From an optimization exercise on the open Yosys and OpenROAD flow, aimed at small area, a short achievable clock period and few clock cycles per item; shortcuts taken in it are not production practice. In this exercise RTL edits were held to simulation tests only and were not proved equivalent to the original. The series may have gaps, and a smaller design here may also do less where the tests do not look.

## flow/design.v in outline (module list and top-level ports)
// module mul_s1: 4366 lines
// module mul_s2: 415 lines
// module floating_carpma: 98 lines
module floating_carpma #(
	parameter N_BIT 		= 64,
	parameter EXPONENT 		= 11,
	parameter FRACTION      = 52,
	parameter DURUM_UST_BIT = 105,
	parameter BIAS 			= 1023,
	parameter CSW           = 408   
	)
    (
	input 		clk,
	input 		rst,
	input 		start,
	input 		[N_BIT-1:0] carpan,
	input 		[N_BIT-1:0] carpilan,
	output 		[N_BIT-1:0] sonuc,
	output 		ready,
	output 		done
    );
  // ...
==> flow/run.sh <==
#!/bin/bash
# synth_recipe.tcl (not shown) runs the flow's synth.tcl, then flattens the netlist and writes it again
# the make line also repeats each setting of config.mk as NAME=value (left out here)
make -C /OpenROAD-flow-scripts/flow DESIGN_CONFIG=/design/flow/config.mk WORK_HOME=/design/flow/orfs CLKGATE_MAP_FILE= SYNTH_SCRIPT=/design/flow/synth_recipe.tcl finish
==> flow/config.mk <==
export PLATFORM = sky130hd
export DESIGN_NAME = floating_carpma
export DESIGN_NICKNAME = floating_carpma
export VERILOG_FILES = /design/flow/design.v
export SDC_FILE = /design/flow/constraint.sdc
export NUM_CORES = 4
export LEC_CHECK = 0
export CAP_MARGIN = 20
export CORE_MARGIN = 2
export CORE_UTILIZATION = 40
export SLEW_MARGIN = 20
==> flow/constraint.sdc <==
create_clock -name core_clock -period 6.0 [get_ports {clk}]
set_input_delay 1.2000 -clock core_clock [delete_from_list [all_inputs] [get_ports {clk}]]
set_output_delay 1.2000 -clock core_clock [all_outputs]
set_load 0.01 [all_outputs]
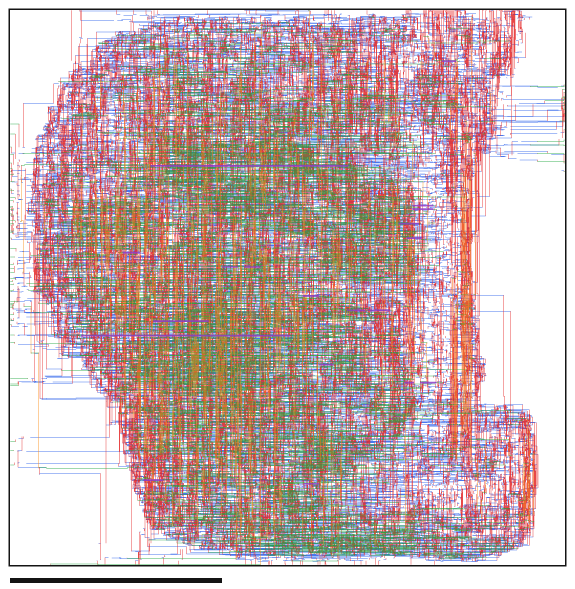
run_1/metal_stack.png
The bar under the picture is 200 um long.
Key: green = met3 [wire length 86.7 mm]; blue = met1 [wire length 197 mm]; red = met2 [wire length 198 mm]; orange = met4 [wire length 27.8 mm]; purple = met5 [wire length 664 um]
GRT Total Usage: 36.07%
drt wl/cell: 29.31 um
drt total wl: 510000 um

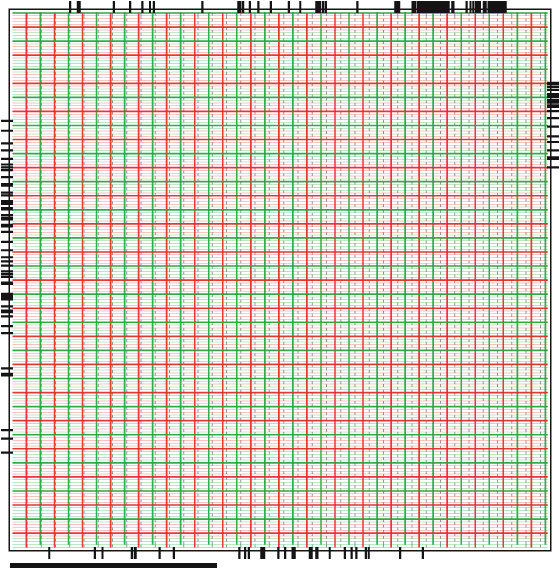
run_1/pdn.png
The bar under the picture is 200 um long. Pins as bars on the die edge. Tap cells in grey.
Key: green = VDD; red = VSS
197 signal pins sit on the boundary. 38 straps on met5. The core has 190 rows. 38 straps on met4. 3552 tap cells.
Die W: 522.4 um
die height: 522.4 um
Core Footprint: 0.2677 sq mm

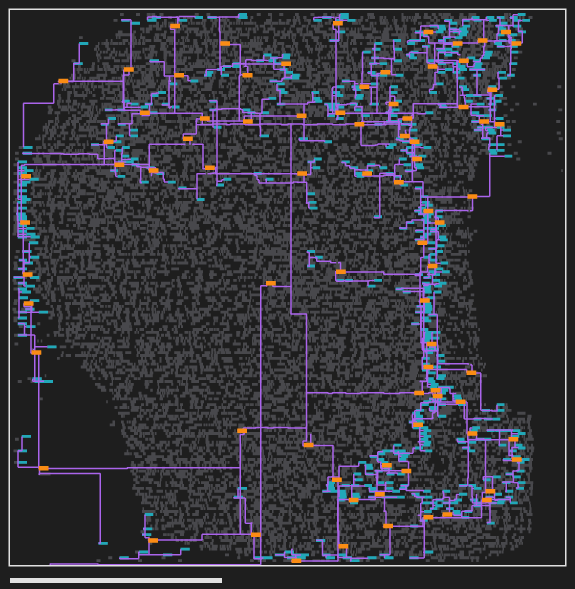
run_1/clock_map.png
The bar under the picture is 200 um long.
Key: orange = cells driving clock nets [count 81]; cyan = flip-flops [count 618]; purple = clock wires [length 11700 um]
Position of the flops: widely spread.
Clock Skew: 0.09163 ns
clk latency of the worst-skew pair: 0.79 ns

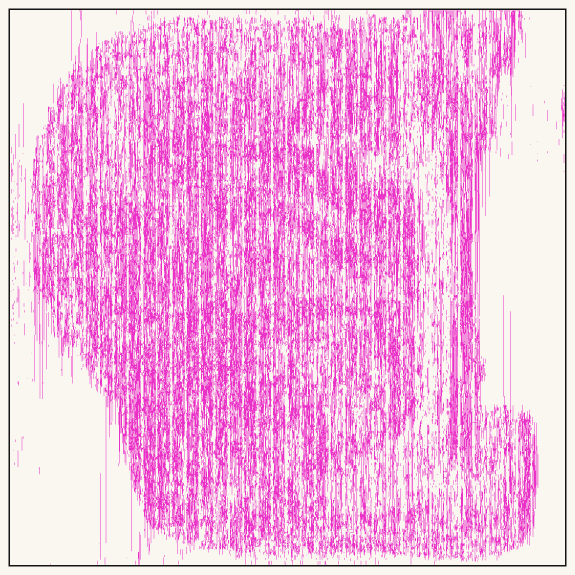
run_1/met2.png
11218 nets have wire on it. The layer carries 198 mm of wire. The longest straight run is 142 um. The wires run mostly vertical.
total number of vias: 113.1k
GR Util met2: 48.63%

==> out/qor.csv, run 1 <==
stage;metric;value;unit
clock_tree;CTS H-tree depth;3;
clock_tree;CTS tree;built;
yosys;main area contributors after synthesis;fa_1 (24%), dfxtp_1 (12%), a21oi_1 (8.6%), inv_1 (5.5%), clkbuf_1 (5.2%);
critical_path;Crit path required time;6.68;ns
route;drt drc;0;
final_layout;Non-clock buffers;646;
final_layout;antenna diode count;18;
placement;Port Buffers;195;
die;# Taps;3552;
final_layout;Storage cell area;0.01272;sq mm
sta;Final min period;5.456;ns
sta;total negative slack;0;ns
yosys;Yosys reg bits;618;
die;I/O pin total;197;
final_layout;Final #Nets;15400;
critical_path;Worst R2R Path Depth;18;
die;floorplan row count;190;
yosys;cell taking the most area after synthesis;fa_1;
critical_path;flop-to-flop setup slack;0.54;ns
yosys;Synth Warn #;1;
route;final antenna-violating net count;0;
yosys;XOR/XNOR Fraction of Synth Area;1.385;%
critical_path;Setup crit end kind;flop;
min_path;hold path cells;1;
critical_path;CP arrival;6.14;ns
final_layout;FILL cells;27610;
critical_path;crit-path max FO;8;
clock_tree;Hold Buf Count CTS;0;
clock_tree;clk slew on worst S/H paths;0.07;ns
outcome;status;no timing/DRC/antenna violations;
clock_tree;clk root buf;clkbuf_16;
route;vias per cell;6.498;
final_layout;NonClk Buf Share;4.978;%
yosys;post-synth top area share;24.10;%
min_path;Worst Hold Class;flop to flop;
yosys;Syn Area/Cell;7.193;sq um
yosys;simple-gate share of the synthesized area;12.88;%
clock_tree;Longest Clk Path Bufs;3;
yosys;proportion of synthesized area in mux cells;0.6610;%
clock_tree;Post-CTS Resized;0;
yosys;count of cell types in the netlist;88;
route;drt pass-1 iters;10;
sta;Slew Limit Headroom;16.00;%
final_layout;clk tree area frac;2.453;%
flow_run;max-cap viol count;0;
sta;f_max;183.3;MHz
final_layout;multi-input gates;10800;
sta;Max Slew Vio Count;0;
yosys;Mapped Area;0.1075;sq mm
die;full die area;0.2729;sq mm
sta;final setup violation count;0;
placement;HPWL Detailed;372100;um
yosys;Top FF cell, synth;dfxtp_1;
final_layout;Leading cell kind;multi-input gates;
critical_path;crit path kind;flop to flop;
yosys;number of synthesized flops with an enable pin;0;
clock_tree;Num Clock Sinks;618;
global_routing;initial antenna violation count;46;
yosys;synthesized instance count;14950;
global_routing;largest net degree at the start of global routing;164;
final_layout;register share of the cell area;11.18;%
yosys;largest family of logic cells by synthesized area;compound AO/OA/AOI/OAI gates;
sta;RSZ-0062 raised after global routing;no;
route;DR iter-0 viols;19170;
final_layout;Non-CTS inverters;1611;
final_layout;max FFs per register;408;
placement;routability congestion estimate;1.041;
final_layout;clkbuf count;96;
sta;Tcrit/Tclk final;90.94;%
final_layout;share of cells above drive strength 1;5.864;%
yosys;Seq/Total Area, Yosys;11.51;%
die;Initial Utilization;40.16;%
final_layout;Post-Layout Inst Area;0.1138;sq mm
global_routing;gr ovfl total;0;
critical_path;Startpoint Class;flop;
placement;placed instance area;0.1109;sq mm
final_layout;num sequential;618;
final_layout;Multi-input gate area;0.08206;sq mm
clock_tree;Setup Fix Bufs, Post-CTS;0;
clock_tree;Num CTS Buffers;81;
global_routing;vias in the first global route;100600;
final_layout;fraction of area in multi-input gates;72.13;%
yosys;Synth Area in Compound Gates;31.62;%
global_routing;first-pass GRT wire length;729900;um
yosys;asr flop ratio synth;0;%
sta;Worst Tran Pin Value;1.247;ns
sta;Hold Fails Final Rpt;0;
final_layout;Area Growth Syn to Fin;5.820;%
Testbench counts for the RTL of run 1, summed over its fixed seeds: cycles 3,216, ops 3,200.
[run 1: layout by cell type (no fill, tap or decap), types with 195 or more instances in the layout]
cell             count
o31ai_1            227
ha_1               209
a221oi_1           274
nor2_1            1301
o311a_1            196
nor2b_1            239
o21ai_0            903
o22ai_1            563
a211oi_1           532
a21oi_1           1842
nand2_1           1406
a22oi_1            426
buf_4              425
inv_1             1575
dfxtp_1            517
clkdlybuf4s50_1    195
fa_1              1294
maj3_1             330
[run 1: per-stage QoR]
step                hold slack, ns  util (%)  setup slack [ns]  std cells
global placement            0.4178     41.44            0.5769      17230
floorplan                   0.3290         -             1.562      14950
detailed placement          0.4187     41.44            0.5603      17230
CTS                         0.4258     42.48            0.6311      17380
finish                      0.4243     42.50            0.5437      17400
global route                0.4356     42.49            0.3868      17380
[run 1: per-layer routing]
| metal | share of wire [%] | global-route usage, % |
|---|---|---|
| met2 | 39 | 48.63 |
| met3 | 17 | 17.17 |
| met4 | 5.4 | 15.90 |
| met5 | 0.13 | 1.123 |
| met1 | 39 | 48.17 |
[run 1: critical path: stages, from the launching register on]
cell and delay (ns):
dfxtp_1 0.39, inv_1 0.07, fa_1 0.47, fa_1 0.49, inv_1 0.04, ha_1 0.48
nand4_1 0.24, nor4_1 0.91, buf_4 0.26, and3_1 0.22, and3b_1 0.17, a41oi_1 0.04
buf_4 0.21, a21oi_1 0.30, o31ai_1 0.15, a21oi_1 0.32, a21oi_1 0.14, xnor2_1 0.17
a221o_1 0.35
[run 1: synth_stat cells, types with 30 or more instances]
cell and number:
a211oi_1 532, nand4_1 62, o21a_1 30, o31ai_1 227, o311a_1 196, a21o_1 47, xor2_1 91, o211ai_1 105
inv_1 1589, and2_1 56, nor4_1 34, a221oi_1 274, nand3_1 58, a21oi_1 1842, ha_1 209, buf_1 403
o21ai_1 50, o21ai_0 903, nor2b_1 239, clkbuf_1 1501, xnor2_1 79, mux2i_1 53, fa_1 1294, nor2_1 1322
nor3_1 62, o221ai_1 83, a22oi_1 426, dfxtp_1 618, o22ai_1 563, nand2_1 1414, maj3_1 330
## Run 2: what changed since run 1
--- a/flow/config.mk
+++ b/flow/config.mk
@@ -6,6 +6,8 @@
 export NUM_CORES = 4
 export LEC_CHECK = 0
+export ABC_CLOCK_PERIOD_IN_PS = 3000
 export CAP_MARGIN = 20
 export CORE_MARGIN = 2
-export CORE_UTILIZATION = 40
+export CORE_UTILIZATION = 55
+export SETUP_SLACK_MARGIN = 2.5
 export SLEW_MARGIN = 20
==> run 2 against run 1 <==
Net effect: the flow now stops in global routing; synthesized area is the same; synthesized cell count unchanged.
==> out/qor.csv, run 2 <==
stage;metric;value;unit;change
yosys;Top FF cell, synth;dfxtp_1;;
yosys;count of cell types in the netlist;88;;unchanged
clock_tree;Num Clock Sinks;618;;unchanged
placement;Port Buffers;195;;unchanged
yosys;main area contributors after synthesis;fa_1 (24%), dfxtp_1 (12%), a21oi_1 (8.6%), inv_1 (5.5%), clkbuf_1 (5.2%);;
yosys;Mapped Area;0.1075;sq mm;unchanged
yosys;Yosys reg bits;618;;unchanged
outcome;status;did not finish;;
yosys;Seq/Total Area, Yosys;11.51;%;unchanged
yosys;post-synth top area share;24.10;%;unchanged
yosys;cell taking the most area after synthesis;fa_1;;
die;die height;446.1;um;-15%
placement;placed instance area;0.1106;sq mm;-0.34%
clock_tree;Num CTS Buffers;78;;-3.7%
die;Initial Utilization;55.25;%;+15 points
die;I/O pin total;197;;unchanged
yosys;Syn Area/Cell;7.193;sq um;unchanged
die;Die W;446.1;um;-15%
die;floorplan row count;162;;-15%
yosys;number of synthesized flops with an enable pin;0;;unchanged
outcome;Err;[ERROR GRT-0116] Global routing finished with congestion. Check the congestion regions in the DRC Viewer.;;
clock_tree;Hold Buf Count CTS;0;;unchanged
yosys;synthesized instance count;14950;;unchanged
yosys;asr flop ratio synth;0;%;unchanged
placement;routability congestion estimate;1.104;;+6.0%
outcome;Failed at;global routing;;
global_routing;largest net degree at the start of global routing;99;;
clock_tree;Longest Clk Path Bufs;3;;unchanged
placement;HPWL Detailed;384900;um;+3.4%
clock_tree;clk root buf;clkbuf_16;;
yosys;cell with the most instances after synthesis;a21oi_1;;
clock_tree;CTS H-tree depth;3;;unchanged
yosys;Synth Warn #;1;;unchanged
yosys;most instantiated cells after synthesis;a21oi_1 (1842), inv_1 (1589), clkbuf_1 (1501);;
-- run 2: cell counts after synthesis --
No cell type changed its count.
-- run 2: timing repair --
item / in CTS
pin swaps: 669
resized for setup: 2403
setup buffers: 888
setup endpoints to repair: 375
gates cloned: 157
-- run 2: per-stage QoR --
| stage | cells | utilization, % | setup slack (ns) | hold slack (ns) |
|---|---|---|---|---|
| 3_3_place_gp | 16190 | 56.81 | 0.4163 | 0.4184 |
| 2_1_floorplan | 14950 | - | 1.934 | 0.3300 |
| 4_1_cts | 17380 | 69.55 | 1.452 | 0.4527 |
| 3_5_place_dp | 16190 | 56.82 | 0.6874 | 0.4331 |
-- run 2: cell families after synthesis --
group	count (synthesis)	share of synthesized area, %
adder cells (fa/ha/maj)	1833	29.60
multiplexers	69	0.6610
other	1	0.003488
flip-flops	618	11.51
buffers and inverters	3524	12.34
XOR/XNOR	170	1.385
AO/OA/AOI/OAI	5406	31.62
AND/OR/NAND/NOR	3325	12.88
==> run 3: too many edits to list; what changed since run 2 <==
flow/design.v: 4880 -> 4914 lines; modules unchanged: 1
  mul_s1: edited, 4366 -> 4392 lines
  mul_s2: edited, 415 -> 415 lines
  fa_hucre: new, 4 lines
  ha_hucre: new, 4 lines
==> module fa_hucre as of run 3 <==
module fa_hucre (input a, input b, input c, output s, output co);
	assign s  = a ^ b ^ c;
	assign co = (a & b) | (a & c) | (b & c);
endmodule
==> module ha_hucre as of run 3 <==
module ha_hucre (input a, input b, output s, output co);
	assign s  = a ^ b;
	assign co = a & b;
endmodule
--- a/flow/config.mk
+++ b/flow/config.mk
@@ -6,8 +6,9 @@
 export NUM_CORES = 4
 export LEC_CHECK = 0
-export ABC_CLOCK_PERIOD_IN_PS = 3000
 export CAP_MARGIN = 20
 export CORE_MARGIN = 2
-export CORE_UTILIZATION = 55
-export SETUP_SLACK_MARGIN = 2.5
+export CORE_UTILIZATION = 40
+export SETUP_SLACK_MARGIN = 1.5
 export SLEW_MARGIN = 20
+export SYNTH_HIERARCHICAL = 1
+export SYNTH_MINIMUM_KEEP_SIZE = 0
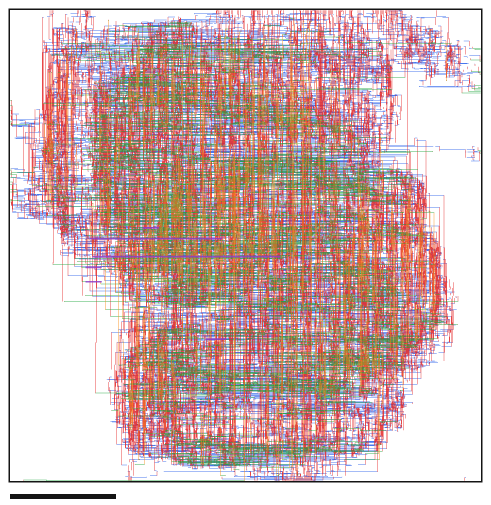
run_3/metal_stack.png
The bar under the picture is 100 um long.
Key: purple = met5 [wire length 360 um]; blue = met1 [wire length 127 mm]; red = met2 [wire length 142 mm]; orange = met4 [wire length 29.5 mm]; green = met3 [wire length 52.1 mm]
drt total wl: 350500 um
drt wl/cell: 36.11 um
total number of vias: 64.27k

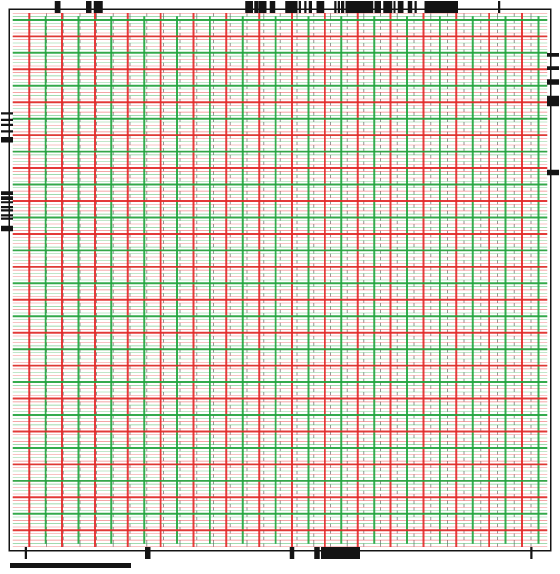
run_3/pdn.png
The bar under the picture is 100 um long. Pins as bars on the die edge. Tap cells in grey.
Key: red = VSS; green = VDD
163 met1 rails follow the rows. The core has 162 rows. 197 signal pins sit on the boundary. 2542 tap cells.
Die W: 446.1 um
die height: 446.1 um
Core Footprint: 0.1946 sq mm

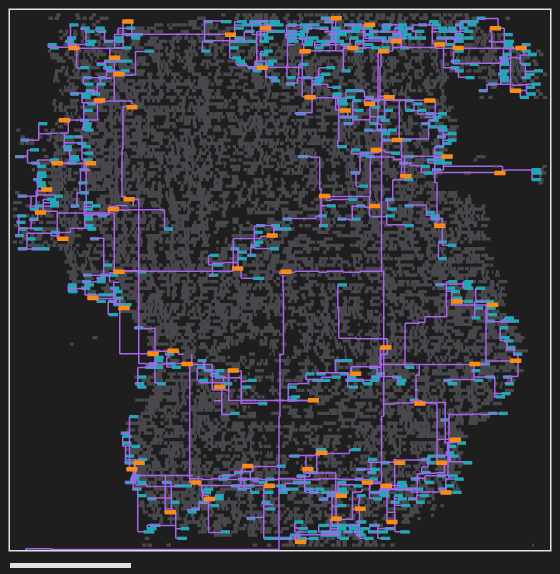
run_3/clock_map.png
The bar under the picture is 100 um long.
Key: orange = cells driving clock nets [count 80]; cyan = flip-flops [count 618]; purple = clock wires [length 11000 um]
There are 81 routed clock nets.
Clock Skew: 0.07702 ns

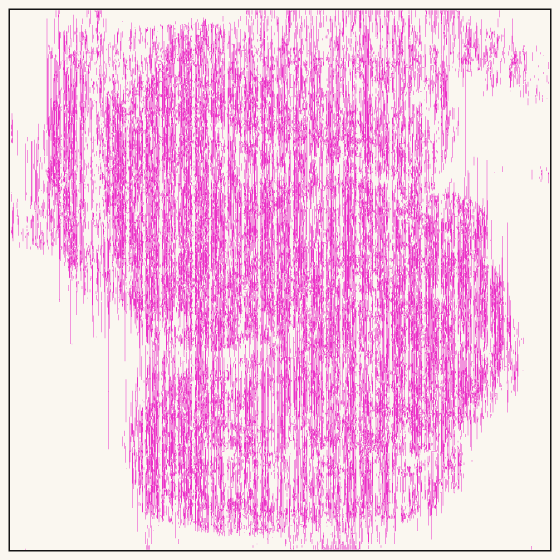
run_3/met2.png
The layer carries 142 mm of wire. The layer holds 40% of the routed length.
GR Util met2: 48.60%

==> run 3 against run 2 <==
Net effect: the run now finishes clean; synthesized cell count is 50% lower; synthesized area is 27% lower.
==> out/qor.csv, run 3 <==
stage;metric;value;unit;change
yosys;Top FF cell, synth;dfxtp_1;;
critical_path;crit path cell chain;fa_1 > fa_1 > ha_2 > nand4_1 > nor2_1 > nand4_1 > buf_6 > or3_4 > o2111ai_2 > buf_6 > nand4_4 > buf_6 > a21o_1 > a211oi_4 > buf_12 > buf_12 > buf_12 > buf_16 > mux2i_2 > o21bai_1;;
yosys;Mapped Area;0.07818;sq mm;-27%
yosys;Synth Warn #;7;;+6
critical_path;crit-path max FO;10;;
clock_tree;Longest Clk Path Bufs;3;;unchanged
placement;HPWL Detailed;261500;um;-32%
critical_path;Crit path required time;6.61;ns;
clock_tree;clk root buf;clkbuf_16;;
clock_tree;CTS tree;built;;
sta;f_max;194.8;MHz;
final_layout;Area Growth Syn to Fin;7.981;%;
global_routing;gr ovfl total;0;;
clock_tree;clk slew on worst S/H paths;0.06;ns;
sta;Worst Tran Pin Value;1.286;ns;
critical_path;Setup crit end kind;flop;;
die;floorplan row count;162;;unchanged
flow_run;max-cap viol count;0;;
clock_tree;Num CTS Buffers;80;;+2.6%
critical_path;Startpoint Class;flop;;
critical_path;slowest cell on the critical path;fa_1;;
sta;PnR worst setup slack;0.8659;ns;
placement;Port Buffers;195;;unchanged
yosys;number of synthesized flops with an enable pin;0;;unchanged
sta;Max Slew Vio Count;0;;
global_routing;largest net degree at the start of global routing;59;;
global_routing;initial antenna violation count;14;;
final_layout;commonest non-fill, non-tap cells in the layout;xnor2_1 (1318), o22ai_1 (1307), fa_1 (1304);;
yosys;Syn Area/Cell;10.50;sq um;+46%
final_layout;Final #Nets;8756;;
die;I/O pin total;197;;unchanged
placement;routability congestion estimate;1.025;;-7.1%
yosys;asr flop ratio synth;0;%;unchanged
outcome;status;no timing/DRC/antenna violations;;
die;full die area;0.1990;sq mm;
sta;Slew Limit Headroom;14.24;%;
sta;Final min period;5.134;ns;
placement;placed cells;9461;;-42%
critical_path;crit path kind;flop to flop;;
final_layout;share of cells above drive strength 1;11.77;%;
sta;final setup violation count;0;;
yosys;cell taking the most area after synthesis;fa_1;;
critical_path;Worst R2R Path Depth;20;;
yosys;Yosys reg bits;618;;unchanged
critical_path;CP arrival;5.74;ns;
route;final antenna-violating net count;0;;
final_layout;commonest non-fill, non-tap cell in the layout;xnor2_1;;
route;vias per cell;6.621;;
critical_path;worst path bufs/invs;7;;
global_routing;first-pass GRT wire length;491400;um;
clock_tree;CTS H-tree depth;3;;unchanged
final_layout;FILL cells;18370;;
route;DR iter-0 viols;9594;;
placement;pre-CTS WS;0.1869;ns;-0.5004 ns
yosys;count of cell types in the netlist;102;;+16%
critical_path;CP Depth;20;;
yosys;post-synth top area share;33.49;%;+9.4 points
yosys;synthesized instance count;7449;;-50%
yosys;cell with the most instances after synthesis;xnor2_1;;
die;Initial Utilization;40.18;%;-15 points
route;drt drc;0;;
sta;Tcrit/Tclk final;85.57;%;
min_path;Worst Hold Class;flop to flop;;
route;drt pass-1 iters;10;;
yosys;main area contributors after synthesis;fa_1 (33%), dfxtp_1 (16%), xnor2_1 (15%), o22ai_1 (10%), buf_4 (5.3%);;
final_layout;max FFs per register;408;;
sta;Hold Fails Final Rpt;0;;
critical_path;delay-heaviest family, CP;adder cells;;
global_routing;GRT Total Usage;34.75;%;
yosys;most instantiated cells after synthesis;xnor2_1 (1360), o22ai_1 (1309), fa_1 (1308);;
clock_tree;clk latency of the worst-skew pair;0.79;ns;
critical_path;CP peak stage delay;0.57;ns;
sta;RSZ-0062 raised after global routing;yes;;
critical_path;flop-to-flop setup slack;0.87;ns;
clock_tree;Num Clock Sinks;618;;unchanged
min_path;hold path cells;1;;
final_layout;Finished Layout Cells;9707;;
yosys;Seq/Total Area, Yosys;15.82;%;+4.3 points
global_routing;vias in the first global route;65720;;
sta;total negative slack;0;ns;
Testbench counts for the RTL of run 3, summed over its fixed seeds: cycles 3,216, ops 3,200.
[run 3: cell count changes after synthesis, sizes merged, moves of 746 or more]
cell	change
o22ai	+746
o21ai	-781
xnor2	+1281
clkbuf	-1318
inv	-1488
nand2	-1226
a21oi	-1676
nor2	-1216
[run 3: cells by family (layout without fill, tap and decap cells)]
group | count (synthesis) | in the layout | share of synthesized area [%]
compound gates | 1951 | 1961 | 15.93
xor+xnor | 1395 | 1395 | 15.63
fa+ha+maj | 1543 | 1543 | 37.25
buf+inv | 1156 | 837 | 9.607
flops | 618 | 618 | 15.82
mux | 53 | 53 | 0.6785
other cells | 1 | 26 | 0.004796
simple gates | 732 | 732 | 5.075
[run 3: layout make-up]
| type | instances | area, sq um | share of cell area (%) |
|---|---|---|---|
| Multi-Input combinational cell | 5688 | 59560 | 70.55 |
| Sequential cell | 618 | 12520 | 14.84 |
| Timing Repair Buffer | 575 | 5514 | 6.531 |
| Tap cell | 2542 | 3181 | 3.767 |
| Clock buffer | 105 | 2216 | 2.625 |
| Inverter | 113 | 701.9 | 0.8314 |
| Clock inverter | 38 | 621.8 | 0.7366 |
| Antenna cell | 22 | 55.05 | 0.06521 |
| Timing Repair inverter | 6 | 52.55 | 0.06225 |
[run 3: layer usage]
layer  vias to the layer above  part of all wire, %  global-route usage (%)
met4                        12                  8.4                   23.84
met2                      5538                   40                   48.60
met5                         -                 0.10                   1.245
met3                      1421                   15                   15.29
met1                     32150                   36                   42.66
li1                      25150                    -                       -
[run 3: per-stage QoR]
stage	util (%)	hold slack [ns]	instance area [sq um]
detailed placement	40.65	0.4267	79100
global route	43.37	0.4507	84390
finish	43.39	0.4349	84420
CTS	42.89	0.4452	83460
floorplan	-	0.4056	78200
global placement	40.64	0.4163	79080
[run 3: timing repair]
item	in CTS	in global routing
pin swaps	13	17
gates resized for setup	165	136
cloned	19	4
buffers inserted	41	17
hold buffers	0	0
setup endpoints to repair	269	145
endpoints found under the hold margin	0	0
run_3/final_routing.png
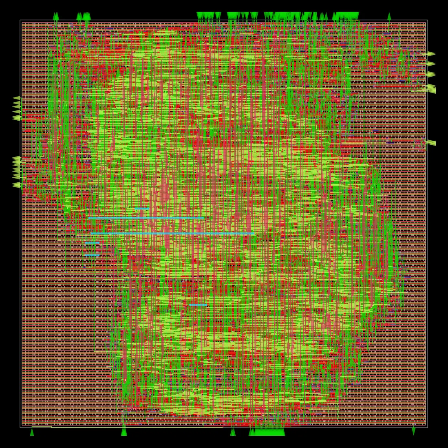

--- run 4: outline of the changes from run 3 ---
flow/design.v: 4914 -> 5049 lines; modules unchanged: 2
  booth_kod: new, 19 lines
  mul_s1: edited, 4392 -> 4340 lines
  mul_s2: edited, 415 -> 524 lines
  mul_s3: new, 9 lines
  booth_xnor: new, 3 lines
  booth_sec: new, 3 lines
  floating_carpma: edited, 98 -> 142 lines
==> module floating_carpma as of run 4 <==
module floating_carpma #(
	parameter N_BIT 		= 64,
	parameter EXPONENT 		= 11,
	parameter FRACTION      = 52,
	parameter DURUM_UST_BIT = 105,
	parameter BIAS 			= 1023,
	parameter CS1W          = 408,   
	parameter UPW           = 108
	)
    (
	input 		clk,
	input 		rst,
	input 		start,
	input 		[N_BIT-1:0] carpan,
	input 		[N_BIT-1:0] carpilan,
	output 		[N_BIT-1:0] sonuc,
	output 		ready,
	output 		done
    );
	wire               isaret  = carpan[N_BIT-1] ^ carpilan[N_BIT-1];
	wire [EXPONENT-1:0] us_a   = carpan[N_BIT-2:FRACTION];
	wire [EXPONENT-1:0] us_b   = carpilan[N_BIT-2:FRACTION];
	wire [FRACTION-1:0] fr_a   = carpan[FRACTION-1:0];
	wire [FRACTION-1:0] fr_b   = carpilan[FRACTION-1:0];
	wire a_us1   = (us_a == {EXPONENT{1'b1}});
	wire b_us1   = (us_b == {EXPONENT{1'b1}});
	wire a_fr0   = (fr_a == {FRACTION{1'b0}});
	wire b_fr0   = (fr_b == {FRACTION{1'b0}});
	wire a_sifir = (us_a == {EXPONENT{1'b0}}) && a_fr0;
	wire b_sifir = (us_b == {EXPONENT{1'b0}}) && b_fr0;
	wire a_sonsuz = a_us1 && a_fr0;
	wire b_sonsuz = b_us1 && b_fr0;
	reg ozel_sifir, ozel_nan, ozel_sonsuz;
	always @(*) begin
		ozel_sifir  = 1'b0;
		ozel_nan    = 1'b0;
		ozel_sonsuz = 1'b0;
		if (a_sifir && b_sifir)                  ozel_sifir  = 1'b1;   
		else if (a_sonsuz && b_sifir)            ozel_nan    = 1'b1;   
		else if (a_sifir && b_sonsuz)            ozel_nan    = 1'b1;   
		else if (a_sonsuz && b_sonsuz)           ozel_sonsuz = 1'b1;   
		else if (a_sonsuz && !b_us1)             ozel_sonsuz = 1'b1;   
		else if (b_sonsuz && !a_us1)             ozel_sonsuz = 1'b1;   
		else if (a_sifir && !b_us1)              ozel_sifir  = 1'b1;   
		else if (b_sifir && !a_us1)              ozel_sifir  = 1'b1;   
		else if ((a_us1 && !a_fr0) || (b_us1 && !b_fr0)) ozel_nan = 1'b1;  
	end
	wire [EXPONENT-1:0] us_toplam = us_a + us_b - BIAS[EXPONENT-1:0];
	wire [26:0] bk_one, bk_two;    
	wire [25:0] bk_neg;
	booth_kod u_kod (
		.mb({1'b1, fr_b}),
		.onen(bk_one),
		.twon(bk_two),
		.neg(bk_neg)
	);
	reg [FRACTION-1:0] fa_r;
	reg [26:0]         one_r, two_r;
	reg [25:0]         neg_r;
	reg [EXPONENT-1:0] us0_r;
	reg                is0_r, sf0_r, nan0_r, inf0_r;
	reg                v0;
	always @(posedge clk) begin
		fa_r   <= fr_a;
		one_r  <= bk_one;
		two_r  <= bk_two;
		neg_r  <= bk_neg;
		us0_r  <= us_toplam;
		is0_r  <= isaret;
		sf0_r  <= ozel_sifir;
		nan0_r <= ozel_nan;
		inf0_r <= ozel_sonsuz;
		v0     <= start & ~rst;
	end
	wire [CS1W-1:0] cs1;
	mul_s1 u_s1 (
		.ma({1'b1, fa_r}),
		.onen(one_r),
		.twon(two_r),
		.neg(neg_r),
		.cs(cs1)
	);
	reg [CS1W-1:0]     cs1_r;
	reg [EXPONENT-1:0] us1_r;
	reg                is1_r, sf1_r, nan1_r, inf1_r;
	reg                v1;
	always @(posedge clk) begin
		cs1_r  <= cs1;
		us1_r  <= us0_r;
		is1_r  <= is0_r;
		sf1_r  <= sf0_r;
		nan1_r <= nan0_r;
		inf1_r <= inf0_r;
		v1     <= v0 & ~rst;
	end
	wire [UPW-1:0] up;
	wire           c52;
	mul_s2 u_s2 (
		.cs(cs1_r),
		.up(up),
		.c52(c52)
	);
	reg [UPW-1:0]      up_r;
	reg                c52_r;
	reg [EXPONENT-1:0] us2_r;
	reg                is2_r, sf2_r, nan2_r, inf2_r;
	reg                v2;
	always @(posedge clk) begin
		up_r   <= up;
		c52_r  <= c52;
		us2_r  <= us1_r;
		is2_r  <= is1_r;
		sf2_r  <= sf1_r;
		nan2_r <= nan1_r;
		inf2_r <= inf1_r;
		v2     <= v1 & ~rst;
	end
	wire [53:0] phi;    
	mul_s3 u_s3 (
		.up(up_r),
		.c52(c52_r),
		.phi(phi)
	);
	wire [EXPONENT-1:0] us_son = phi[53] ? us2_r + 1'b1 : us2_r;
	wire [FRACTION-1:0] fr_son = phi[53] ? phi[52:1] : phi[51:0];
	reg [N_BIT-1:0] sonuc_;
	reg             done_;
	always @(posedge clk) begin
		if (nan2_r)
			sonuc_ <= {1'b0, {EXPONENT{1'b1}}, {FRACTION{1'b1}}};
		else if (inf2_r)
			sonuc_ <= {is2_r, {EXPONENT{1'b1}}, {FRACTION{1'b0}}};
		else if (sf2_r)
			sonuc_ <= {N_BIT{1'b0}};
		else
			sonuc_ <= {is2_r, us_son, fr_son};
		done_ <= v2 & ~rst;
	end
	assign sonuc = sonuc_;
	assign ready = 1'b1;
	assign done  = done_;
endmodule
==> module booth_xnor as of run 4 <==
module booth_xnor (input [52:0] ma, input neg, output [52:0] axn);
	assign axn = ~(ma ^ {53{neg}});
endmodule
==> module booth_sec as of run 4 <==
module booth_sec (input x1n, input x0n, input onen, input twon, output pp);
	assign pp = ~((onen | x1n) & (twon | x0n));
endmodule
==> module mul_s3 as of run 4 <==
module mul_s3 (
	input  [107:0] up,
	input         c52,
	output [53:0] phi
);
	wire [53:0] h0 = {up[53], up[52], up[51], up[50], up[49], up[48], up[47], up[46], up[45], up[44], up[43], up[42], up[41], up[40], up[39], up[38], up[37], up[36], up[35], up[34], up[33], up[32], up[31], up[30], up[29], up[28], up[27], up[26], up[25], up[24], up[23], up[22], up[21], up[20], up[19], up[18], up[17], up[16], up[15], up[14], up[13], up[12], up[11], up[10], up[9], up[8], up[7], up[6], up[5], up[4], up[3], up[2], up[1], up[0]};
	wire [53:0] h1 = {up[107], up[106], up[105], up[104], up[103], up[102], up[101], up[100], up[99], up[98], up[97], up[96], up[95], up[94], up[93], up[92], up[91], up[90], up[89], up[88], up[87], up[86], up[85], up[84], up[83], up[82], up[81], up[80], up[79], up[78], up[77], up[76], up[75], up[74], up[73], up[72], up[71], up[70], up[69], up[68], up[67], up[66], up[65], up[64], up[63], up[62], up[61], up[60], up[59], up[58], up[57], up[56], up[55], up[54]};
	assign phi = h0 + h1 + c52;
endmodule
==> module booth_kod as of run 4 <==
module booth_kod (
	input  [52:0] mb,
	output [26:0] onen,
	output [26:0] twon,
	output [25:0] neg
);
	wire [26:0] one, two;
	assign onen = ~one;
	assign twon = ~two;
	wire [54:0] b = {1'b0, mb, 1'b0};   
	genvar i;
	generate for (i = 0; i < 27; i = i + 1) begin : g
		assign one[i] = b[2*i+1] ^ b[2*i];
		assign two[i] = (b[2*i+2] & ~b[2*i+1] & ~b[2*i]) | (~b[2*i+2] & b[2*i+1] & b[2*i]);
	end endgenerate
	generate for (i = 0; i < 26; i = i + 1) begin : n
		assign neg[i] = b[2*i+2] & ~(b[2*i+1] & b[2*i]);
	end endgenerate
endmodule
--- a/flow/config.mk
+++ b/flow/config.mk
@@ -8,6 +8,6 @@
 export CAP_MARGIN = 20
 export CORE_MARGIN = 2
-export CORE_UTILIZATION = 40
-export SETUP_SLACK_MARGIN = 1.5
+export CORE_UTILIZATION = 45
+export SETUP_SLACK_MARGIN = 2.5
 export SLEW_MARGIN = 20
 export SYNTH_HIERARCHICAL = 1
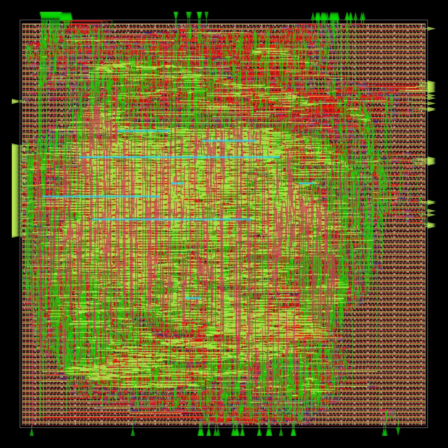
run_4/final_routing.png
Met3 Routed Length: 53370 um
total number of vias: 63.09k
drt total wl: 330000 um

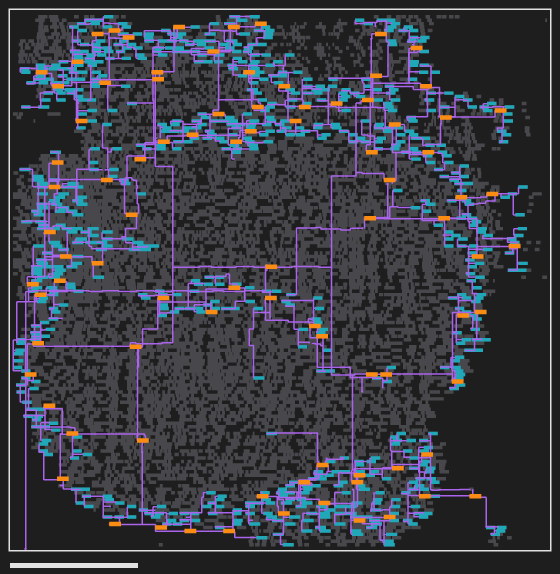
run_4/clock_map.png
The bar under the picture is 100 um long.
Key: cyan = flip-flops [count 762]; orange = cells driving clock nets [count 89]; purple = clock wires [length 11300 um]
There are 90 routed clock nets.
clk latency of the worst-skew pair: 0.78 ns

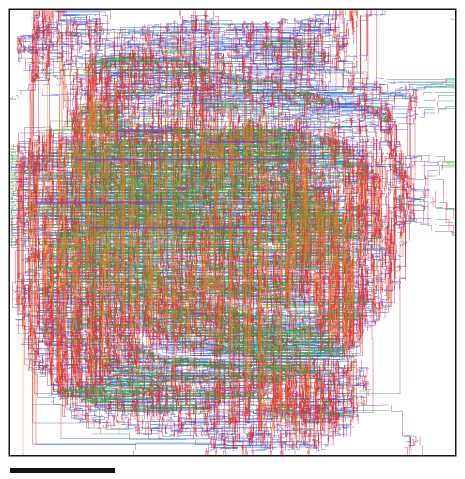
run_4/metal_stack.png
The bar under the picture is 100 um long.
Key: orange = met4 [wire length 26.8 mm]; purple = met5 [wire length 634 um]; blue = met1 [wire length 120 mm]; red = met2 [wire length 130 mm]; green = met3 [wire length 53.4 mm]
drt wl/cell: 34.82 um
GRT Total Usage: 35.20%

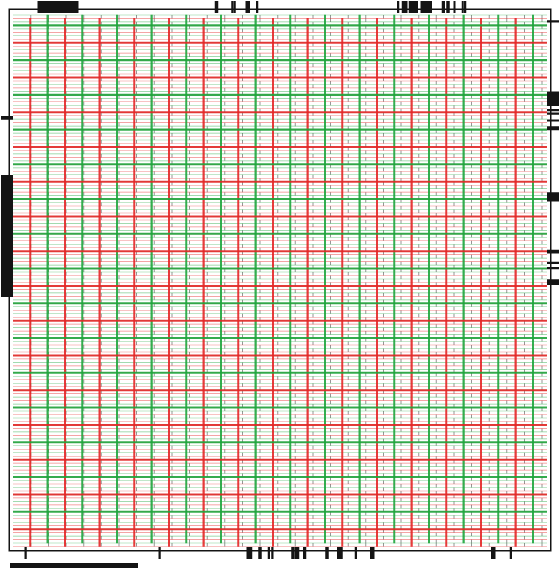
run_4/pdn.png
The bar under the picture is 100 um long. Pins as bars on the die edge. Tap cells in grey.
Key: green = VDD; red = VSS
The core has 153 rows. 30 straps on met4.
die height: 422.8 um

==> run 4 against run 3 <==
Net effect: routed wire length decreased by 5.8%; hold slack got worse by 0.11 ns; sequential share of layout area rose by 2.1 points; first-iteration DRC count increased by 3.3%; maximum frequency grew 35%; synthesized cell count down 7.5%; core utilization rose by 10 points; worst setup slack gained 1.3 ns; critical endpoint is now cs1_r[258]; largest cell class unchanged.
==> out/qor.csv, run 4 <==
stage;metric;value;unit;change
yosys;post-synth top area share;33.23;%;-0.26 points
yosys;number of synthesized flops with an enable pin;0;;unchanged
die;floorplan row count;153;;-5.6%
sta;final setup violation count;0;;unchanged
critical_path;slowest cell on the critical path;fa_2;;
critical_path;Crit path required time;6.62;ns;about the same
critical_path;crit path kind;flop to flop;;
yosys;Mapped Area;0.07891;sq mm;+0.93%
critical_path;CP arrival;4.43;ns;-1.31 ns
global_routing;met3 GRT Util;15.87;%;+0.58 points
critical_path;Worst R2R Path Depth;8;;-60%
critical_path;flop-to-flop setup slack;2.19;ns;+1.32 ns
final_layout;Final #Nets;8747;;-0.10%
yosys;asr flop ratio synth;0;%;unchanged
global_routing;first-pass GRT wire length;454600;um;-7.5%
clock_tree;Longest Clk Path Bufs;3;;unchanged
clock_tree;Hold Buf Count CTS;0;;unchanged
placement;HPWL Detailed;204100;um;-22%
flow_run;max-cap viol count;0;;unchanged
critical_path;delay-heaviest family, CP;adder cells;;
critical_path;crit path cell chain;clkbuf_16 > xnor2_1 > o22ai_1 > fa_1 > fa_2 > fa_1 > fa_1 > fa_2;;
placement;routability congestion estimate;0.9405;;-8.3%
die;full die area;0.1787;sq mm;-10%
yosys;Seq/Total Area, Yosys;19.33;%;+3.5 points
critical_path;Setup crit end kind;flop;;
min_path;hold path cells;0;;-1
outcome;status;no timing/DRC/antenna violations;;
yosys;cell with the most instances after synthesis;o22ai_1;;
critical_path;Startpoint Class;flop;;
global_routing;initial antenna violation count;7;;-7
route;drt pass-1 iters;10;;unchanged
route;vias per cell;6.657;;+0.54%
route;DR iter-0 viols;9907;;+3.3%
die;Initial Utilization;45.35;%;+5.2 points
critical_path;CP peak stage delay;0.59;ns;+0.02 ns
route;final antenna-violating net count;0;;unchanged
critical_path;worst path bufs/invs;1;;-6
clock_tree;CTS tree;built;;
sta;Tcrit/Tclk final;63.56;%;-22 points
placement;Port Buffers;195;;unchanged
final_layout;max FFs per register;408;;unchanged
route;drt drc;0;;unchanged
sta;Clock Skew;0.07578;ns;-0.001242 ns
yosys;Synth Warn #;7;;unchanged
yosys;main area contributors after synthesis;fa_1 (33%), dfxtp_1 (19%), xnor2_1 (15%), o22ai_1 (12%), buf_4 (4.9%);;
sta;total negative slack;0;ns;unchanged
sta;Worst Tran Pin Value;1.109;ns;-0.1773 ns
global_routing;vias in the first global route;63130;;-3.9%
yosys;most instantiated cells after synthesis;o22ai_1 (1461), xnor2_1 (1314), fa_1 (1310);;
final_layout;commonest non-fill, non-tap cells in the layout;o22ai_1 (1335), fa_1 (1089), xnor2_1 (1080);;
sta;RSZ-0062 raised after global routing;yes;;
global_routing;Most Crowded Layer GR;met2;;
min_path;Worst Hold Class;flop to flop;;
final_layout;share of cells above drive strength 1;22.70;%;+11 points
critical_path;crit-path max FO;7;;-3
sta;f_max;262.2;MHz;+35%
final_layout;Area Growth Syn to Fin;17.71;%;
die;Die W;422.8;um;-5.2%
clock_tree;CTS H-tree depth;3;;unchanged
clock_tree;Num Clock Sinks;762;;+23%
global_routing;gr ovfl total;0;;unchanged
final_layout;Storage cell area;0.01574;sq mm;+26%
yosys;synthesized instance count;6889;;-7.5%
clock_tree;Num CTS Buffers;89;;+11%
yosys;Top FF cell, synth;dfxtp_1;;
global_routing;GR Util met2;48.75;%;+0.15 points
Testbench counts for the RTL of run 4, summed over its fixed seeds: cycles 3,224, ops 3,200.
[run 4: metrics by stage]
step	area, sq um	util (%)	worst slack [ns]	hold slack [ns]
floorplan	79730	-	2.436	0.3096
global placement	78960	45.37	1.059	0.3106
detailed placement	78970	45.38	1.107	0.3121
CTS	88860	51.07	2.327	0.3204
global route	92870	53.37	2.181	0.3226
finish	92880	53.38	2.186	0.3215
[run 4: cells by family (layout without fill, tap and decap cells)]
family / after synthesis / in the layout / share of synthesized area, %
AOI/OAI and AO/OA: 1786 / 1786 / 14.28
xor gates and xnor gates: 1443 / 1443 / 17.01
adders and majority gates: 1544 / 1544 / 36.94
buffers and inverters: 931 / 1159 / 9.188
DFF: 762 / 762 / 19.33
muxes: 53 / 53 / 0.6723
other: 2 / 37 / 0.009517
and+or+nand+nor: 368 / 368 / 2.570
[run 4: cell type report]
cell class,count,share of cell area [%]
diodes,6,0.01616
clock buffers,117,2.663
clock inverters,48,0.8042
inverters,215,0.8729
multi-input cells,5225,64.81
flip-flops and latches,762,16.94
well taps,2325,3.132
repair buffers,779,10.75
[run 4: repair_timing]
item / 4_1_cts / 5_1_grt
gates cloned: 3 / 18
setup buffers: 358 / 112
setup endpoints to repair: 304 / 242
pin swaps: 62 / 136
gates resized for setup: 272 / 474
[run 4: routing by layer]
layer  routed length [um]  up-vias
met2               129700     5771
met4                26760       16
met3                53370     1374
met5                  633        -
met1               119500    31460
li1                     -    24470
run_4/met2.png
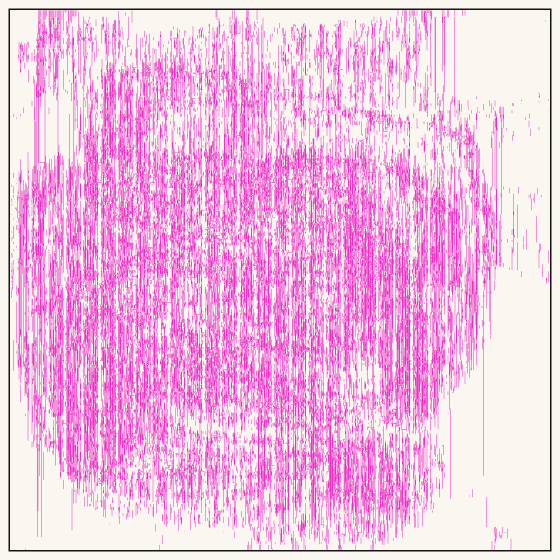

==> run 5: too many edits to list; what changed since run 4 <==
flow/design.v: 5049 -> 5229 lines; modules unchanged: 6
  mul_s1: edited, 4340 -> 4145 lines
  mul_s2: edited, 524 -> 899 lines
  floating_carpma: edited, 142 -> 142 lines
==> module floating_carpma as of run 5 <==
module floating_carpma #(
	parameter N_BIT 		= 64,
	parameter EXPONENT 		= 11,
	parameter FRACTION      = 52,
	parameter DURUM_UST_BIT = 105,
	parameter BIAS 			= 1023,
	parameter CS1W          = 588,   
	parameter UPW           = 108
	)
    (
	input 		clk,
	input 		rst,
	input 		start,
	input 		[N_BIT-1:0] carpan,
	input 		[N_BIT-1:0] carpilan,
	output 		[N_BIT-1:0] sonuc,
	output 		ready,
	output 		done
    );
	wire               isaret  = carpan[N_BIT-1] ^ carpilan[N_BIT-1];
	wire [EXPONENT-1:0] us_a   = carpan[N_BIT-2:FRACTION];
	wire [EXPONENT-1:0] us_b   = carpilan[N_BIT-2:FRACTION];
	wire [FRACTION-1:0] fr_a   = carpan[FRACTION-1:0];
	wire [FRACTION-1:0] fr_b   = carpilan[FRACTION-1:0];
	wire a_us1   = (us_a == {EXPONENT{1'b1}});
	wire b_us1   = (us_b == {EXPONENT{1'b1}});
	wire a_fr0   = (fr_a == {FRACTION{1'b0}});
	wire b_fr0   = (fr_b == {FRACTION{1'b0}});
	wire a_sifir = (us_a == {EXPONENT{1'b0}}) && a_fr0;
	wire b_sifir = (us_b == {EXPONENT{1'b0}}) && b_fr0;
	wire a_sonsuz = a_us1 && a_fr0;
	wire b_sonsuz = b_us1 && b_fr0;
	reg ozel_sifir, ozel_nan, ozel_sonsuz;
	always @(*) begin
		ozel_sifir  = 1'b0;
		ozel_nan    = 1'b0;
		ozel_sonsuz = 1'b0;
		if (a_sifir && b_sifir)                  ozel_sifir  = 1'b1;   
		else if (a_sonsuz && b_sifir)            ozel_nan    = 1'b1;   
		else if (a_sifir && b_sonsuz)            ozel_nan    = 1'b1;   
		else if (a_sonsuz && b_sonsuz)           ozel_sonsuz = 1'b1;   
		else if (a_sonsuz && !b_us1)             ozel_sonsuz = 1'b1;   
		else if (b_sonsuz && !a_us1)             ozel_sonsuz = 1'b1;   
		else if (a_sifir && !b_us1)              ozel_sifir  = 1'b1;   
		else if (b_sifir && !a_us1)              ozel_sifir  = 1'b1;   
		else if ((a_us1 && !a_fr0) || (b_us1 && !b_fr0)) ozel_nan = 1'b1;  
	end
	wire [EXPONENT-1:0] us_toplam = us_a + us_b - BIAS[EXPONENT-1:0];
	wire [26:0] bk_one, bk_two;    
	wire [25:0] bk_neg;
	booth_kod u_kod (
		.mb({1'b1, fr_b}),
		.onen(bk_one),
		.twon(bk_two),
		.neg(bk_neg)
	);
	reg [FRACTION-1:0] fa_r;
	reg [26:0]         one_r, two_r;
	reg [25:0]         neg_r;
	reg [EXPONENT-1:0] us0_r;
	reg                is0_r, sf0_r, nan0_r, inf0_r;
	reg                v0;
	always @(posedge clk) begin
		fa_r   <= fr_a;
		one_r  <= bk_one;
		two_r  <= bk_two;
		neg_r  <= bk_neg;
		us0_r  <= us_toplam;
		is0_r  <= isaret;
		sf0_r  <= ozel_sifir;
		nan0_r <= ozel_nan;
		inf0_r <= ozel_sonsuz;
		v0     <= start & ~rst;
	end
	wire [CS1W-1:0] cs1;
	mul_s1 u_s1 (
		.ma({1'b1, fa_r}),
		.onen(one_r),
		.twon(two_r),
		.neg(neg_r),
		.cs(cs1)
	);
	reg [CS1W-1:0]     cs1_r;
	reg [EXPONENT-1:0] us1_r;
	reg                is1_r, sf1_r, nan1_r, inf1_r;
	reg                v1;
	always @(posedge clk) begin
		cs1_r  <= cs1;
		us1_r  <= us0_r;
		is1_r  <= is0_r;
		sf1_r  <= sf0_r;
		nan1_r <= nan0_r;
		inf1_r <= inf0_r;
		v1     <= v0 & ~rst;
	end
	wire [UPW-1:0] up;
	wire           c52;
	mul_s2 u_s2 (
		.cs(cs1_r),
		.up(up),
		.c52(c52)
	);
	reg [UPW-1:0]      up_r;
	reg                c52_r;
	reg [EXPONENT-1:0] us2_r;
	reg                is2_r, sf2_r, nan2_r, inf2_r;
	reg                v2;
	always @(posedge clk) begin
		up_r   <= up;
		c52_r  <= c52;
		us2_r  <= us1_r;
		is2_r  <= is1_r;
		sf2_r  <= sf1_r;
		nan2_r <= nan1_r;
		inf2_r <= inf1_r;
		v2     <= v1 & ~rst;
	end
	wire [53:0] phi;    
	mul_s3 u_s3 (
		.up(up_r),
		.c52(c52_r),
		.phi(phi)
	);
	wire [EXPONENT-1:0] us_son = phi[53] ? us2_r + 1'b1 : us2_r;
	wire [FRACTION-1:0] fr_son = phi[53] ? phi[52:1] : phi[51:0];
	reg [N_BIT-1:0] sonuc_;
	reg             done_;
	always @(posedge clk) begin
		if (nan2_r)
			sonuc_ <= {1'b0, {EXPONENT{1'b1}}, {FRACTION{1'b1}}};
		else if (inf2_r)
			sonuc_ <= {is2_r, {EXPONENT{1'b1}}, {FRACTION{1'b0}}};
		else if (sf2_r)
			sonuc_ <= {N_BIT{1'b0}};
		else
			sonuc_ <= {is2_r, us_son, fr_son};
		done_ <= v2 & ~rst;
	end
	assign sonuc = sonuc_;
	assign ready = 1'b1;
	assign done  = done_;
endmodule
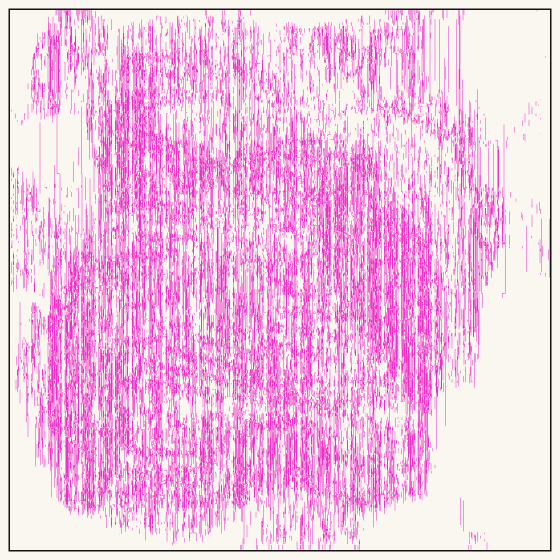
run_5/met2.png
The layer carries 126 mm of wire. The layer holds 41% of the routed length. 7769 nets have wire on it.
drt total wl: 303900 um
total number of vias: 60.80k
GR Util met2: 45.06%

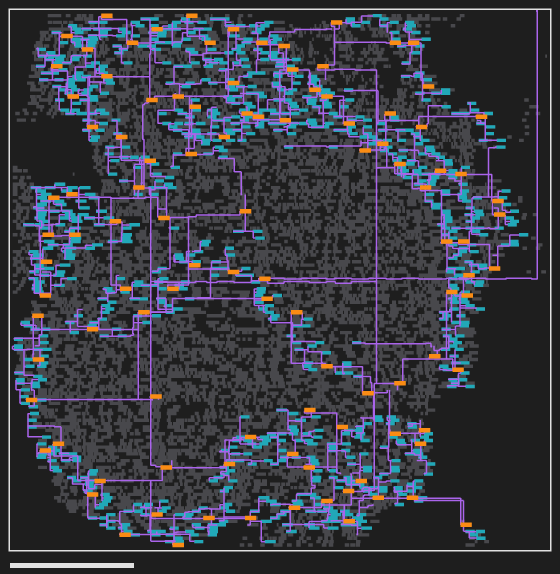
run_5/clock_map.png
The bar under the picture is 100 um long.
Key: cyan = flip-flops [count 942]; purple = clock wires [length 13300 um]; orange = cells driving clock nets [count 106]
There are 107 routed clock nets. Position of the flops: widely spread.
Clock Skew: 0.08767 ns
clk latency of the worst-skew pair: 0.83 ns

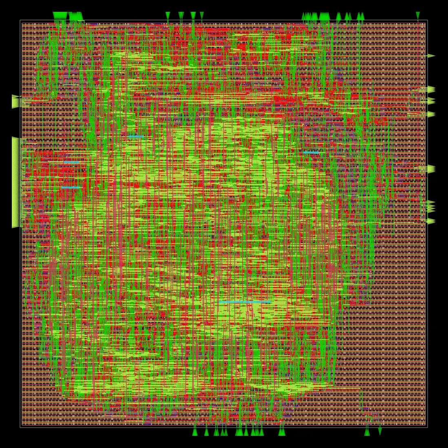
run_5/final_routing.png
Met2 Wirelength: 126000 um
met1 WL: 118000 um
drt wl/cell: 31.87 um
highest routed layer: met5
GRT Total Usage: 31.18%

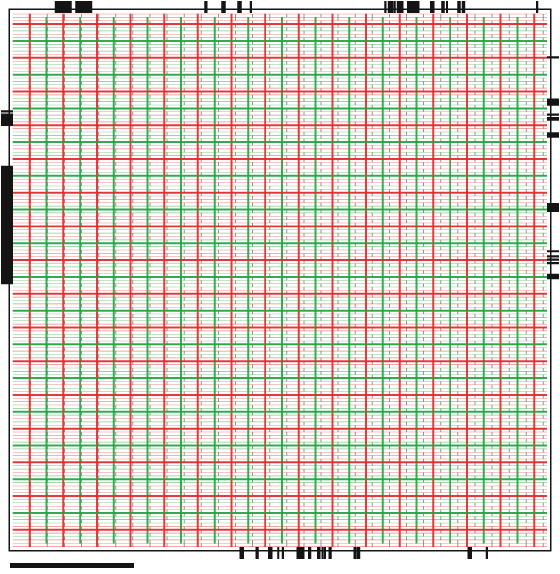
run_5/pdn.png
The bar under the picture is 100 um long. Pins as bars on the die edge. Tap cells in grey.
Key: green = VDD; red = VSS
159 met1 rails follow the rows. 31 straps on met5. 2480 tap cells. 197 signal pins sit on the boundary.
die height: 435.7 um
Core Footprint: 0.1852 sq mm

==> run 5 against run 4 <==
Net effect: final cell count increased by 0.60%; largest cell class unchanged; non-clock buffer count decreased by 311; critical path type unchanged; sequential cell count increased by 180; first-iteration DRC count decreased by 15%; critical path depth increased by 2; cell area decreased by 4.5%; worst setup slack got worse by 0.016 ns; still clean on timing, DRC and antenna; hold slack improved by 0.0034 ns; critical endpoint is now c52_r; synthesized cell count increased by 5.2%.
==> out/qor.csv, run 5 <==
stage;metric;value;unit;change
die;I/O pin total;197;;
yosys;number of synthesized flops with an enable pin;0;;unchanged
min_path;hold path cells;0;;unchanged
clock_tree;Num Clock Sinks;942;;+24%
placement;pre-CTS WS;1.146;ns;+0.03949 ns
die;floorplan row count;158;;+3.3%
clock_tree;Hold Buf Count CTS;0;;unchanged
yosys;count of cell types in the netlist;77;;
critical_path;crit path kind;flop to flop;;
yosys;cell with the most instances after synthesis;o22ai_1;;
die;Initial Utilization;45.28;%;-0.072 points
yosys;main area contributors after synthesis;fa_1 (31%), dfxtp_1 (22%), xnor2_1 (14%), o22ai_1 (11%), buf_4 (6.2%);;
yosys;Seq/Total Area, Yosys;22.49;%;+3.2 points
yosys;Synth Warn #;7;;unchanged
critical_path;Startpoint Class;flop;;
final_layout;max FFs per register;588;;+44%
global_routing;gr ovfl total;0;;unchanged
clock_tree;clk slew on worst S/H paths;0.06;ns;
final_layout;share of cells above drive strength 1;10.89;%;-12 points
sta;Tcrit/Tclk final;63.84;%;+0.27 points
sta;total negative slack;0;ns;unchanged
sta;Worst Tran Pin Value;1.019;ns;-0.09037 ns
yosys;synthesized instance count;7248;;+5.2%
outcome;status;no timing/DRC/antenna violations;;
sta;f_max;261.1;MHz;-0.43%
yosys;Mapped Area;0.08387;sq mm;+6.3%
clock_tree;Num CTS Buffers;106;;+19%
route;DR iter-0 viols;8401;;-15%
sta;RSZ-0062 raised after global routing;yes;;
route;drt drc;0;;unchanged
global_routing;largest net degree at the start of global routing;56;;
sta;Final min period;3.830;ns;
final_layout;Area Growth Syn to Fin;5.781;%;
yosys;most instantiated cells after synthesis;o22ai_1 (1461), xnor2_1 (1314), fa_1 (1310);;
die;Die W;435.7;um;+3.1%
clock_tree;CTS tree;built;;
global_routing;first-pass GRT wire length;434200;um;-4.5%
yosys;post-synth top area share;31.27;%;-2.0 points
critical_path;crit-path max FO;3;;-4
min_path;Worst Hold Class;flop to flop;;
critical_path;Crit path required time;6.69;ns;+0.07 ns
sta;final setup violation count;0;;unchanged
critical_path;CP arrival;4.52;ns;+0.09 ns
yosys;Syn Area/Cell;11.57;sq um;
final_layout;Final #Nets;8634;;-1.3%
critical_path;Setup crit end kind;flop;;
sta;Hold Fails Final Rpt;0;;
yosys;cell taking the most area after synthesis;fa_1;;
route;drt pass-1 iters;9;;-1
sta;Slew Limit Headroom;31.46;%;
final_layout;Finished Core Util;47.89;%;-5.5 points
die;full die area;0.1898;sq mm;+6.2%
yosys;asr flop ratio synth;0;%;unchanged
clock_tree;clk root buf;clkbuf_16;;
route;vias per cell;6.377;;-4.2%
critical_path;Worst R2R Path Depth;10;;+2
clock_tree;CTS H-tree depth;3;;unchanged
final_layout;commonest non-fill, non-tap cells in the layout;o22ai_1 (1461), xnor2_1 (1312), fa_1 (1306);;
clock_tree;Longest Clk Path Bufs;3;;unchanged
final_layout;commonest non-fill, non-tap cell in the layout;o22ai_1;;
sta;PnR worst setup slack;2.170;ns;-0.01644 ns
global_routing;initial antenna violation count;8;;+1
flow_run;max-cap viol count;0;;unchanged
yosys;Top FF cell, synth;dfxtp_1;;
sta;Max Slew Vio Count;0;;
critical_path;flop-to-flop setup slack;2.17;ns;-0.02 ns
placement;HPWL Detailed;220800;um;+8.2%
yosys;Yosys reg bits;942;;
global_routing;vias in the first global route;62240;;-1.4%
route;final antenna-violating net count;0;;unchanged
placement;Port Buffers;195;;unchanged
placement;routability congestion estimate;0.9846;;+4.7%
Testbench counts for the RTL of run 5, summed over its fixed seeds: cycles 3,224, ops 3,200.
-- run 5: changes by cell type in the layout (fill, tap and decap cells not counted), sizes merged, moves of 4 or more --
cell | previous run | this run
clkinv | 24 | 30
dfxtp | 762 | 942
clkbuf | 135 | 139
a211oi | 2 | 6
buf | 566 | 270
bufinv | 12 | 17
a21oi | 115 | 109
diode | 6 | 2
-- run 5: kinds of logic after synthesis --
family,after synthesis,share of synthesized area (%)
AO/OA/AOI/OAI,1787,13.46
XOR/XNOR,1443,16.00
adder cells (fa/ha/maj),1544,34.76
buffers and inverters,1109,10.24
flip-flops,942,22.49
multiplexers,53,0.6326
other,2,0.008955
AND/OR/NAND/NOR,368,2.412
-- run 5: worst max-delay path, cell delays in order (launching register included) --
cell and delay, ns:
dfxtp_2 0.32, fa_1 0.55, fa_1 0.44, fa_1 0.59, ha_4 0.24, nand4_4 0.08, nor2_1 0.06, a311oi_1 0.25
o211ai_1 0.41, a311oi_2 0.61, o211ai_1 0.17
-- run 5: repair_timing --
item | in CTS | in global routing
gates cloned | 3 | 3
gates resized for setup | 83 | 63
hold endpoints to repair | 0 | 0
buffers inserted | 40 | 73
pin swaps | 14 | 32
endpoints found under the setup margin | 236 | 140
-- run 5: cell type report --
| type | count | area, sq um |
|---|---|---|
| antenna | 2 | 5.005 |
| clock buffer | 136 | 2958 |
| tap | 2480 | 3103 |
| inverter | 215 | 812.0 |
| timing repair buffer | 468 | 4807 |
| clock inverter | 65 | 964.7 |
| fill | 16760 | 96520 |
| sequential | 942 | 19240 |
| multi-input combinational | 5226 | 56820 |
-- run 5: metrics by stage --
| step | std cells | cell area (sq um) | hold slack [ns] |
|---|---|---|---|
| after floorplan | 7277 | 84080 | 0.3096 |
| after global placement | 9212 | 82680 | 0.3103 |
| after detailed placement | 9212 | 82690 | 0.3121 |
| after CTS | 9456 | 87560 | 0.3266 |
| after global routing | 9534 | 88710 | 0.3316 |
| final | 9534 | 88710 | 0.3249 |
-- run 5: layer usage --
layer	track usage [%]	wire (um)	part of all wire, %	vias to the layer above
met5	0.2520	111	0.037	-
met4	16.22	18880	6.2	10
met3	10.85	40900	13	944
met2	45.06	126000	41	4779
met1	41.10	118000	39	30680
li1	-	-	-	24380
run_5/metal_stack.png
The bar under the picture is 100 um long.
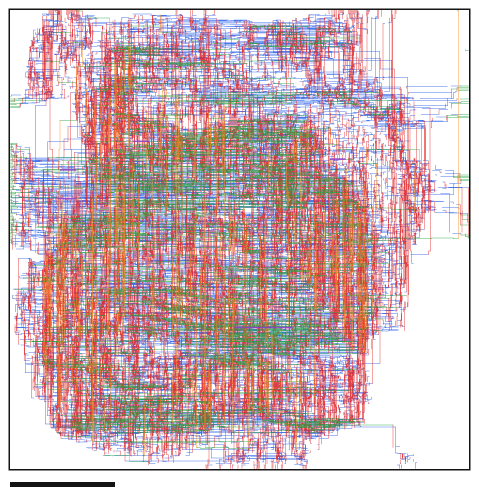

## Run 6: what changed since run 5
--- a/flow/config.mk
+++ b/flow/config.mk
@@ -6,8 +6,9 @@
 export NUM_CORES = 4
 export LEC_CHECK = 0
+export ABC_CLOCK_PERIOD_IN_PS = 3000
 export CAP_MARGIN = 20
 export CORE_MARGIN = 2
 export CORE_UTILIZATION = 45
-export SETUP_SLACK_MARGIN = 2.5
+export SETUP_SLACK_MARGIN = 3.0
 export SLEW_MARGIN = 20
 export SYNTH_HIERARCHICAL = 1
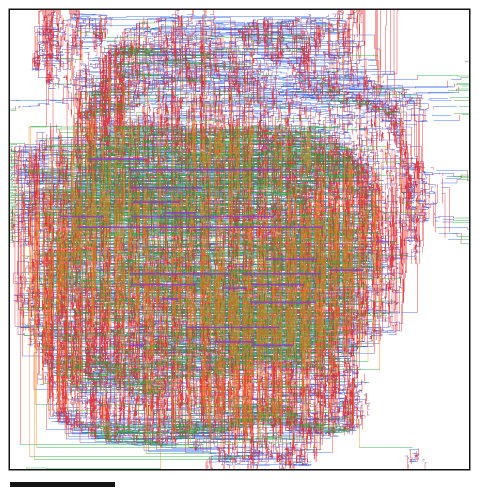
run_6/metal_stack.png
The bar under the picture is 100 um long.
Key: red = met2 [wire length 144 mm]; purple = met5 [wire length 1370 um]; blue = met1 [wire length 126 mm]; green = met3 [wire length 63.5 mm]; orange = met4 [wire length 36.9 mm]
drt total wl: 371100 um
GRT Total Usage: 35.91%
drt wl/cell: 36.95 um
total number of vias: 68.76k

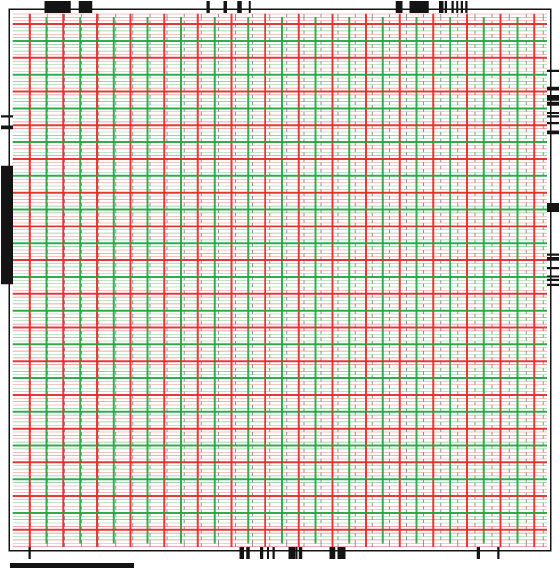
run_6/pdn.png
The bar under the picture is 100 um long. Pins as bars on the die edge. Tap cells in grey.
Key: red = VSS; green = VDD
197 signal pins sit on the boundary. The core has 158 rows. 31 straps on met4.
Die W: 435.7 um

==> run 6 against run 5 <==
Net effect: cell area increased by 19%; first-iteration DRC count increased by 48%; final cell count increased by 5.3%; largest cell class unchanged.
==> out/qor.csv, run 6 <==
stage;metric;value;unit;change
outcome;status;no timing/DRC/antenna violations;;
clock_tree;CTS H-tree depth;3;;unchanged
yosys;Synth Area in Compound Gates;13.46;%;unchanged
critical_path;CP peak stage delay;0.56;ns;-0.05 ns
placement;routability congestion estimate;0.9712;;-1.4%
route;DR iter-0 viols;12410;;+48%
critical_path;crit-path max FO;2;;-1
final_layout;Final #Nets;9148;;+6.0%
yosys;largest family of logic cells by synthesized area;adder cells;;
yosys;count of cell types in the netlist;77;;unchanged
global_routing;initial antenna violation count;13;;+5
yosys;simple-gate share of the synthesized area;2.412;%;unchanged
flow_run;max-cap viol count;0;;unchanged
yosys;proportion of synthesized area in mux cells;0.6326;%;unchanged
critical_path;Startpoint Class;flop;;
sta;hold_ws;0.3238;ns;-0.001080 ns
min_path;hold path cells;0;;unchanged
yosys;post-synthesis adder-cell area fraction;34.76;%;unchanged
global_routing;largest net degree at the start of global routing;56;;unchanged
critical_path;Setup crit end kind;flop;;
global_routing;vias in the first global route;67340;;+8.2%
yosys;cell with the most instances after synthesis;o22ai_1;;
sta;Clock Skew;0.08285;ns;-0.004825 ns
clock_tree;clk root buf;clkbuf_16;;
yosys;number of synthesized flops with an enable pin;0;;unchanged
final_layout;Storage cell area;0.01934;sq mm;+0.50%
clock_tree;Num CTS Buffers;106;;unchanged
die;Initial Utilization;45.28;%;unchanged
critical_path;CP Depth;10;;unchanged
yosys;cell taking the most area after synthesis;fa_1;;
yosys;Syn Area/Cell;11.57;sq um;unchanged
final_layout;Multi-input gate area;0.06512;sq mm;+15%
critical_path;worst path bufs/invs;0;;unchanged
critical_path;Crit path required time;6.64;ns;-0.05 ns
critical_path;slowest cell on the critical path;fa_1;;
clock_tree;Hold Buf Count CTS;0;;unchanged
final_layout;share of cells above drive strength 1;31.90;%;+21 points
clock_tree;CTS tree;built;;
sta;f_max;267.1;MHz;+2.3%
critical_path;crit path kind;flop to flop;;
route;drt drc;0;;unchanged
final_layout;commonest non-fill, non-tap cells in the layout;o22ai_1 (1186), fa_1 (939), xnor2_1 (897);;
yosys;most instantiated cells after synthesis;o22ai_1 (1461), xnor2_1 (1314), fa_1 (1310);;
sta;Worst Tran Pin Value;0.9905;ns;-0.02823 ns
min_path;Worst Hold Class;flop to flop;;
critical_path;delay-heaviest family, CP;adder cells;;
final_layout;Area Growth Syn to Fin;25.78;%;
final_layout;commonest non-fill, non-tap cell in the layout;o22ai_1;;
yosys;XOR/XNOR Fraction of Synth Area;16.00;%;unchanged
sta;RSZ-0062 raised after global routing;yes;;
die;floorplan row count;158;;unchanged
clock_tree;clk slew on worst S/H paths;0.07;ns;about the same
route;final antenna-violating net count;0;;unchanged
global_routing;first-pass GRT wire length;490500;um;+13%
final_layout;FILL cells;14550;;-13%
die;I/O pin total;197;;unchanged
critical_path;Worst R2R Path Depth;10;;unchanged
critical_path;CP arrival;4.38;ns;-0.14 ns
route;drt pass-1 iters;15;;+6
clock_tree;Longest Clk Path Bufs;3;;unchanged
sta;Tcrit/Tclk final;62.39;%;-1.4 points
yosys;asr flop ratio synth;0;%;unchanged
sta;final setup violation count;0;;unchanged
placement;HPWL Detailed;210100;um;-4.8%
yosys;Top FF cell, synth;dfxtp_1;;
yosys;Yosys reg bits;942;;unchanged
die;full die area;0.1898;sq mm;unchanged
yosys;post-synth top area share;31.27;%;unchanged
sta;total negative slack;0;ns;unchanged
placement;Port Buffers;195;;unchanged
clock_tree;clk latency of the worst-skew pair;0.83;ns;about the same
final_layout;max FFs per register;588;;unchanged
sta;Final min period;3.744;ns;-0.08657 ns
die;Core Footprint;0.1852;sq mm;unchanged
critical_path;flop-to-flop setup slack;2.26;ns;+0.09 ns
global_routing;gr ovfl total;0;;unchanged
critical_path;crit path cell chain;fa_1 > fa_1 > fa_1 > ha_1 > a21oi_1 > nor2_1 > a311oi_1 > o211ai_1 > a311oi_2 > o211ai_1;;
sta;Hold Fails Final Rpt;0;;unchanged
yosys;Mapped Area;0.08387;sq mm;unchanged
yosys;synthesized instance count;7248;;unchanged
sta;Max Slew Vio Count;0;;unchanged
final_layout;Finished Core Util;56.95;%;+9.1 points
route;vias per cell;6.846;;+7.4%
critical_path;cell mode on critical path;fa_1;;
yosys;Seq/Total Area, Yosys;22.49;%;unchanged
clock_tree;Num Clock Sinks;942;;unchanged
yosys;main area contributors after synthesis;fa_1 (31%), dfxtp_1 (22%), xnor2_1 (14%), o22ai_1 (11%), buf_4 (6.2%);;
sta;Slew Limit Headroom;33.96;%;+2.5 points
yosys;Synth Warn #;7;;unchanged
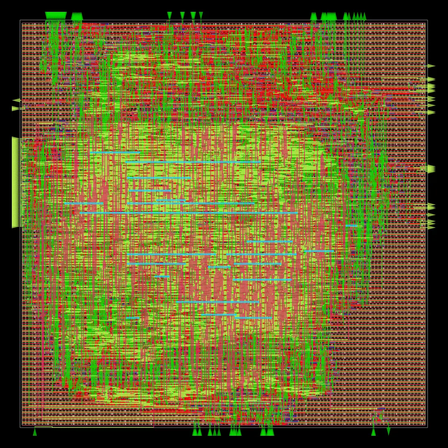
run_6/final_routing.png
Met3 Routed Length: 63490 um
Met2 Wirelength: 143800 um
met1 WL: 125600 um

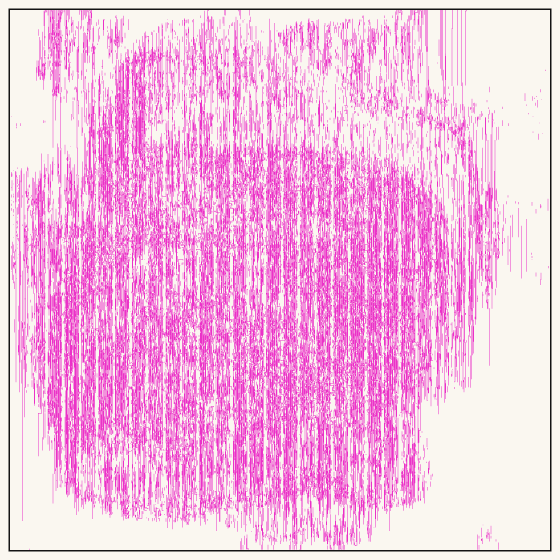
run_6/met2.png
The longest straight run is 175 um. The layer holds 39% of the routed length. 8470 nets have wire on it. The wires run mostly vertical.
GR Util met2: 49.31%

## run 6: layout make-up
class / count / share of cell area (%)
multi-input combinational: 5226 / 61.73
sequential: 942 / 18.33
timing repair buffer: 982 / 12.71
tap: 2480 / 2.942
clock buffer: 147 / 2.899
inverter: 215 / 0.7817
clock inverter: 48 / 0.5966
antenna: 4 / 0.009489
## run 6: cells by family after synthesis
| group | count (synthesis) |
|---|---|
| and+or+nand+nor | 368 |
| other | 2 |
| buffers and inverters | 1109 |
| muxes | 53 |
| adders and majority gates | 1544 |
| DFF | 942 |
| AOI/OAI and AO/OA | 1787 |
| xor gates and xnor gates | 1443 |
## run 6: per-stage QoR
stage                     cell area (sq um)  cells  setup WS [ns]
after floorplan                       85200   7277          2.911
after global placement                83250   9158          1.585
after detailed placement              83250   9158          1.517
after CTS                             97930   9794          2.367
after global routing                 105500  10040          2.221
final                                105500  10040          2.256
## run 6: repair_timing
action                     in CTS  in global routing
setup buffers                 412                235
gates cloned                   29                 11
gates resized for setup       767                874
setup endpoints to repair     415                290
pin swaps                     342                419
## run 6: routing by layer
metal	GRT usage (%)	wire (um)
met4	25.16	36920
met5	2.041	1369
met2	49.31	143800
met1	43.33	125600
met3	17.91	63490
run_6/clock_map.png
The bar under the picture is 100 um long.
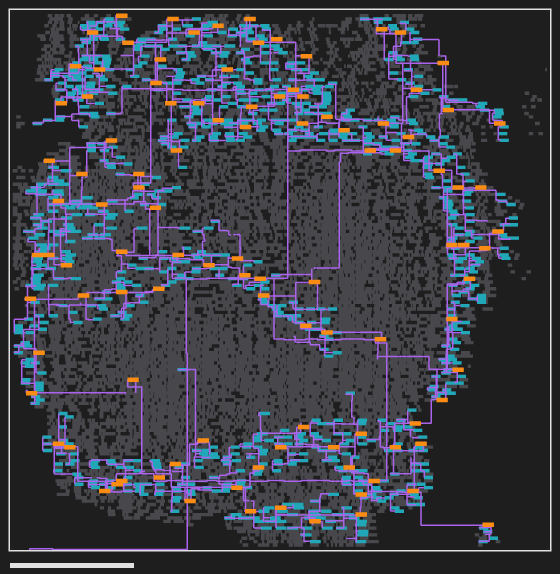

## Run 7: large edit since run 6, in outline
flow/design.v: 5229 -> 5592 lines; modules unchanged: 5
  mul_s1: edited, 4145 -> 3882 lines
  mul_s2: edited, 899 -> 1500 lines
  mul_s3: edited, 9 -> 13 lines
  floating_carpma: edited, 142 -> 163 lines
==> module mul_s3 as of run 7 <==
module mul_s3 (
	input  [210:0] rw,
	output        c52,
	output [53:0] s0,
	output [53:0] s1
);
	wire [105:0] r0 = {rw[105], rw[104], rw[103], rw[102], rw[101], rw[100], rw[99], rw[98], rw[97], rw[96], rw[95], rw[94], rw[93], rw[92], rw[91], rw[90], rw[89], rw[88], rw[87], rw[86], rw[85], rw[84], rw[83], rw[82], rw[81], rw[80], rw[79], rw[78], rw[77], rw[76], rw[75], rw[74], rw[73], rw[72], rw[71], rw[70], rw[69], rw[68], rw[67], rw[66], rw[65], rw[64], rw[63], rw[62], rw[61], rw[60], rw[59], rw[58], rw[57], rw[56], rw[55], rw[54], rw[53], rw[52], rw[51], rw[50], rw[49], rw[48], rw[47], rw[46], rw[45], rw[44], rw[43], rw[42], rw[41], rw[40], rw[39], rw[38], rw[37], rw[36], rw[35], rw[34], rw[33], rw[32], rw[31], rw[30], rw[29], rw[28], rw[27], rw[26], rw[25], rw[24], rw[23], rw[22], rw[21], rw[20], rw[19], rw[18], rw[17], rw[16], rw[15], rw[14], rw[13], rw[12], rw[11], rw[10], rw[9], rw[8], rw[7], rw[6], rw[5], rw[4], rw[3], rw[2], rw[1], rw[0]};
	wire [105:0] r1 = {rw[210], rw[209], rw[208], rw[207], rw[206], rw[205], rw[204], rw[203], rw[202], rw[201], rw[200], rw[199], rw[198], rw[197], rw[196], rw[195], rw[194], rw[193], rw[192], rw[191], rw[190], rw[189], rw[188], rw[187], rw[186], rw[185], rw[184], rw[183], rw[182], rw[181], rw[180], rw[179], rw[178], rw[177], rw[176], rw[175], rw[174], rw[173], rw[172], rw[171], rw[170], rw[169], rw[168], rw[167], rw[166], rw[165], rw[164], rw[163], rw[162], rw[161], rw[160], rw[159], rw[158], rw[157], rw[156], rw[155], rw[154], rw[153], rw[152], rw[151], rw[150], rw[149], rw[148], rw[147], rw[146], rw[145], rw[144], rw[143], rw[142], rw[141], rw[140], rw[139], rw[138], rw[137], rw[136], rw[135], rw[134], rw[133], rw[132], rw[131], rw[130], rw[129], rw[128], rw[127], rw[126], rw[125], rw[124], rw[123], rw[122], rw[121], rw[120], rw[119], rw[118], rw[117], rw[116], rw[115], rw[114], rw[113], rw[112], rw[111], rw[110], rw[109], rw[108], rw[107], 1'b0, rw[106]};
	wire [52:0] lo = {1'b0, r0[51:0]} + {1'b0, r1[51:0]};
	assign c52 = lo[52];
	assign s0 = r0[105:52] + r1[105:52];
	assign s1 = r0[105:52] + r1[105:52] + 1'b1;
endmodule
==> module floating_carpma as of run 7 <==
module floating_carpma #(
	parameter N_BIT 		= 64,
	parameter EXPONENT 		= 11,
	parameter FRACTION      = 52,
	parameter DURUM_UST_BIT = 105,
	parameter BIAS 			= 1023,
	parameter CS1W          = 828,   
	parameter CS2W          = 211
	)
    (
	input 		clk,
	input 		rst,
	input 		start,
	input 		[N_BIT-1:0] carpan,
	input 		[N_BIT-1:0] carpilan,
	output 		[N_BIT-1:0] sonuc,
	output 		ready,
	output 		done
    );
	wire               isaret  = carpan[N_BIT-1] ^ carpilan[N_BIT-1];
	wire [EXPONENT-1:0] us_a   = carpan[N_BIT-2:FRACTION];
	wire [EXPONENT-1:0] us_b   = carpilan[N_BIT-2:FRACTION];
	wire [FRACTION-1:0] fr_a   = carpan[FRACTION-1:0];
	wire [FRACTION-1:0] fr_b   = carpilan[FRACTION-1:0];
	wire a_us1   = (us_a == {EXPONENT{1'b1}});
	wire b_us1   = (us_b == {EXPONENT{1'b1}});
	wire a_fr0   = (fr_a == {FRACTION{1'b0}});
	wire b_fr0   = (fr_b == {FRACTION{1'b0}});
	wire a_us0   = (us_a == {EXPONENT{1'b0}});
	wire b_us0   = (us_b == {EXPONENT{1'b0}});
	wire [EXPONENT-1:0] us_toplam = us_a + us_b - BIAS[EXPONENT-1:0];
	wire [26:0] bk_one, bk_two;    
	wire [25:0] bk_neg;
	booth_kod u_kod (
		.mb({1'b1, fr_b}),
		.onen(bk_one),
		.twon(bk_two),
		.neg(bk_neg)
	);
	reg [FRACTION-1:0] fa_r;
	reg [26:0]         one_r, two_r;
	reg [25:0]         neg_r;
	reg [EXPONENT-1:0] us0_r;
	reg                is0_r;
	reg                a_us1_r, b_us1_r, a_us0_r, b_us0_r, a_fr0_r, b_fr0_r;
	reg                v0;
	always @(posedge clk) begin
		fa_r   <= fr_a;
		one_r  <= bk_one;
		two_r  <= bk_two;
		neg_r  <= bk_neg;
		us0_r  <= us_toplam;
		is0_r  <= isaret;
		a_us1_r <= a_us1;
		b_us1_r <= b_us1;
		a_us0_r <= a_us0;
		b_us0_r <= b_us0;
		a_fr0_r <= a_fr0;
		b_fr0_r <= b_fr0;
		v0     <= start & ~rst;
	end
	wire a_sifir  = a_us0_r && a_fr0_r;
	wire b_sifir  = b_us0_r && b_fr0_r;
	wire a_sonsuz = a_us1_r && a_fr0_r;
	wire b_sonsuz = b_us1_r && b_fr0_r;
	reg ozel_sifir, ozel_nan, ozel_sonsuz;
	always @(*) begin
		ozel_sifir  = 1'b0;
		ozel_nan    = 1'b0;
		ozel_sonsuz = 1'b0;
		if (a_sifir && b_sifir)                  ozel_sifir  = 1'b1;   
		else if (a_sonsuz && b_sifir)            ozel_nan    = 1'b1;   
		else if (a_sifir && b_sonsuz)            ozel_nan    = 1'b1;   
		else if (a_sonsuz && b_sonsuz)           ozel_sonsuz = 1'b1;   
		else if (a_sonsuz && !b_us1_r)             ozel_sonsuz = 1'b1;   
		else if (b_sonsuz && !a_us1_r)             ozel_sonsuz = 1'b1;   
		else if (a_sifir && !b_us1_r)              ozel_sifir  = 1'b1;   
		else if (b_sifir && !a_us1_r)              ozel_sifir  = 1'b1;   
		else if ((a_us1_r && !a_fr0_r) || (b_us1_r && !b_fr0_r)) ozel_nan = 1'b1;  
	end
	wire [CS1W-1:0] cs1;
	mul_s1 u_s1 (
		.ma({1'b1, fa_r}),
		.onen(one_r),
		.twon(two_r),
		.neg(neg_r),
		.cs(cs1)
	);
	reg [CS1W-1:0]     cs1_r;
	reg [EXPONENT-1:0] us1_r;
	reg                is1_r, sf1_r, nan1_r, inf1_r;
	reg                v1;
	always @(posedge clk) begin
		cs1_r  <= cs1;
		us1_r  <= us0_r;
		is1_r  <= is0_r;
		sf1_r  <= ozel_sifir;
		nan1_r <= ozel_nan;
		inf1_r <= ozel_sonsuz;
		v1     <= v0 & ~rst;
	end
	wire [CS2W-1:0] cs2;
	mul_s2 u_s2 (
		.cs(cs1_r),
		.rw(cs2)
	);
	reg [CS2W-1:0]     cs2_r;
	reg [EXPONENT-1:0] us2_r;
	reg                is2_r, sf2_r, nan2_r, inf2_r;
	reg                v2;
	always @(posedge clk) begin
		cs2_r  <= cs2;
		us2_r  <= us1_r;
		is2_r  <= is1_r;
		sf2_r  <= sf1_r;
		nan2_r <= nan1_r;
		inf2_r <= inf1_r;
		v2     <= v1 & ~rst;
	end
	wire        c52;
	wire [53:0] s0, s1;    
	mul_s3 u_s3 (
		.rw(cs2_r),
		.c52(c52),
		.s0(s0),
		.s1(s1)
	);
	reg                c52_r;
	reg [53:0]         s0_r, s1_r;
	reg [EXPONENT-1:0] us3_r;
	reg                is3_r, sf3_r, nan3_r, inf3_r;
	reg                v3;
	always @(posedge clk) begin
		c52_r  <= c52;
		s0_r   <= s0;
		s1_r   <= s1;
		us3_r  <= us2_r;
		is3_r  <= is2_r;
		sf3_r  <= sf2_r;
		nan3_r <= nan2_r;
		inf3_r <= inf2_r;
		v3     <= v2 & ~rst;
	end
	wire [53:0] phi = c52_r ? s1_r : s0_r;    
	wire [EXPONENT-1:0] us_son = phi[53] ? us3_r + 1'b1 : us3_r;
	wire [FRACTION-1:0] fr_son = phi[53] ? phi[52:1] : phi[51:0];
	reg [N_BIT-1:0] sonuc_;
	reg             done_;
	always @(posedge clk) begin
		if (nan3_r)
			sonuc_ <= {1'b0, {EXPONENT{1'b1}}, {FRACTION{1'b1}}};
		else if (inf3_r)
			sonuc_ <= {is3_r, {EXPONENT{1'b1}}, {FRACTION{1'b0}}};
		else if (sf3_r)
			sonuc_ <= {N_BIT{1'b0}};
		else
			sonuc_ <= {is3_r, us_son, fr_son};
		done_ <= v3 & ~rst;
	end
	assign sonuc = sonuc_;
	assign ready = 1'b1;
	assign done  = done_;
endmodule
--- a/flow/config.mk
+++ b/flow/config.mk
@@ -6,5 +6,4 @@
 export NUM_CORES = 4
 export LEC_CHECK = 0
-export ABC_CLOCK_PERIOD_IN_PS = 3000
 export CAP_MARGIN = 20
 export CORE_MARGIN = 2
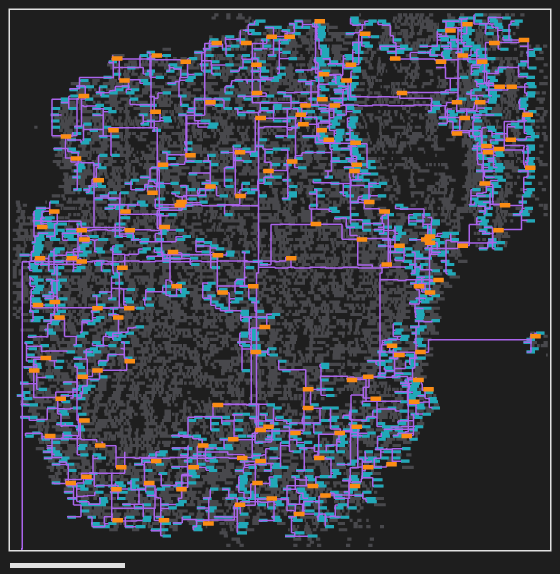
run_7/clock_map.png
The bar under the picture is 100 um long.
Key: cyan = flip-flops [count 1412]; purple = clock wires [length 18500 um]; orange = cells driving clock nets [count 158]
Position of the flops: widely spread. There are 159 routed clock nets.
Clock Skew: 0.06105 ns

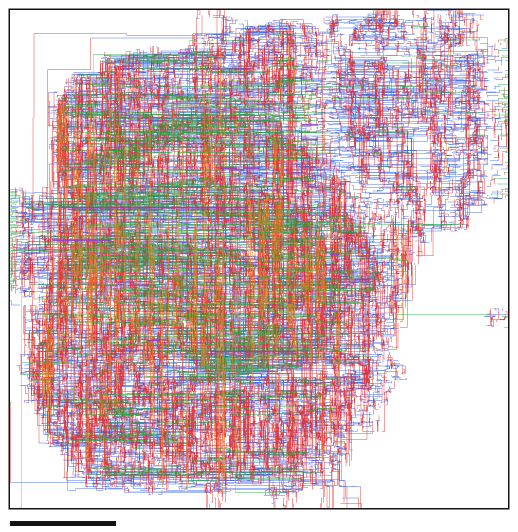
run_7/metal_stack.png
The bar under the picture is 100 um long.
Key: purple = met5 [wire length 417 um]; red = met2 [wire length 137 mm]; orange = met4 [wire length 21.4 mm]; blue = met1 [wire length 132 mm]; green = met3 [wire length 46.4 mm]
GRT Total Usage: 29.72%
drt total wl: 337400 um
drt wl/cell: 31.25 um
total number of vias: 66.92k

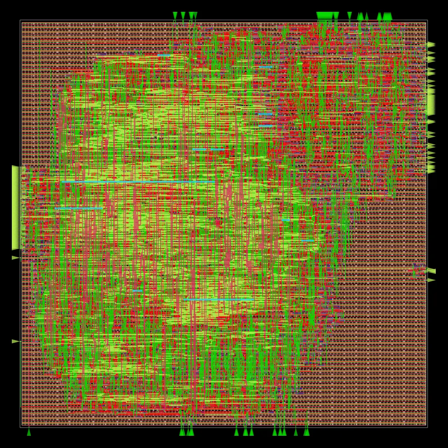
run_7/final_routing.png
Met3 Routed Length: 46380 um
Met2 Wirelength: 137000 um

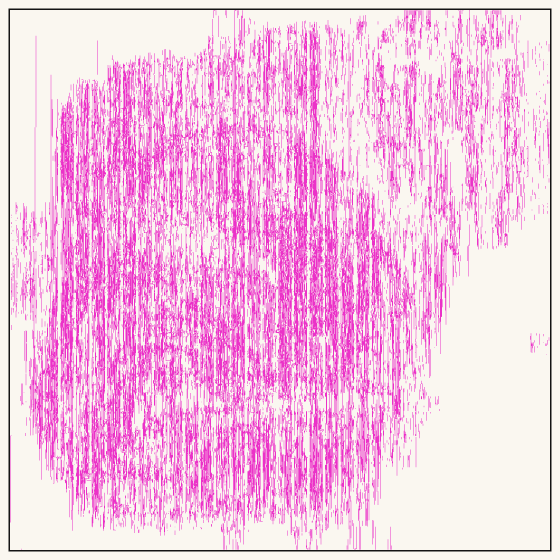
run_7/met2.png
The layer holds 41% of the routed length. The longest straight run is 159 um. The layer carries 137 mm of wire. The wires run mostly vertical.
GR Util met2: 42.06%

==> run 7 against run 6 <==
Net effect: still clean; clock skew down 0.022 ns; synthesized area rose by 17%; largest cell class unchanged.
==> out/qor.csv, run 7 <==
stage;metric;value;unit;change
outcome;status;no timing/DRC/antenna violations;;
global_routing;largest net degree at the start of global routing;59;;+5.4%
final_layout;commonest non-fill, non-tap cell in the layout;o22ai_1;;
yosys;count of cell types in the netlist;90;;+17%
critical_path;Setup crit end kind;flop;;
clock_tree;CTS H-tree depth;4;;+1
yosys;XOR/XNOR Fraction of Synth Area;14.16;%;-1.8 points
yosys;post-synthesis adder-cell area fraction;29.74;%;-5.0 points
yosys;Seq/Total Area, Yosys;28.83;%;+6.3 points
min_path;hold path cells;0;;unchanged
clock_tree;Num CTS Buffers;158;;+49%
yosys;Synth Warn #;7;;unchanged
critical_path;Crit path required time;6.74;ns;+0.10 ns
die;I/O pin total;197;;unchanged
final_layout;commonest non-fill, non-tap cells in the layout;o22ai_1 (1459), xnor2_1 (1323), fa_1 (1308);;
final_layout;Final #Nets;9485;;+3.7%
route;final antenna-violating net count;0;;unchanged
sta;f_max;271.0;MHz;+1.5%
yosys;Syn Area/Cell;11.71;sq um;+1.2%
clock_tree;clk latency of the worst-skew pair;0.86;ns;+0.03 ns
sta;Worst Tran Pin Value;1.019;ns;+0.02837 ns
critical_path;crit-path max FO;6;;+4
global_routing;vias in the first global route;68840;;+2.2%
placement;routability congestion estimate;0.9887;;+1.8%
critical_path;Startpoint Class;flop;;
sta;total negative slack;0;ns;unchanged
clock_tree;clk root buf;clkbuf_16;;
global_routing;first-pass GRT wire length;481200;um;-1.9%
final_layout;Multi-input gate area;0.05946;sq mm;-8.7%
sta;RSZ-0062 raised after global routing;yes;;
critical_path;Worst R2R Path Depth;15;;+5
sta;Max Slew Vio Count;0;;unchanged
yosys;number of synthesized flops with an enable pin;0;;unchanged
route;met1 WL;132200;um;+5.3%
sta;PnR worst setup slack;2.310;ns;+0.05355 ns
critical_path;flop-to-flop setup slack;2.31;ns;+0.05 ns
critical_path;CP arrival;4.43;ns;+0.05 ns
critical_path;CP peak stage delay;0.39;ns;-0.17 ns
final_layout;max FFs per register;828;;+41%
route;drt drc;0;;unchanged
route;drt pass-1 iters;7;;-8
clock_tree;clk slew on worst S/H paths;0.06;ns;about the same
sta;Final min period;3.690;ns;-0.05355 ns
critical_path;CP Depth;15;;+5
final_layout;share of cells above drive strength 1;12.51;%;-19 points
final_layout;Finished Core Util;47.41;%;-9.5 points
global_routing;initial antenna violation count;21;;+8
final_layout;Storage cell area;0.02867;sq mm;+48%
critical_path;crit path cell chain;ha_4 > fa_2 > a21o_1 > a221o_2 > buf_6 > a21bo_4 > xor2_4 > nand3_4 > nor4_4 > nand4b_4 > buf_6 > nor3_4 > and3_4 > and3_4 > xor2_1;;
placement;Port Buffers;195;;unchanged
yosys;cell taking the most area after synthesis;dfxtp_1;;
die;Die W;470.8;um;+8.0%
route;vias per cell;6.198;;-9.5%
placement;HPWL Detailed;240400;um;+14%
yosys;Mapped Area;0.09805;sq mm;+17%
clock_tree;Hold Buf Count CTS;0;;unchanged
yosys;largest family of logic cells by synthesized area;adder cells;;
route;highest routed layer;met5;;
final_layout;Area Growth Syn to Fin;4.909;%;
route;DR iter-0 viols;9793;;-21%
flow_run;max-cap viol count;0;;unchanged
sta;final setup violation count;0;;unchanged
yosys;most instantiated cells after synthesis;o22ai_1 (1459), dfxtp_1 (1412), xnor2_1 (1340);;
die;Initial Utilization;45.19;%;-0.082 points
yosys;simple-gate share of the synthesized area;3.104;%;+0.69 points
yosys;asr flop ratio synth;0;%;unchanged
global_routing;gr ovfl total;0;;unchanged
die;full die area;0.2216;sq mm;+17%
yosys;proportion of synthesized area in mux cells;0.6802;%;+0.048 points
yosys;synthesized instance count;8376;;+16%
die;floorplan row count;171;;+8.2%
yosys;cell with the most instances after synthesis;o22ai_1;;
clock_tree;Num Clock Sinks;1412;;+50%
die;die height;470.8;um;
final_layout;FILL cells;19570;;+35%
sta;Hold Fails Final Rpt;0;;unchanged
clock_tree;CTS tree;built;;
critical_path;slowest cell on the critical path;a221o_2;;
yosys;Yosys reg bits;1412;;+50%
critical_path;worst path bufs/invs;2;;+2
sta;Slew Limit Headroom;32.07;%;-1.9 points
yosys;main area contributors after synthesis;dfxtp_1 (29%), fa_1 (27%), xnor2_1 (12%), o22ai_1 (9.3%), buf_4 (8.0%);;
clock_tree;Longest Clk Path Bufs;3;;unchanged
yosys;post-synth top area share;28.83;%;-2.4 points
min_path;Worst Hold Class;flop to flop;;
yosys;Synth Area in Compound Gates;12.03;%;-1.4 points
yosys;Top FF cell, synth;dfxtp_1;;
die;Core Footprint;0.2170;sq mm;+17%
critical_path;crit path kind;flop to flop;;
sta;Tcrit/Tclk final;61.50;%;-0.89 points
placement;pre-CTS WS;1.873;ns;+0.3555 ns
critical_path;delay-heaviest family, CP;simple AND/OR/NAND/NOR gates;;
Testbench counts for the RTL of run 7, summed over its fixed seeds: cycles 3,232, ops 3,200.
==> run 7: changes by cell type after synthesis, moves of 27 or more <==
cell	previous run	this run
nand2_1	65	128
o21bai_1	64	8
nor2b_1	37	73
a211oi_1	4	32
a21o_1	22	71
buf_4	695	1039
a21oi_1	105	132
dfxtp_1	942	1412
==> run 7: cell families after synthesis <==
kind of cell | after synthesis
other | 2
XOR/XNOR | 1491
multiplexers | 61
buffers and inverters | 1468
AND/OR/NAND/NOR | 540
adder cells (fa/ha/maj) | 1545
flip-flops | 1412
AO/OA/AOI/OAI | 1857
==> run 7: routing by layer <==
metal | GRT usage (%) | vias to the layer above
li1 | - | 27160
met1 | 39.05 | 33590
met2 | 42.06 | 5005
met3 | 11.67 | 1140
met4 | 15.31 | 24
met5 | 1.038 | -
==> run 7: what timing repair did <==
action                                  in CTS  in global routing
gates resized for setup                    153                 85
buffers inserted                            78                 52
hold endpoints to repair                     0                  0
cloned                                       0                  0
endpoints found under the setup margin     264                135
pin swaps                                   46                 39
==> run 7: per-stage QoR <==
stage	cell area (sq um)	instances	hold WS, ns
6_report	102900	10800	0.3246
5_1_grt	102900	10800	0.3318
4_1_cts	101900	10740	0.3257
3_3_place_gp	94900	10370	0.3124
2_1_floorplan	98310	8405	0.3096
3_5_place_dp	94900	10370	0.3121
==> run 7: cell type report <==
class                      instances  share of cell area (%)
multi-input combinational       5525                   57.80
sequential                      1412                   27.87
timing repair buffer             492                   4.794
clock buffer                     209                   4.345
tap                             2854                   3.472
clock inverter                    81                  0.9050
inverter                         220                  0.8028
antenna                            4                0.009731
run_7/pdn.png
The bar under the picture is 100 um long. Pins as bars on the die edge. Tap cells in grey.
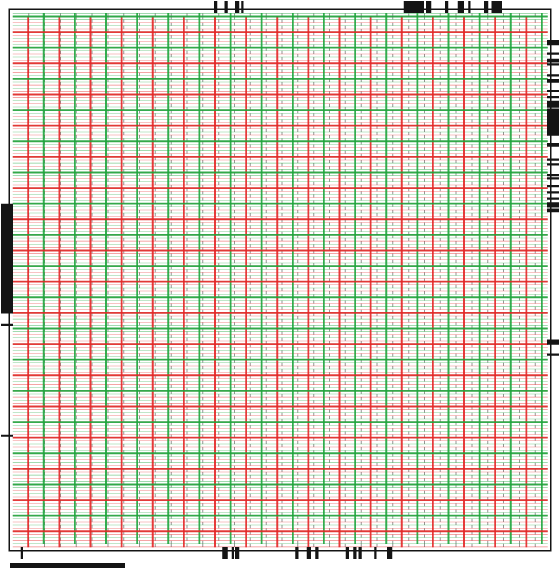

--- run 8: outline of the changes from run 7 ---
flow/design.v: 5592 -> 5297 lines; modules unchanged: 5
  mul_s1: edited, 3882 -> 4087 lines
  mul_s2: edited, 1500 -> 1000 lines
  mul_s3: edited, 13 -> 13 lines
  floating_carpma: edited, 163 -> 163 lines
==> module mul_s3 as of run 8 <==
module mul_s3 (
	input  [206:0] rw,
	output        c52,
	output [53:0] s0,
	output [53:0] s1
);
	wire [105:0] r0 = {rw[105], rw[104], rw[103], rw[102], rw[101], rw[100], rw[99], rw[98], rw[97], rw[96], rw[95], rw[94], rw[93], rw[92], rw[91], rw[90], rw[89], rw[88], rw[87], rw[86], rw[85], rw[84], rw[83], rw[82], rw[81], rw[80], rw[79], rw[78], rw[77], rw[76], rw[75], rw[74], rw[73], rw[72], rw[71], rw[70], rw[69], rw[68], rw[67], rw[66], rw[65], rw[64], rw[63], rw[62], rw[61], rw[60], rw[59], rw[58], rw[57], rw[56], rw[55], rw[54], rw[53], rw[52], rw[51], rw[50], rw[49], rw[48], rw[47], rw[46], rw[45], rw[44], rw[43], rw[42], rw[41], rw[40], rw[39], rw[38], rw[37], rw[36], rw[35], rw[34], rw[33], rw[32], rw[31], rw[30], rw[29], rw[28], rw[27], rw[26], rw[25], rw[24], rw[23], rw[22], rw[21], rw[20], rw[19], rw[18], rw[17], rw[16], rw[15], rw[14], rw[13], rw[12], rw[11], rw[10], rw[9], rw[8], rw[7], rw[6], rw[5], rw[4], rw[3], rw[2], rw[1], rw[0]};
	wire [105:0] r1 = {1'b0, rw[206], rw[205], rw[204], rw[203], rw[202], rw[201], rw[200], rw[199], rw[198], rw[197], rw[196], rw[195], rw[194], rw[193], rw[192], rw[191], rw[190], rw[189], rw[188], rw[187], rw[186], rw[185], rw[184], rw[183], rw[182], rw[181], rw[180], rw[179], rw[178], rw[177], rw[176], rw[175], rw[174], rw[173], rw[172], rw[171], rw[170], rw[169], rw[168], rw[167], rw[166], rw[165], rw[164], rw[163], rw[162], rw[161], rw[160], rw[159], rw[158], rw[157], rw[156], rw[155], rw[154], rw[153], rw[152], rw[151], rw[150], rw[149], rw[148], rw[147], rw[146], rw[145], rw[144], rw[143], rw[142], rw[141], rw[140], rw[139], rw[138], rw[137], rw[136], rw[135], rw[134], rw[133], rw[132], rw[131], rw[130], rw[129], rw[128], rw[127], rw[126], rw[125], rw[124], rw[123], rw[122], rw[121], rw[120], rw[119], rw[118], rw[117], rw[116], rw[115], rw[114], rw[113], rw[112], rw[111], rw[110], rw[109], rw[108], rw[107], 1'b0, 1'b0, 1'b0, 1'b0, rw[106]};
	wire [52:0] lo = {1'b0, r0[51:0]} + {1'b0, r1[51:0]};
	assign c52 = lo[52];
	assign s0 = r0[105:52] + r1[105:52];
	assign s1 = r0[105:52] + r1[105:52] + 1'b1;
endmodule
==> module floating_carpma as of run 8 <==
module floating_carpma #(
	parameter N_BIT 		= 64,
	parameter EXPONENT 		= 11,
	parameter FRACTION      = 52,
	parameter DURUM_UST_BIT = 105,
	parameter BIAS 			= 1023,
	parameter CS1W          = 530,   
	parameter CS2W          = 207
	)
    (
	input 		clk,
	input 		rst,
	input 		start,
	input 		[N_BIT-1:0] carpan,
	input 		[N_BIT-1:0] carpilan,
	output 		[N_BIT-1:0] sonuc,
	output 		ready,
	output 		done
    );
	wire               isaret  = carpan[N_BIT-1] ^ carpilan[N_BIT-1];
	wire [EXPONENT-1:0] us_a   = carpan[N_BIT-2:FRACTION];
	wire [EXPONENT-1:0] us_b   = carpilan[N_BIT-2:FRACTION];
	wire [FRACTION-1:0] fr_a   = carpan[FRACTION-1:0];
	wire [FRACTION-1:0] fr_b   = carpilan[FRACTION-1:0];
	wire a_us1   = (us_a == {EXPONENT{1'b1}});
	wire b_us1   = (us_b == {EXPONENT{1'b1}});
	wire a_fr0   = (fr_a == {FRACTION{1'b0}});
	wire b_fr0   = (fr_b == {FRACTION{1'b0}});
	wire a_us0   = (us_a == {EXPONENT{1'b0}});
	wire b_us0   = (us_b == {EXPONENT{1'b0}});
	wire [EXPONENT-1:0] us_toplam = us_a + us_b - BIAS[EXPONENT-1:0];
	wire [26:0] bk_one, bk_two;    
	wire [25:0] bk_neg;
	booth_kod u_kod (
		.mb({1'b1, fr_b}),
		.onen(bk_one),
		.twon(bk_two),
		.neg(bk_neg)
	);
	reg [FRACTION-1:0] fa_r;
	reg [26:0]         one_r, two_r;
	reg [25:0]         neg_r;
	reg [EXPONENT-1:0] us0_r;
	reg                is0_r;
	reg                a_us1_r, b_us1_r, a_us0_r, b_us0_r, a_fr0_r, b_fr0_r;
	reg                v0;
	always @(posedge clk) begin
		fa_r   <= fr_a;
		one_r  <= bk_one;
		two_r  <= bk_two;
		neg_r  <= bk_neg;
		us0_r  <= us_toplam;
		is0_r  <= isaret;
		a_us1_r <= a_us1;
		b_us1_r <= b_us1;
		a_us0_r <= a_us0;
		b_us0_r <= b_us0;
		a_fr0_r <= a_fr0;
		b_fr0_r <= b_fr0;
		v0     <= start & ~rst;
	end
	wire a_sifir  = a_us0_r && a_fr0_r;
	wire b_sifir  = b_us0_r && b_fr0_r;
	wire a_sonsuz = a_us1_r && a_fr0_r;
	wire b_sonsuz = b_us1_r && b_fr0_r;
	reg ozel_sifir, ozel_nan, ozel_sonsuz;
	always @(*) begin
		ozel_sifir  = 1'b0;
		ozel_nan    = 1'b0;
		ozel_sonsuz = 1'b0;
		if (a_sifir && b_sifir)                  ozel_sifir  = 1'b1;   
		else if (a_sonsuz && b_sifir)            ozel_nan    = 1'b1;   
		else if (a_sifir && b_sonsuz)            ozel_nan    = 1'b1;   
		else if (a_sonsuz && b_sonsuz)           ozel_sonsuz = 1'b1;   
		else if (a_sonsuz && !b_us1_r)             ozel_sonsuz = 1'b1;   
		else if (b_sonsuz && !a_us1_r)             ozel_sonsuz = 1'b1;   
		else if (a_sifir && !b_us1_r)              ozel_sifir  = 1'b1;   
		else if (b_sifir && !a_us1_r)              ozel_sifir  = 1'b1;   
		else if ((a_us1_r && !a_fr0_r) || (b_us1_r && !b_fr0_r)) ozel_nan = 1'b1;  
	end
	wire [CS1W-1:0] cs1;
	mul_s1 u_s1 (
		.ma({1'b1, fa_r}),
		.onen(one_r),
		.twon(two_r),
		.neg(neg_r),
		.cs(cs1)
	);
	reg [CS1W-1:0]     cs1_r;
	reg [EXPONENT-1:0] us1_r;
	reg                is1_r, sf1_r, nan1_r, inf1_r;
	reg                v1;
	always @(posedge clk) begin
		cs1_r  <= cs1;
		us1_r  <= us0_r;
		is1_r  <= is0_r;
		sf1_r  <= ozel_sifir;
		nan1_r <= ozel_nan;
		inf1_r <= ozel_sonsuz;
		v1     <= v0 & ~rst;
	end
	wire [CS2W-1:0] cs2;
	mul_s2 u_s2 (
		.cs(cs1_r),
		.rw(cs2)
	);
	reg [CS2W-1:0]     cs2_r;
	reg [EXPONENT-1:0] us2_r;
	reg                is2_r, sf2_r, nan2_r, inf2_r;
	reg                v2;
	always @(posedge clk) begin
		cs2_r  <= cs2;
		us2_r  <= us1_r;
		is2_r  <= is1_r;
		sf2_r  <= sf1_r;
		nan2_r <= nan1_r;
		inf2_r <= inf1_r;
		v2     <= v1 & ~rst;
	end
	wire        c52;
	wire [53:0] s0, s1;    
	mul_s3 u_s3 (
		.rw(cs2_r),
		.c52(c52),
		.s0(s0),
		.s1(s1)
	);
	reg                c52_r;
	reg [53:0]         s0_r, s1_r;
	reg [EXPONENT-1:0] us3_r;
	reg                is3_r, sf3_r, nan3_r, inf3_r;
	reg                v3;
	always @(posedge clk) begin
		c52_r  <= c52;
		s0_r   <= s0;
		s1_r   <= s1;
		us3_r  <= us2_r;
		is3_r  <= is2_r;
		sf3_r  <= sf2_r;
		nan3_r <= nan2_r;
		inf3_r <= inf2_r;
		v3     <= v2 & ~rst;
	end
	wire [53:0] phi = c52_r ? s1_r : s0_r;    
	wire [EXPONENT-1:0] us_son = phi[53] ? us3_r + 1'b1 : us3_r;
	wire [FRACTION-1:0] fr_son = phi[53] ? phi[52:1] : phi[51:0];
	reg [N_BIT-1:0] sonuc_;
	reg             done_;
	always @(posedge clk) begin
		if (nan3_r)
			sonuc_ <= {1'b0, {EXPONENT{1'b1}}, {FRACTION{1'b1}}};
		else if (inf3_r)
			sonuc_ <= {is3_r, {EXPONENT{1'b1}}, {FRACTION{1'b0}}};
		else if (sf3_r)
			sonuc_ <= {N_BIT{1'b0}};
		else
			sonuc_ <= {is3_r, us_son, fr_son};
		done_ <= v3 & ~rst;
	end
	assign sonuc = sonuc_;
	assign ready = 1'b1;
	assign done  = done_;
endmodule
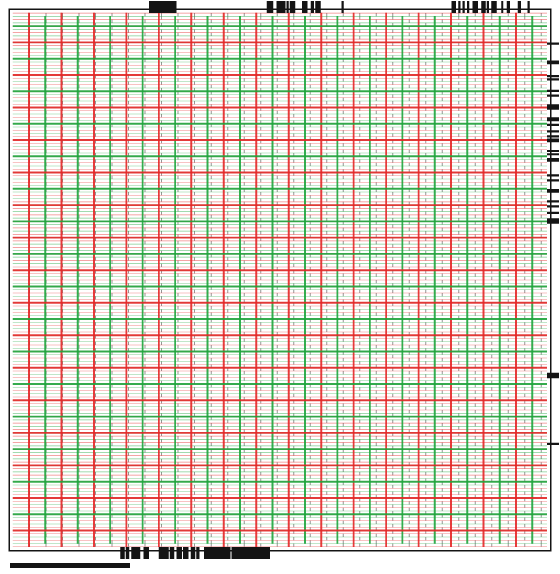
run_8/pdn.png
The bar under the picture is 100 um long. Pins as bars on the die edge. Tap cells in grey.
Key: red = VSS; green = VDD
2656 tap cells. The core has 164 rows.
die height: 451.4 um
Core Footprint: 0.1992 sq mm

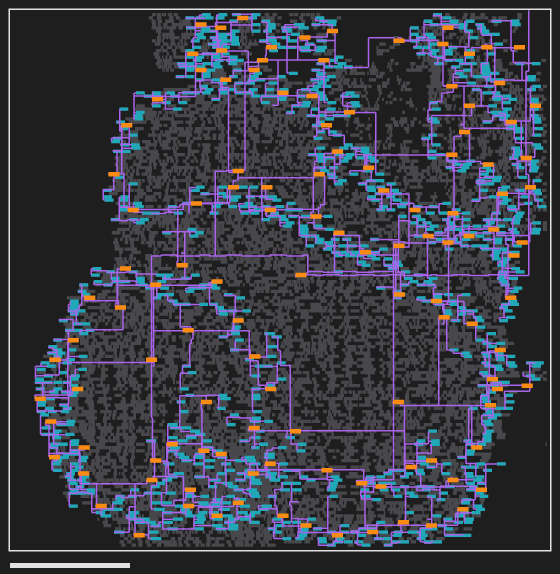
run_8/clock_map.png
The bar under the picture is 100 um long.
Key: orange = cells driving clock nets [count 121]; cyan = flip-flops [count 1110]; purple = clock wires [length 15200 um]
Position of the flops: widely spread. There are 122 routed clock nets.
Clock Skew: 0.04835 ns
clk latency of the worst-skew pair: 0.85 ns

==> run 8 against run 7 <==
Net effect: die area shrank 8.1%; first-iteration DRC count rose by 13%; hold slack worse by 0.0095 ns; largest cell class unchanged.
==> out/qor.csv, run 8 <==
stage;metric;value;unit;change
outcome;status;no timing/DRC/antenna violations;;
placement;HPWL Detailed;227300;um;-5.4%
sta;RSZ-0062 raised after global routing;yes;;
critical_path;Setup crit end kind;flop;;
min_path;hold path cells;0;;unchanged
final_layout;Storage cell area;0.02270;sq mm;-21%
clock_tree;clk slew on worst S/H paths;0.06;ns;about the same
yosys;post-synth top area share;29.03;%;+0.19 points
yosys;post-synthesis adder-cell area fraction;32.39;%;+2.6 points
clock_tree;Num CTS Buffers;121;;-23%
final_layout;FILL cells;17600;;-10%
yosys;Synth Warn #;7;;unchanged
global_routing;vias in the first global route;68270;;-0.83%
final_layout;Multi-input gate area;0.05977;sq mm;+0.53%
die;Die W;451.4;um;-4.1%
critical_path;crit path kind;flop to flop;;
sta;f_max;263.1;MHz;-2.9%
yosys;cell with the most instances after synthesis;o22ai_1;;
global_routing;initial antenna violation count;22;;+4.8%
route;drt pass-1 iters;12;;+5
route;vias per cell;6.614;;+6.7%
critical_path;cell mode on critical path;buf_4;;
critical_path;Startpoint Class;flop;;
yosys;count of cell types in the netlist;97;;+7.8%
yosys;asr flop ratio synth;0;%;unchanged
final_layout;Finished Layout Cells;10410;;-3.6%
sta;Final min period;3.801;ns;+0.1109 ns
yosys;XOR/XNOR Fraction of Synth Area;15.46;%;+1.3 points
sta;Slew Limit Headroom;11.11;%;-21 points
global_routing;largest net degree at the start of global routing;59;;unchanged
yosys;simple-gate share of the synthesized area;3.466;%;+0.36 points
placement;pre-CTS WS;1.723;ns;-0.1501 ns
clock_tree;CTS H-tree depth;3;;-1
yosys;main area contributors after synthesis;fa_1 (29%), dfxtp_1 (25%), xnor2_1 (13%), o22ai_1 (10%), buf_4 (6.2%);;
yosys;Seq/Total Area, Yosys;24.67;%;-4.2 points
global_routing;first-pass GRT wire length;505600;um;+5.1%
yosys;most instantiated cells after synthesis;o22ai_1 (1460), xnor2_1 (1337), fa_1 (1306);;
final_layout;max FFs per register;530;;-36%
clock_tree;clk root buf;clkbuf_16;;
critical_path;CP arrival;4.51;ns;+0.08 ns
clock_tree;CTS tree;built;;
yosys;cell taking the most area after synthesis;fa_1;;
route;drt drc;0;;unchanged
critical_path;CP peak stage delay;0.46;ns;+0.07 ns
placement;placed instance area;0.08849;sq mm;-6.8%
final_layout;Final #Nets;9316;;-1.8%
sta;hold_ws;0.3150;ns;-0.009544 ns
die;floorplan row count;164;;-4.1%
final_layout;Area Growth Syn to Fin;8.869;%;
yosys;proportion of synthesized area in mux cells;0.7167;%;+0.037 points
global_routing;gr ovfl total;0;;unchanged
die;full die area;0.2038;sq mm;-8.1%
placement;Port Buffers;195;;unchanged
sta;PnR worst setup slack;2.199;ns;-0.1109 ns
route;final antenna-violating net count;0;;unchanged
final_layout;commonest non-fill, non-tap cell in the layout;o22ai_1;;
yosys;Synth Area in Compound Gates;13.20;%;+1.2 points
critical_path;Crit path required time;6.71;ns;-0.03 ns
critical_path;crit path cell chain;ha_4 > fa_2 > a211oi_4 > buf_4 > o21ai_4 > a221oi_4 > buf_12 > buf_4 > xnor2_4 > nand4_2 > or3_4 > or4_4 > nor4_4 > nand3_1 > xnor2_1;;
critical_path;crit-path max FO;6;;unchanged
clock_tree;Num Clock Sinks;1110;;-21%
final_layout;share of cells above drive strength 1;13.75;%;+1.2 points
final_layout;Post-Layout Inst Area;0.09807;sq mm;-4.7%
route;DR iter-0 viols;11110;;+13%
critical_path;Worst R2R Path Depth;15;;unchanged
die;Initial Utilization;45.21;%;about the same
sta;final setup violation count;0;;unchanged
sta;Tcrit/Tclk final;63.35;%;+1.8 points
yosys;Top FF cell, synth;dfxtp_1;;
final_layout;commonest non-fill, non-tap cells in the layout;o22ai_1 (1458), xnor2_1 (1317), fa_1 (1298);;
placement;placed cells;9868;;-4.9%
final_layout;Finished Core Util;49.22;%;+1.8 points
min_path;Worst Hold Class;flop to flop;;
die;I/O pin total;197;;unchanged
yosys;largest family of logic cells by synthesized area;adder cells;;
yosys;number of synthesized flops with an enable pin;0;;unchanged
flow_run;max-cap viol count;0;;unchanged
yosys;Yosys reg bits;1110;;-21%
yosys;Mapped Area;0.09008;sq mm;-8.1%
sta;Hold Fails Final Rpt;0;;unchanged
yosys;synthesized instance count;7836;;-6.4%
critical_path;slowest cell on the critical path;or4_4;;
sta;Worst Tran Pin Value;1.333;ns;+0.3144 ns
sta;total negative slack;0;ns;unchanged
sta;Max Slew Vio Count;0;;unchanged
yosys;Syn Area/Cell;11.50;sq um;-1.8%
critical_path;flop-to-flop setup slack;2.20;ns;-0.11 ns
clock_tree;Longest Clk Path Bufs;3;;unchanged
placement;routability congestion estimate;1.014;;+2.6%
Testbench counts for the RTL of run 8, summed over its fixed seeds: cycles 3,232, ops 3,200.
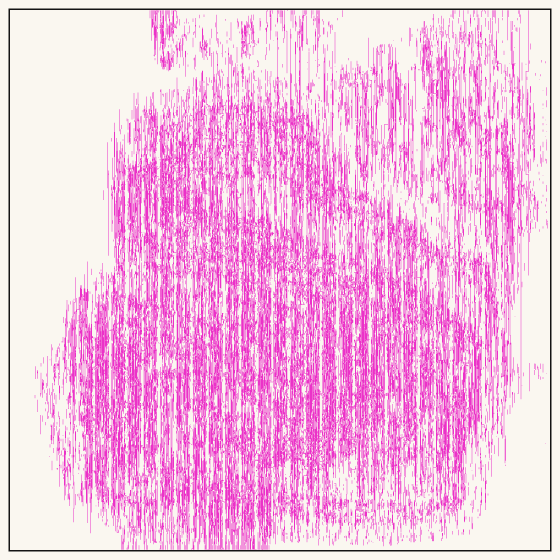
run_8/met2.png
The layer carries 144 mm of wire. The wires run mostly vertical. The longest straight run is 180 um. 8357 nets have wire on it.
total number of vias: 68.86k
GR Util met2: 48.25%
drt total wl: 361600 um

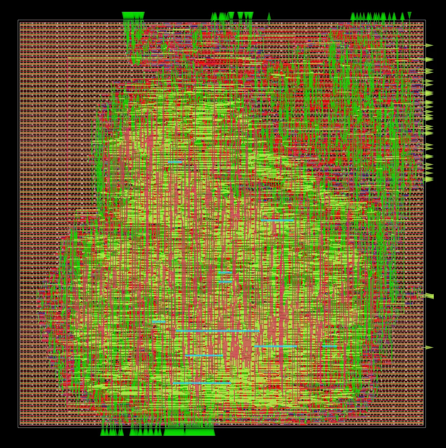
run_8/final_routing.png
Met2 Wirelength: 144500 um
drt wl/cell: 34.73 um
met1 WL: 127700 um
GRT Total Usage: 34.51%
Met3 Routed Length: 57920 um

run 8: cell count changes in the layout (fill, tap and decap cells not counted), sizes merged, moves of 9 or more:
cell and delta:
and3 -11, and2 -9, buf +108, nand3 +16, a21oi +11, clkinv -22, clkbuf -35, diode +11
nor2 +11, inv +15, dfxtp -302, nor3 +19
run 8: cells by family after synthesis:
logic type / count (synthesis)
compound gates: 1870
flops: 1110
buf+inv: 1194
simple gates: 563
other cells: 2
mux: 59
xor+xnor: 1490
fa+ha+maj: 1548
run 8: routing by layer:
layer	vias up	routed length [um]	track usage [%]
met2	6348	144500	48.25
met1	34260	127700	42.20
met4	20	31150	23.67
li1	26530	-	-
met3	1702	57920	15.69
met5	-	337	0.8862
run 8: final cells by class:
type,count,area share (%)
diodes,15,0.03828
clock buffers,172,3.620
clock inverters,54,0.7196
inverters,241,0.9225
multi-input cells,5561,60.95
flip-flops and latches,1110,23.15
well taps,2656,3.389
repair buffers,602,7.216
run 8: timing repair:
item                                    in CTS  in global routing
hold buffers                                 0                  0
pin swaps                                   32                 60
cloned                                       0                  1
endpoints found under the setup margin     511                209
resized for setup                          183                139
buffers inserted                           237                 63
hold endpoints to repair                     0                  0
run 8: critical path, delay by kind of cell, from the launching register on:
kind / cells / cell delay, ns
AND/OR/NAND/NOR: 5 / 1.44
adder cells (fa/ha/maj): 2 / 0.54
AO/OA/AOI/OAI: 3 / 0.65
XOR/XNOR: 2 / 0.27
flip-flops: 1 / 0.33
buffers and inverters: 3 / 0.44
run_8/metal_stack.png
The bar under the picture is 100 um long.
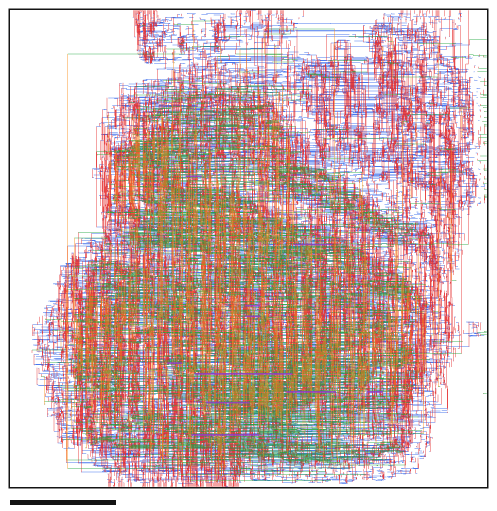

## Run 9: large edit since run 8, in outline
flow/design.v: 5297 -> 6286 lines; modules unchanged: 8
  mul_s3: edited, 13 -> 995 lines
  gp_hucre: new, 4 lines
  g_hucre: new, 3 lines
==> module gp_hucre as of run 9 <==
module gp_hucre (input gh, input ph, input gl, input pl, output g, output p);
	assign g = gh | (ph & gl);
	assign p = ph & pl;
endmodule
==> module g_hucre as of run 9 <==
module g_hucre (input gh, input ph, input gl, output g);
	assign g = gh | (ph & gl);
endmodule
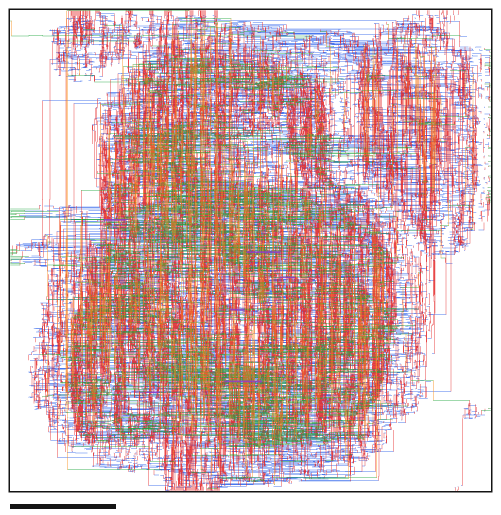
run_9/metal_stack.png
The bar under the picture is 100 um long.
Key: blue = met1 [wire length 125 mm]; red = met2 [wire length 144 mm]; purple = met5 [wire length 120 um]; green = met3 [wire length 42.4 mm]; orange = met4 [wire length 30.7 mm]
GRT Total Usage: 32.36%
drt wl/cell: 32.81 um

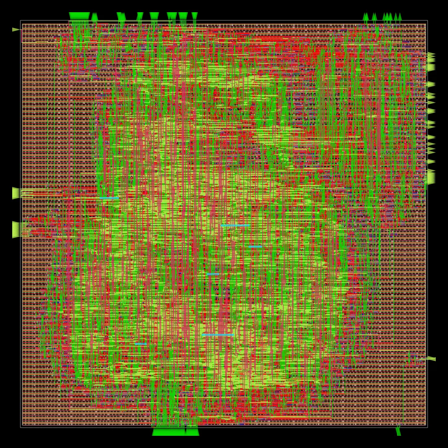
run_9/final_routing.png
met1 WL: 125000 um
Met3 Routed Length: 42400 um

==> run 9 against run 8 <==
Net effect: clock skew fell by 0.0061 ns; sequential share of layout area grew 0.13 points; first-iteration DRC count is 18% lower; global-route usage shrank 2.1 points; die area increased by 1.8%; still clean; largest cell class unchanged; final cell count about the same; via count decreased by 5.2%.
==> out/qor.csv, run 9 <==
stage;metric;value;unit;change
outcome;status;no timing/DRC/antenna violations;;
global_routing;largest net degree at the start of global routing;59;;unchanged
critical_path;crit-path max FO;9;;+3
route;Met2 Wirelength;143600;um;-0.58%
placement;Port Buffers;195;;unchanged
final_layout;commonest non-fill, non-tap cells in the layout;o22ai_1 (1455), xnor2_1 (1331), fa_1 (1304);;
sta;total negative slack;0;ns;unchanged
die;Initial Utilization;45.31;%;+0.10 points
critical_path;slowest cell on the critical path;fa_1;;
global_routing;vias in the first global route;67320;;-1.4%
route;drt drc;0;;unchanged
global_routing;first-pass GRT wire length;481800;um;-4.7%
yosys;Mapped Area;0.09168;sq mm;+1.8%
sta;Tcrit/Tclk final;51.62;%;-12 points
critical_path;Worst R2R Path Depth;6;;-9
clock_tree;Num Clock Sinks;1110;;unchanged
final_layout;Storage cell area;0.02266;sq mm;-0.18%
flow_run;max-cap viol count;0;;unchanged
route;highest routed layer;met5;;
critical_path;Setup crit end kind;flop;;
sta;Slew Limit Headroom;27.70;%;+17 points
critical_path;crit path kind;flop to flop;;
sta;RSZ-0062 raised after global routing;no;;
critical_path;crit path cell chain;buf_4 > xnor2_1 > o22ai_1 > fa_1 > fa_1 > fa_1;;
clock_tree;CTS tree;built;;
die;Core Footprint;0.2023;sq mm;+1.5%
sta;Max Slew Vio Count;0;;unchanged
critical_path;CP peak stage delay;0.55;ns;+0.09 ns
sta;hold_ws;0.3186;ns;+0.003522 ns
sta;Final min period;3.097;ns;-0.7035 ns
min_path;Worst Hold Class;flop to flop;;
final_layout;share of cells above drive strength 1;11.57;%;-2.2 points
yosys;synthesized instance count;7979;;+1.8%
clock_tree;Longest Clk Path Bufs;3;;unchanged
clock_tree;clk slew on worst S/H paths;0.06;ns;about the same
final_layout;commonest non-fill, non-tap cell in the layout;o22ai_1;;
min_path;hold path cells;0;;unchanged
sta;Worst Tran Pin Value;1.076;ns;-0.2569 ns
yosys;Synth Warn #;7;;unchanged
final_layout;FILL cells;18140;;+3.1%
final_layout;Final #Nets;9310;;-0.064%
final_layout;Area Growth Syn to Fin;6.178;%;
final_layout;Multi-input gate area;0.06004;sq mm;+0.45%
route;drt pass-1 iters;10;;-2
die;full die area;0.2074;sq mm;+1.8%
die;die height;455.4;um;+0.88%
route;vias per cell;6.269;;-5.2%
route;DR iter-0 viols;9101;;-18%
critical_path;cell mode on critical path;fa_1;;
die;I/O pin total;197;;unchanged
placement;routability congestion estimate;0.9839;;-3.0%
critical_path;Crit path required time;6.69;ns;-0.02 ns
sta;f_max;322.8;MHz;+23%
global_routing;gr ovfl total;0;;unchanged
global_routing;initial antenna violation count;20;;-9.1%
critical_path;flop-to-flop setup slack;2.90;ns;+0.70 ns
die;floorplan row count;165;;+0.61%
critical_path;Startpoint Class;flop;;
sta;final setup violation count;0;;unchanged
yosys;Syn Area/Cell;11.49;sq um;about the same
critical_path;CP arrival;3.78;ns;-0.73 ns
die;Die W;455.4;um;+0.88%
clock_tree;Num CTS Buffers;121;;unchanged
final_layout;max FFs per register;530;;unchanged
clock_tree;CTS H-tree depth;3;;unchanged
route;final antenna-violating net count;0;;unchanged
sta;Hold Fails Final Rpt;0;;unchanged
placement;HPWL Detailed;236900;um;+4.2%
clock_tree;clk root buf;clkbuf_16;;
Testbench counts for the RTL of run 9, summed over its fixed seeds: cycles 3,232, ops 3,200.
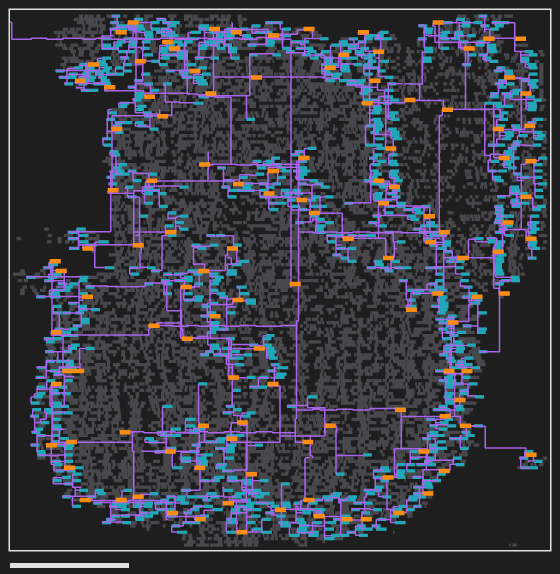
run_9/clock_map.png
The bar under the picture is 100 um long.
Key: purple = clock wires [length 15300 um]; cyan = flip-flops [count 1110]; orange = cells driving clock nets [count 121]
There are 122 routed clock nets. Position of the flops: widely spread.
Clock Skew: 0.04225 ns
clk latency of the worst-skew pair: 0.84 ns

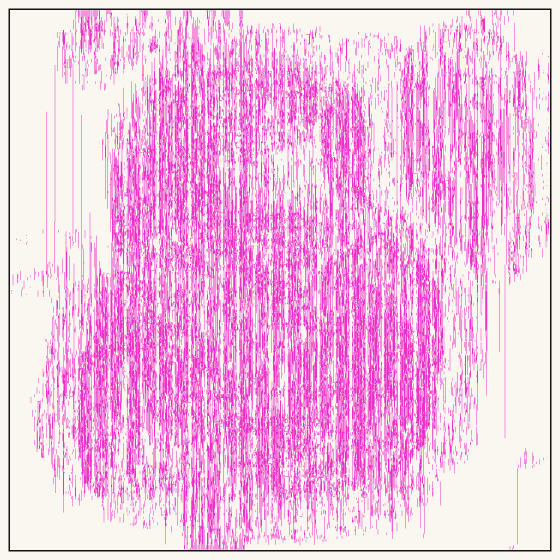
run_9/met2.png
The layer carries 144 mm of wire. The longest straight run is 198 um. The wires run mostly vertical.
GR Util met2: 47.73%
drt total wl: 341800 um
total number of vias: 65.31k

## run 9: cell types whose count changed in the layout (fill, tap and decap cells not counted), sizes merged, moves of 41 or more
cell   change
nand4     -41
o21ai     -48
a21oi     -85
and2     +294
a21o     +275
buf       -68
nand2     -73
## run 9: timing repair
item                                    in CTS  in global routing
cloned                                       0                  1
buffers inserted                           155                 44
resized for setup                          155                 40
hold buffers                                 0                  0
pin swaps                                    0                  0
endpoints found under the setup margin     438                117
## run 9: metal layers
layer	up-vias	track usage [%]
met3	1382	10.99
met5	-	0.1149
met1	32520	39.50
li1	26340	-
met2	5054	47.73
met4	12	23.21
## run 9: area by class of cell
| cell class | count | area share (%) |
|---|---|---|
| multi-input combinational | 5653 | 61.68 |
| sequential | 1110 | 23.28 |
| timing repair buffer | 537 | 6.386 |
| clock buffer | 165 | 3.537 |
| tap | 2672 | 3.435 |
| clock inverter | 62 | 0.8561 |
| inverter | 209 | 0.8059 |
| antenna | 10 | 0.02571 |
## run 9: worst max-delay path, delay by kind of cell, from the launching register on
family	cells	cell delay, ns
adders and majority gates	3	1.55
xor gates and xnor gates	1	0.48
DFF	1	0.42
buffers and inverters	1	0.25
AOI/OAI and AO/OA	1	0.25
## run 9: stage by stage
step / util (%) / std cells / setup WS (ns) / area [sq um]
after CTS: 47.78 / 10360 / 3.000 / 96670
after global routing: 48.11 / 10410 / 2.994 / 97330
after global placement: 44.29 / 9980 / 0.7504 / 89610
final: 48.11 / 10420 / 2.903 / 97340
after detailed placement: 44.30 / 9981 / 2.353 / 89620
after floorplan: - / 8009 / 3.010 / 91950

-- port drivers added, routing unchanged --
In the flow no input, the clock included, has a driving cell. The finished layouts below were timed again as built, in two steps. Step 1 sets driving cells, clkbuf_16 on the clock port and buf_2 on the other inputs (assumed; they add their load-dependent delay and slew). Step 2 moves the port delays by t, midway between the first and last clock arrival at a register: inputs arrive t later, outputs are due t later. That takes back most of the time a late clock gives input paths. a / b / c = ideal / step 1 / step 2; a / b = the first two.
run | t (ns) | slack for setup (ns) | hold WS [ns] | worst setup path at the end
run 1 | 0.835 | 0.544 / 0.544 / 0.544 | 0.424 / 0.424 / 0.424 | register to register
run 3 | 0.844 | 0.866 / 0.866 / 0.866 | 0.435 / 0.435 / 0.435 | register to register
run 4 | 0.845 | 2.186 / 2.186 / 1.782 | 0.321 / 0.321 / 0.321 | input to register
run 5 | 0.880 | 2.170 / 2.170 / 1.751 | 0.325 / 0.325 / 0.325 | input to register
run 6 | 0.879 | 2.256 / 2.256 / 2.198 | 0.324 / 0.324 / 0.324 | input to register
run 7 | 0.927 | 2.310 / 2.310 / 2.082 | 0.325 / 0.325 / 0.325 | input to register
run 8 | 0.910 | 2.199 / 2.199 / 2.199 | 0.315 / 0.315 / 0.315 | register to register
run 9 | 0.922 | 2.903 / 2.903 / 2.383 | 0.319 / 0.319 / 0.319 | input to register
After both steps setup and hold are still met in every run listed. The setup slack of run 9, which loses most, moves by 0.000 ns with the drivers and by -0.520 ns with both steps.
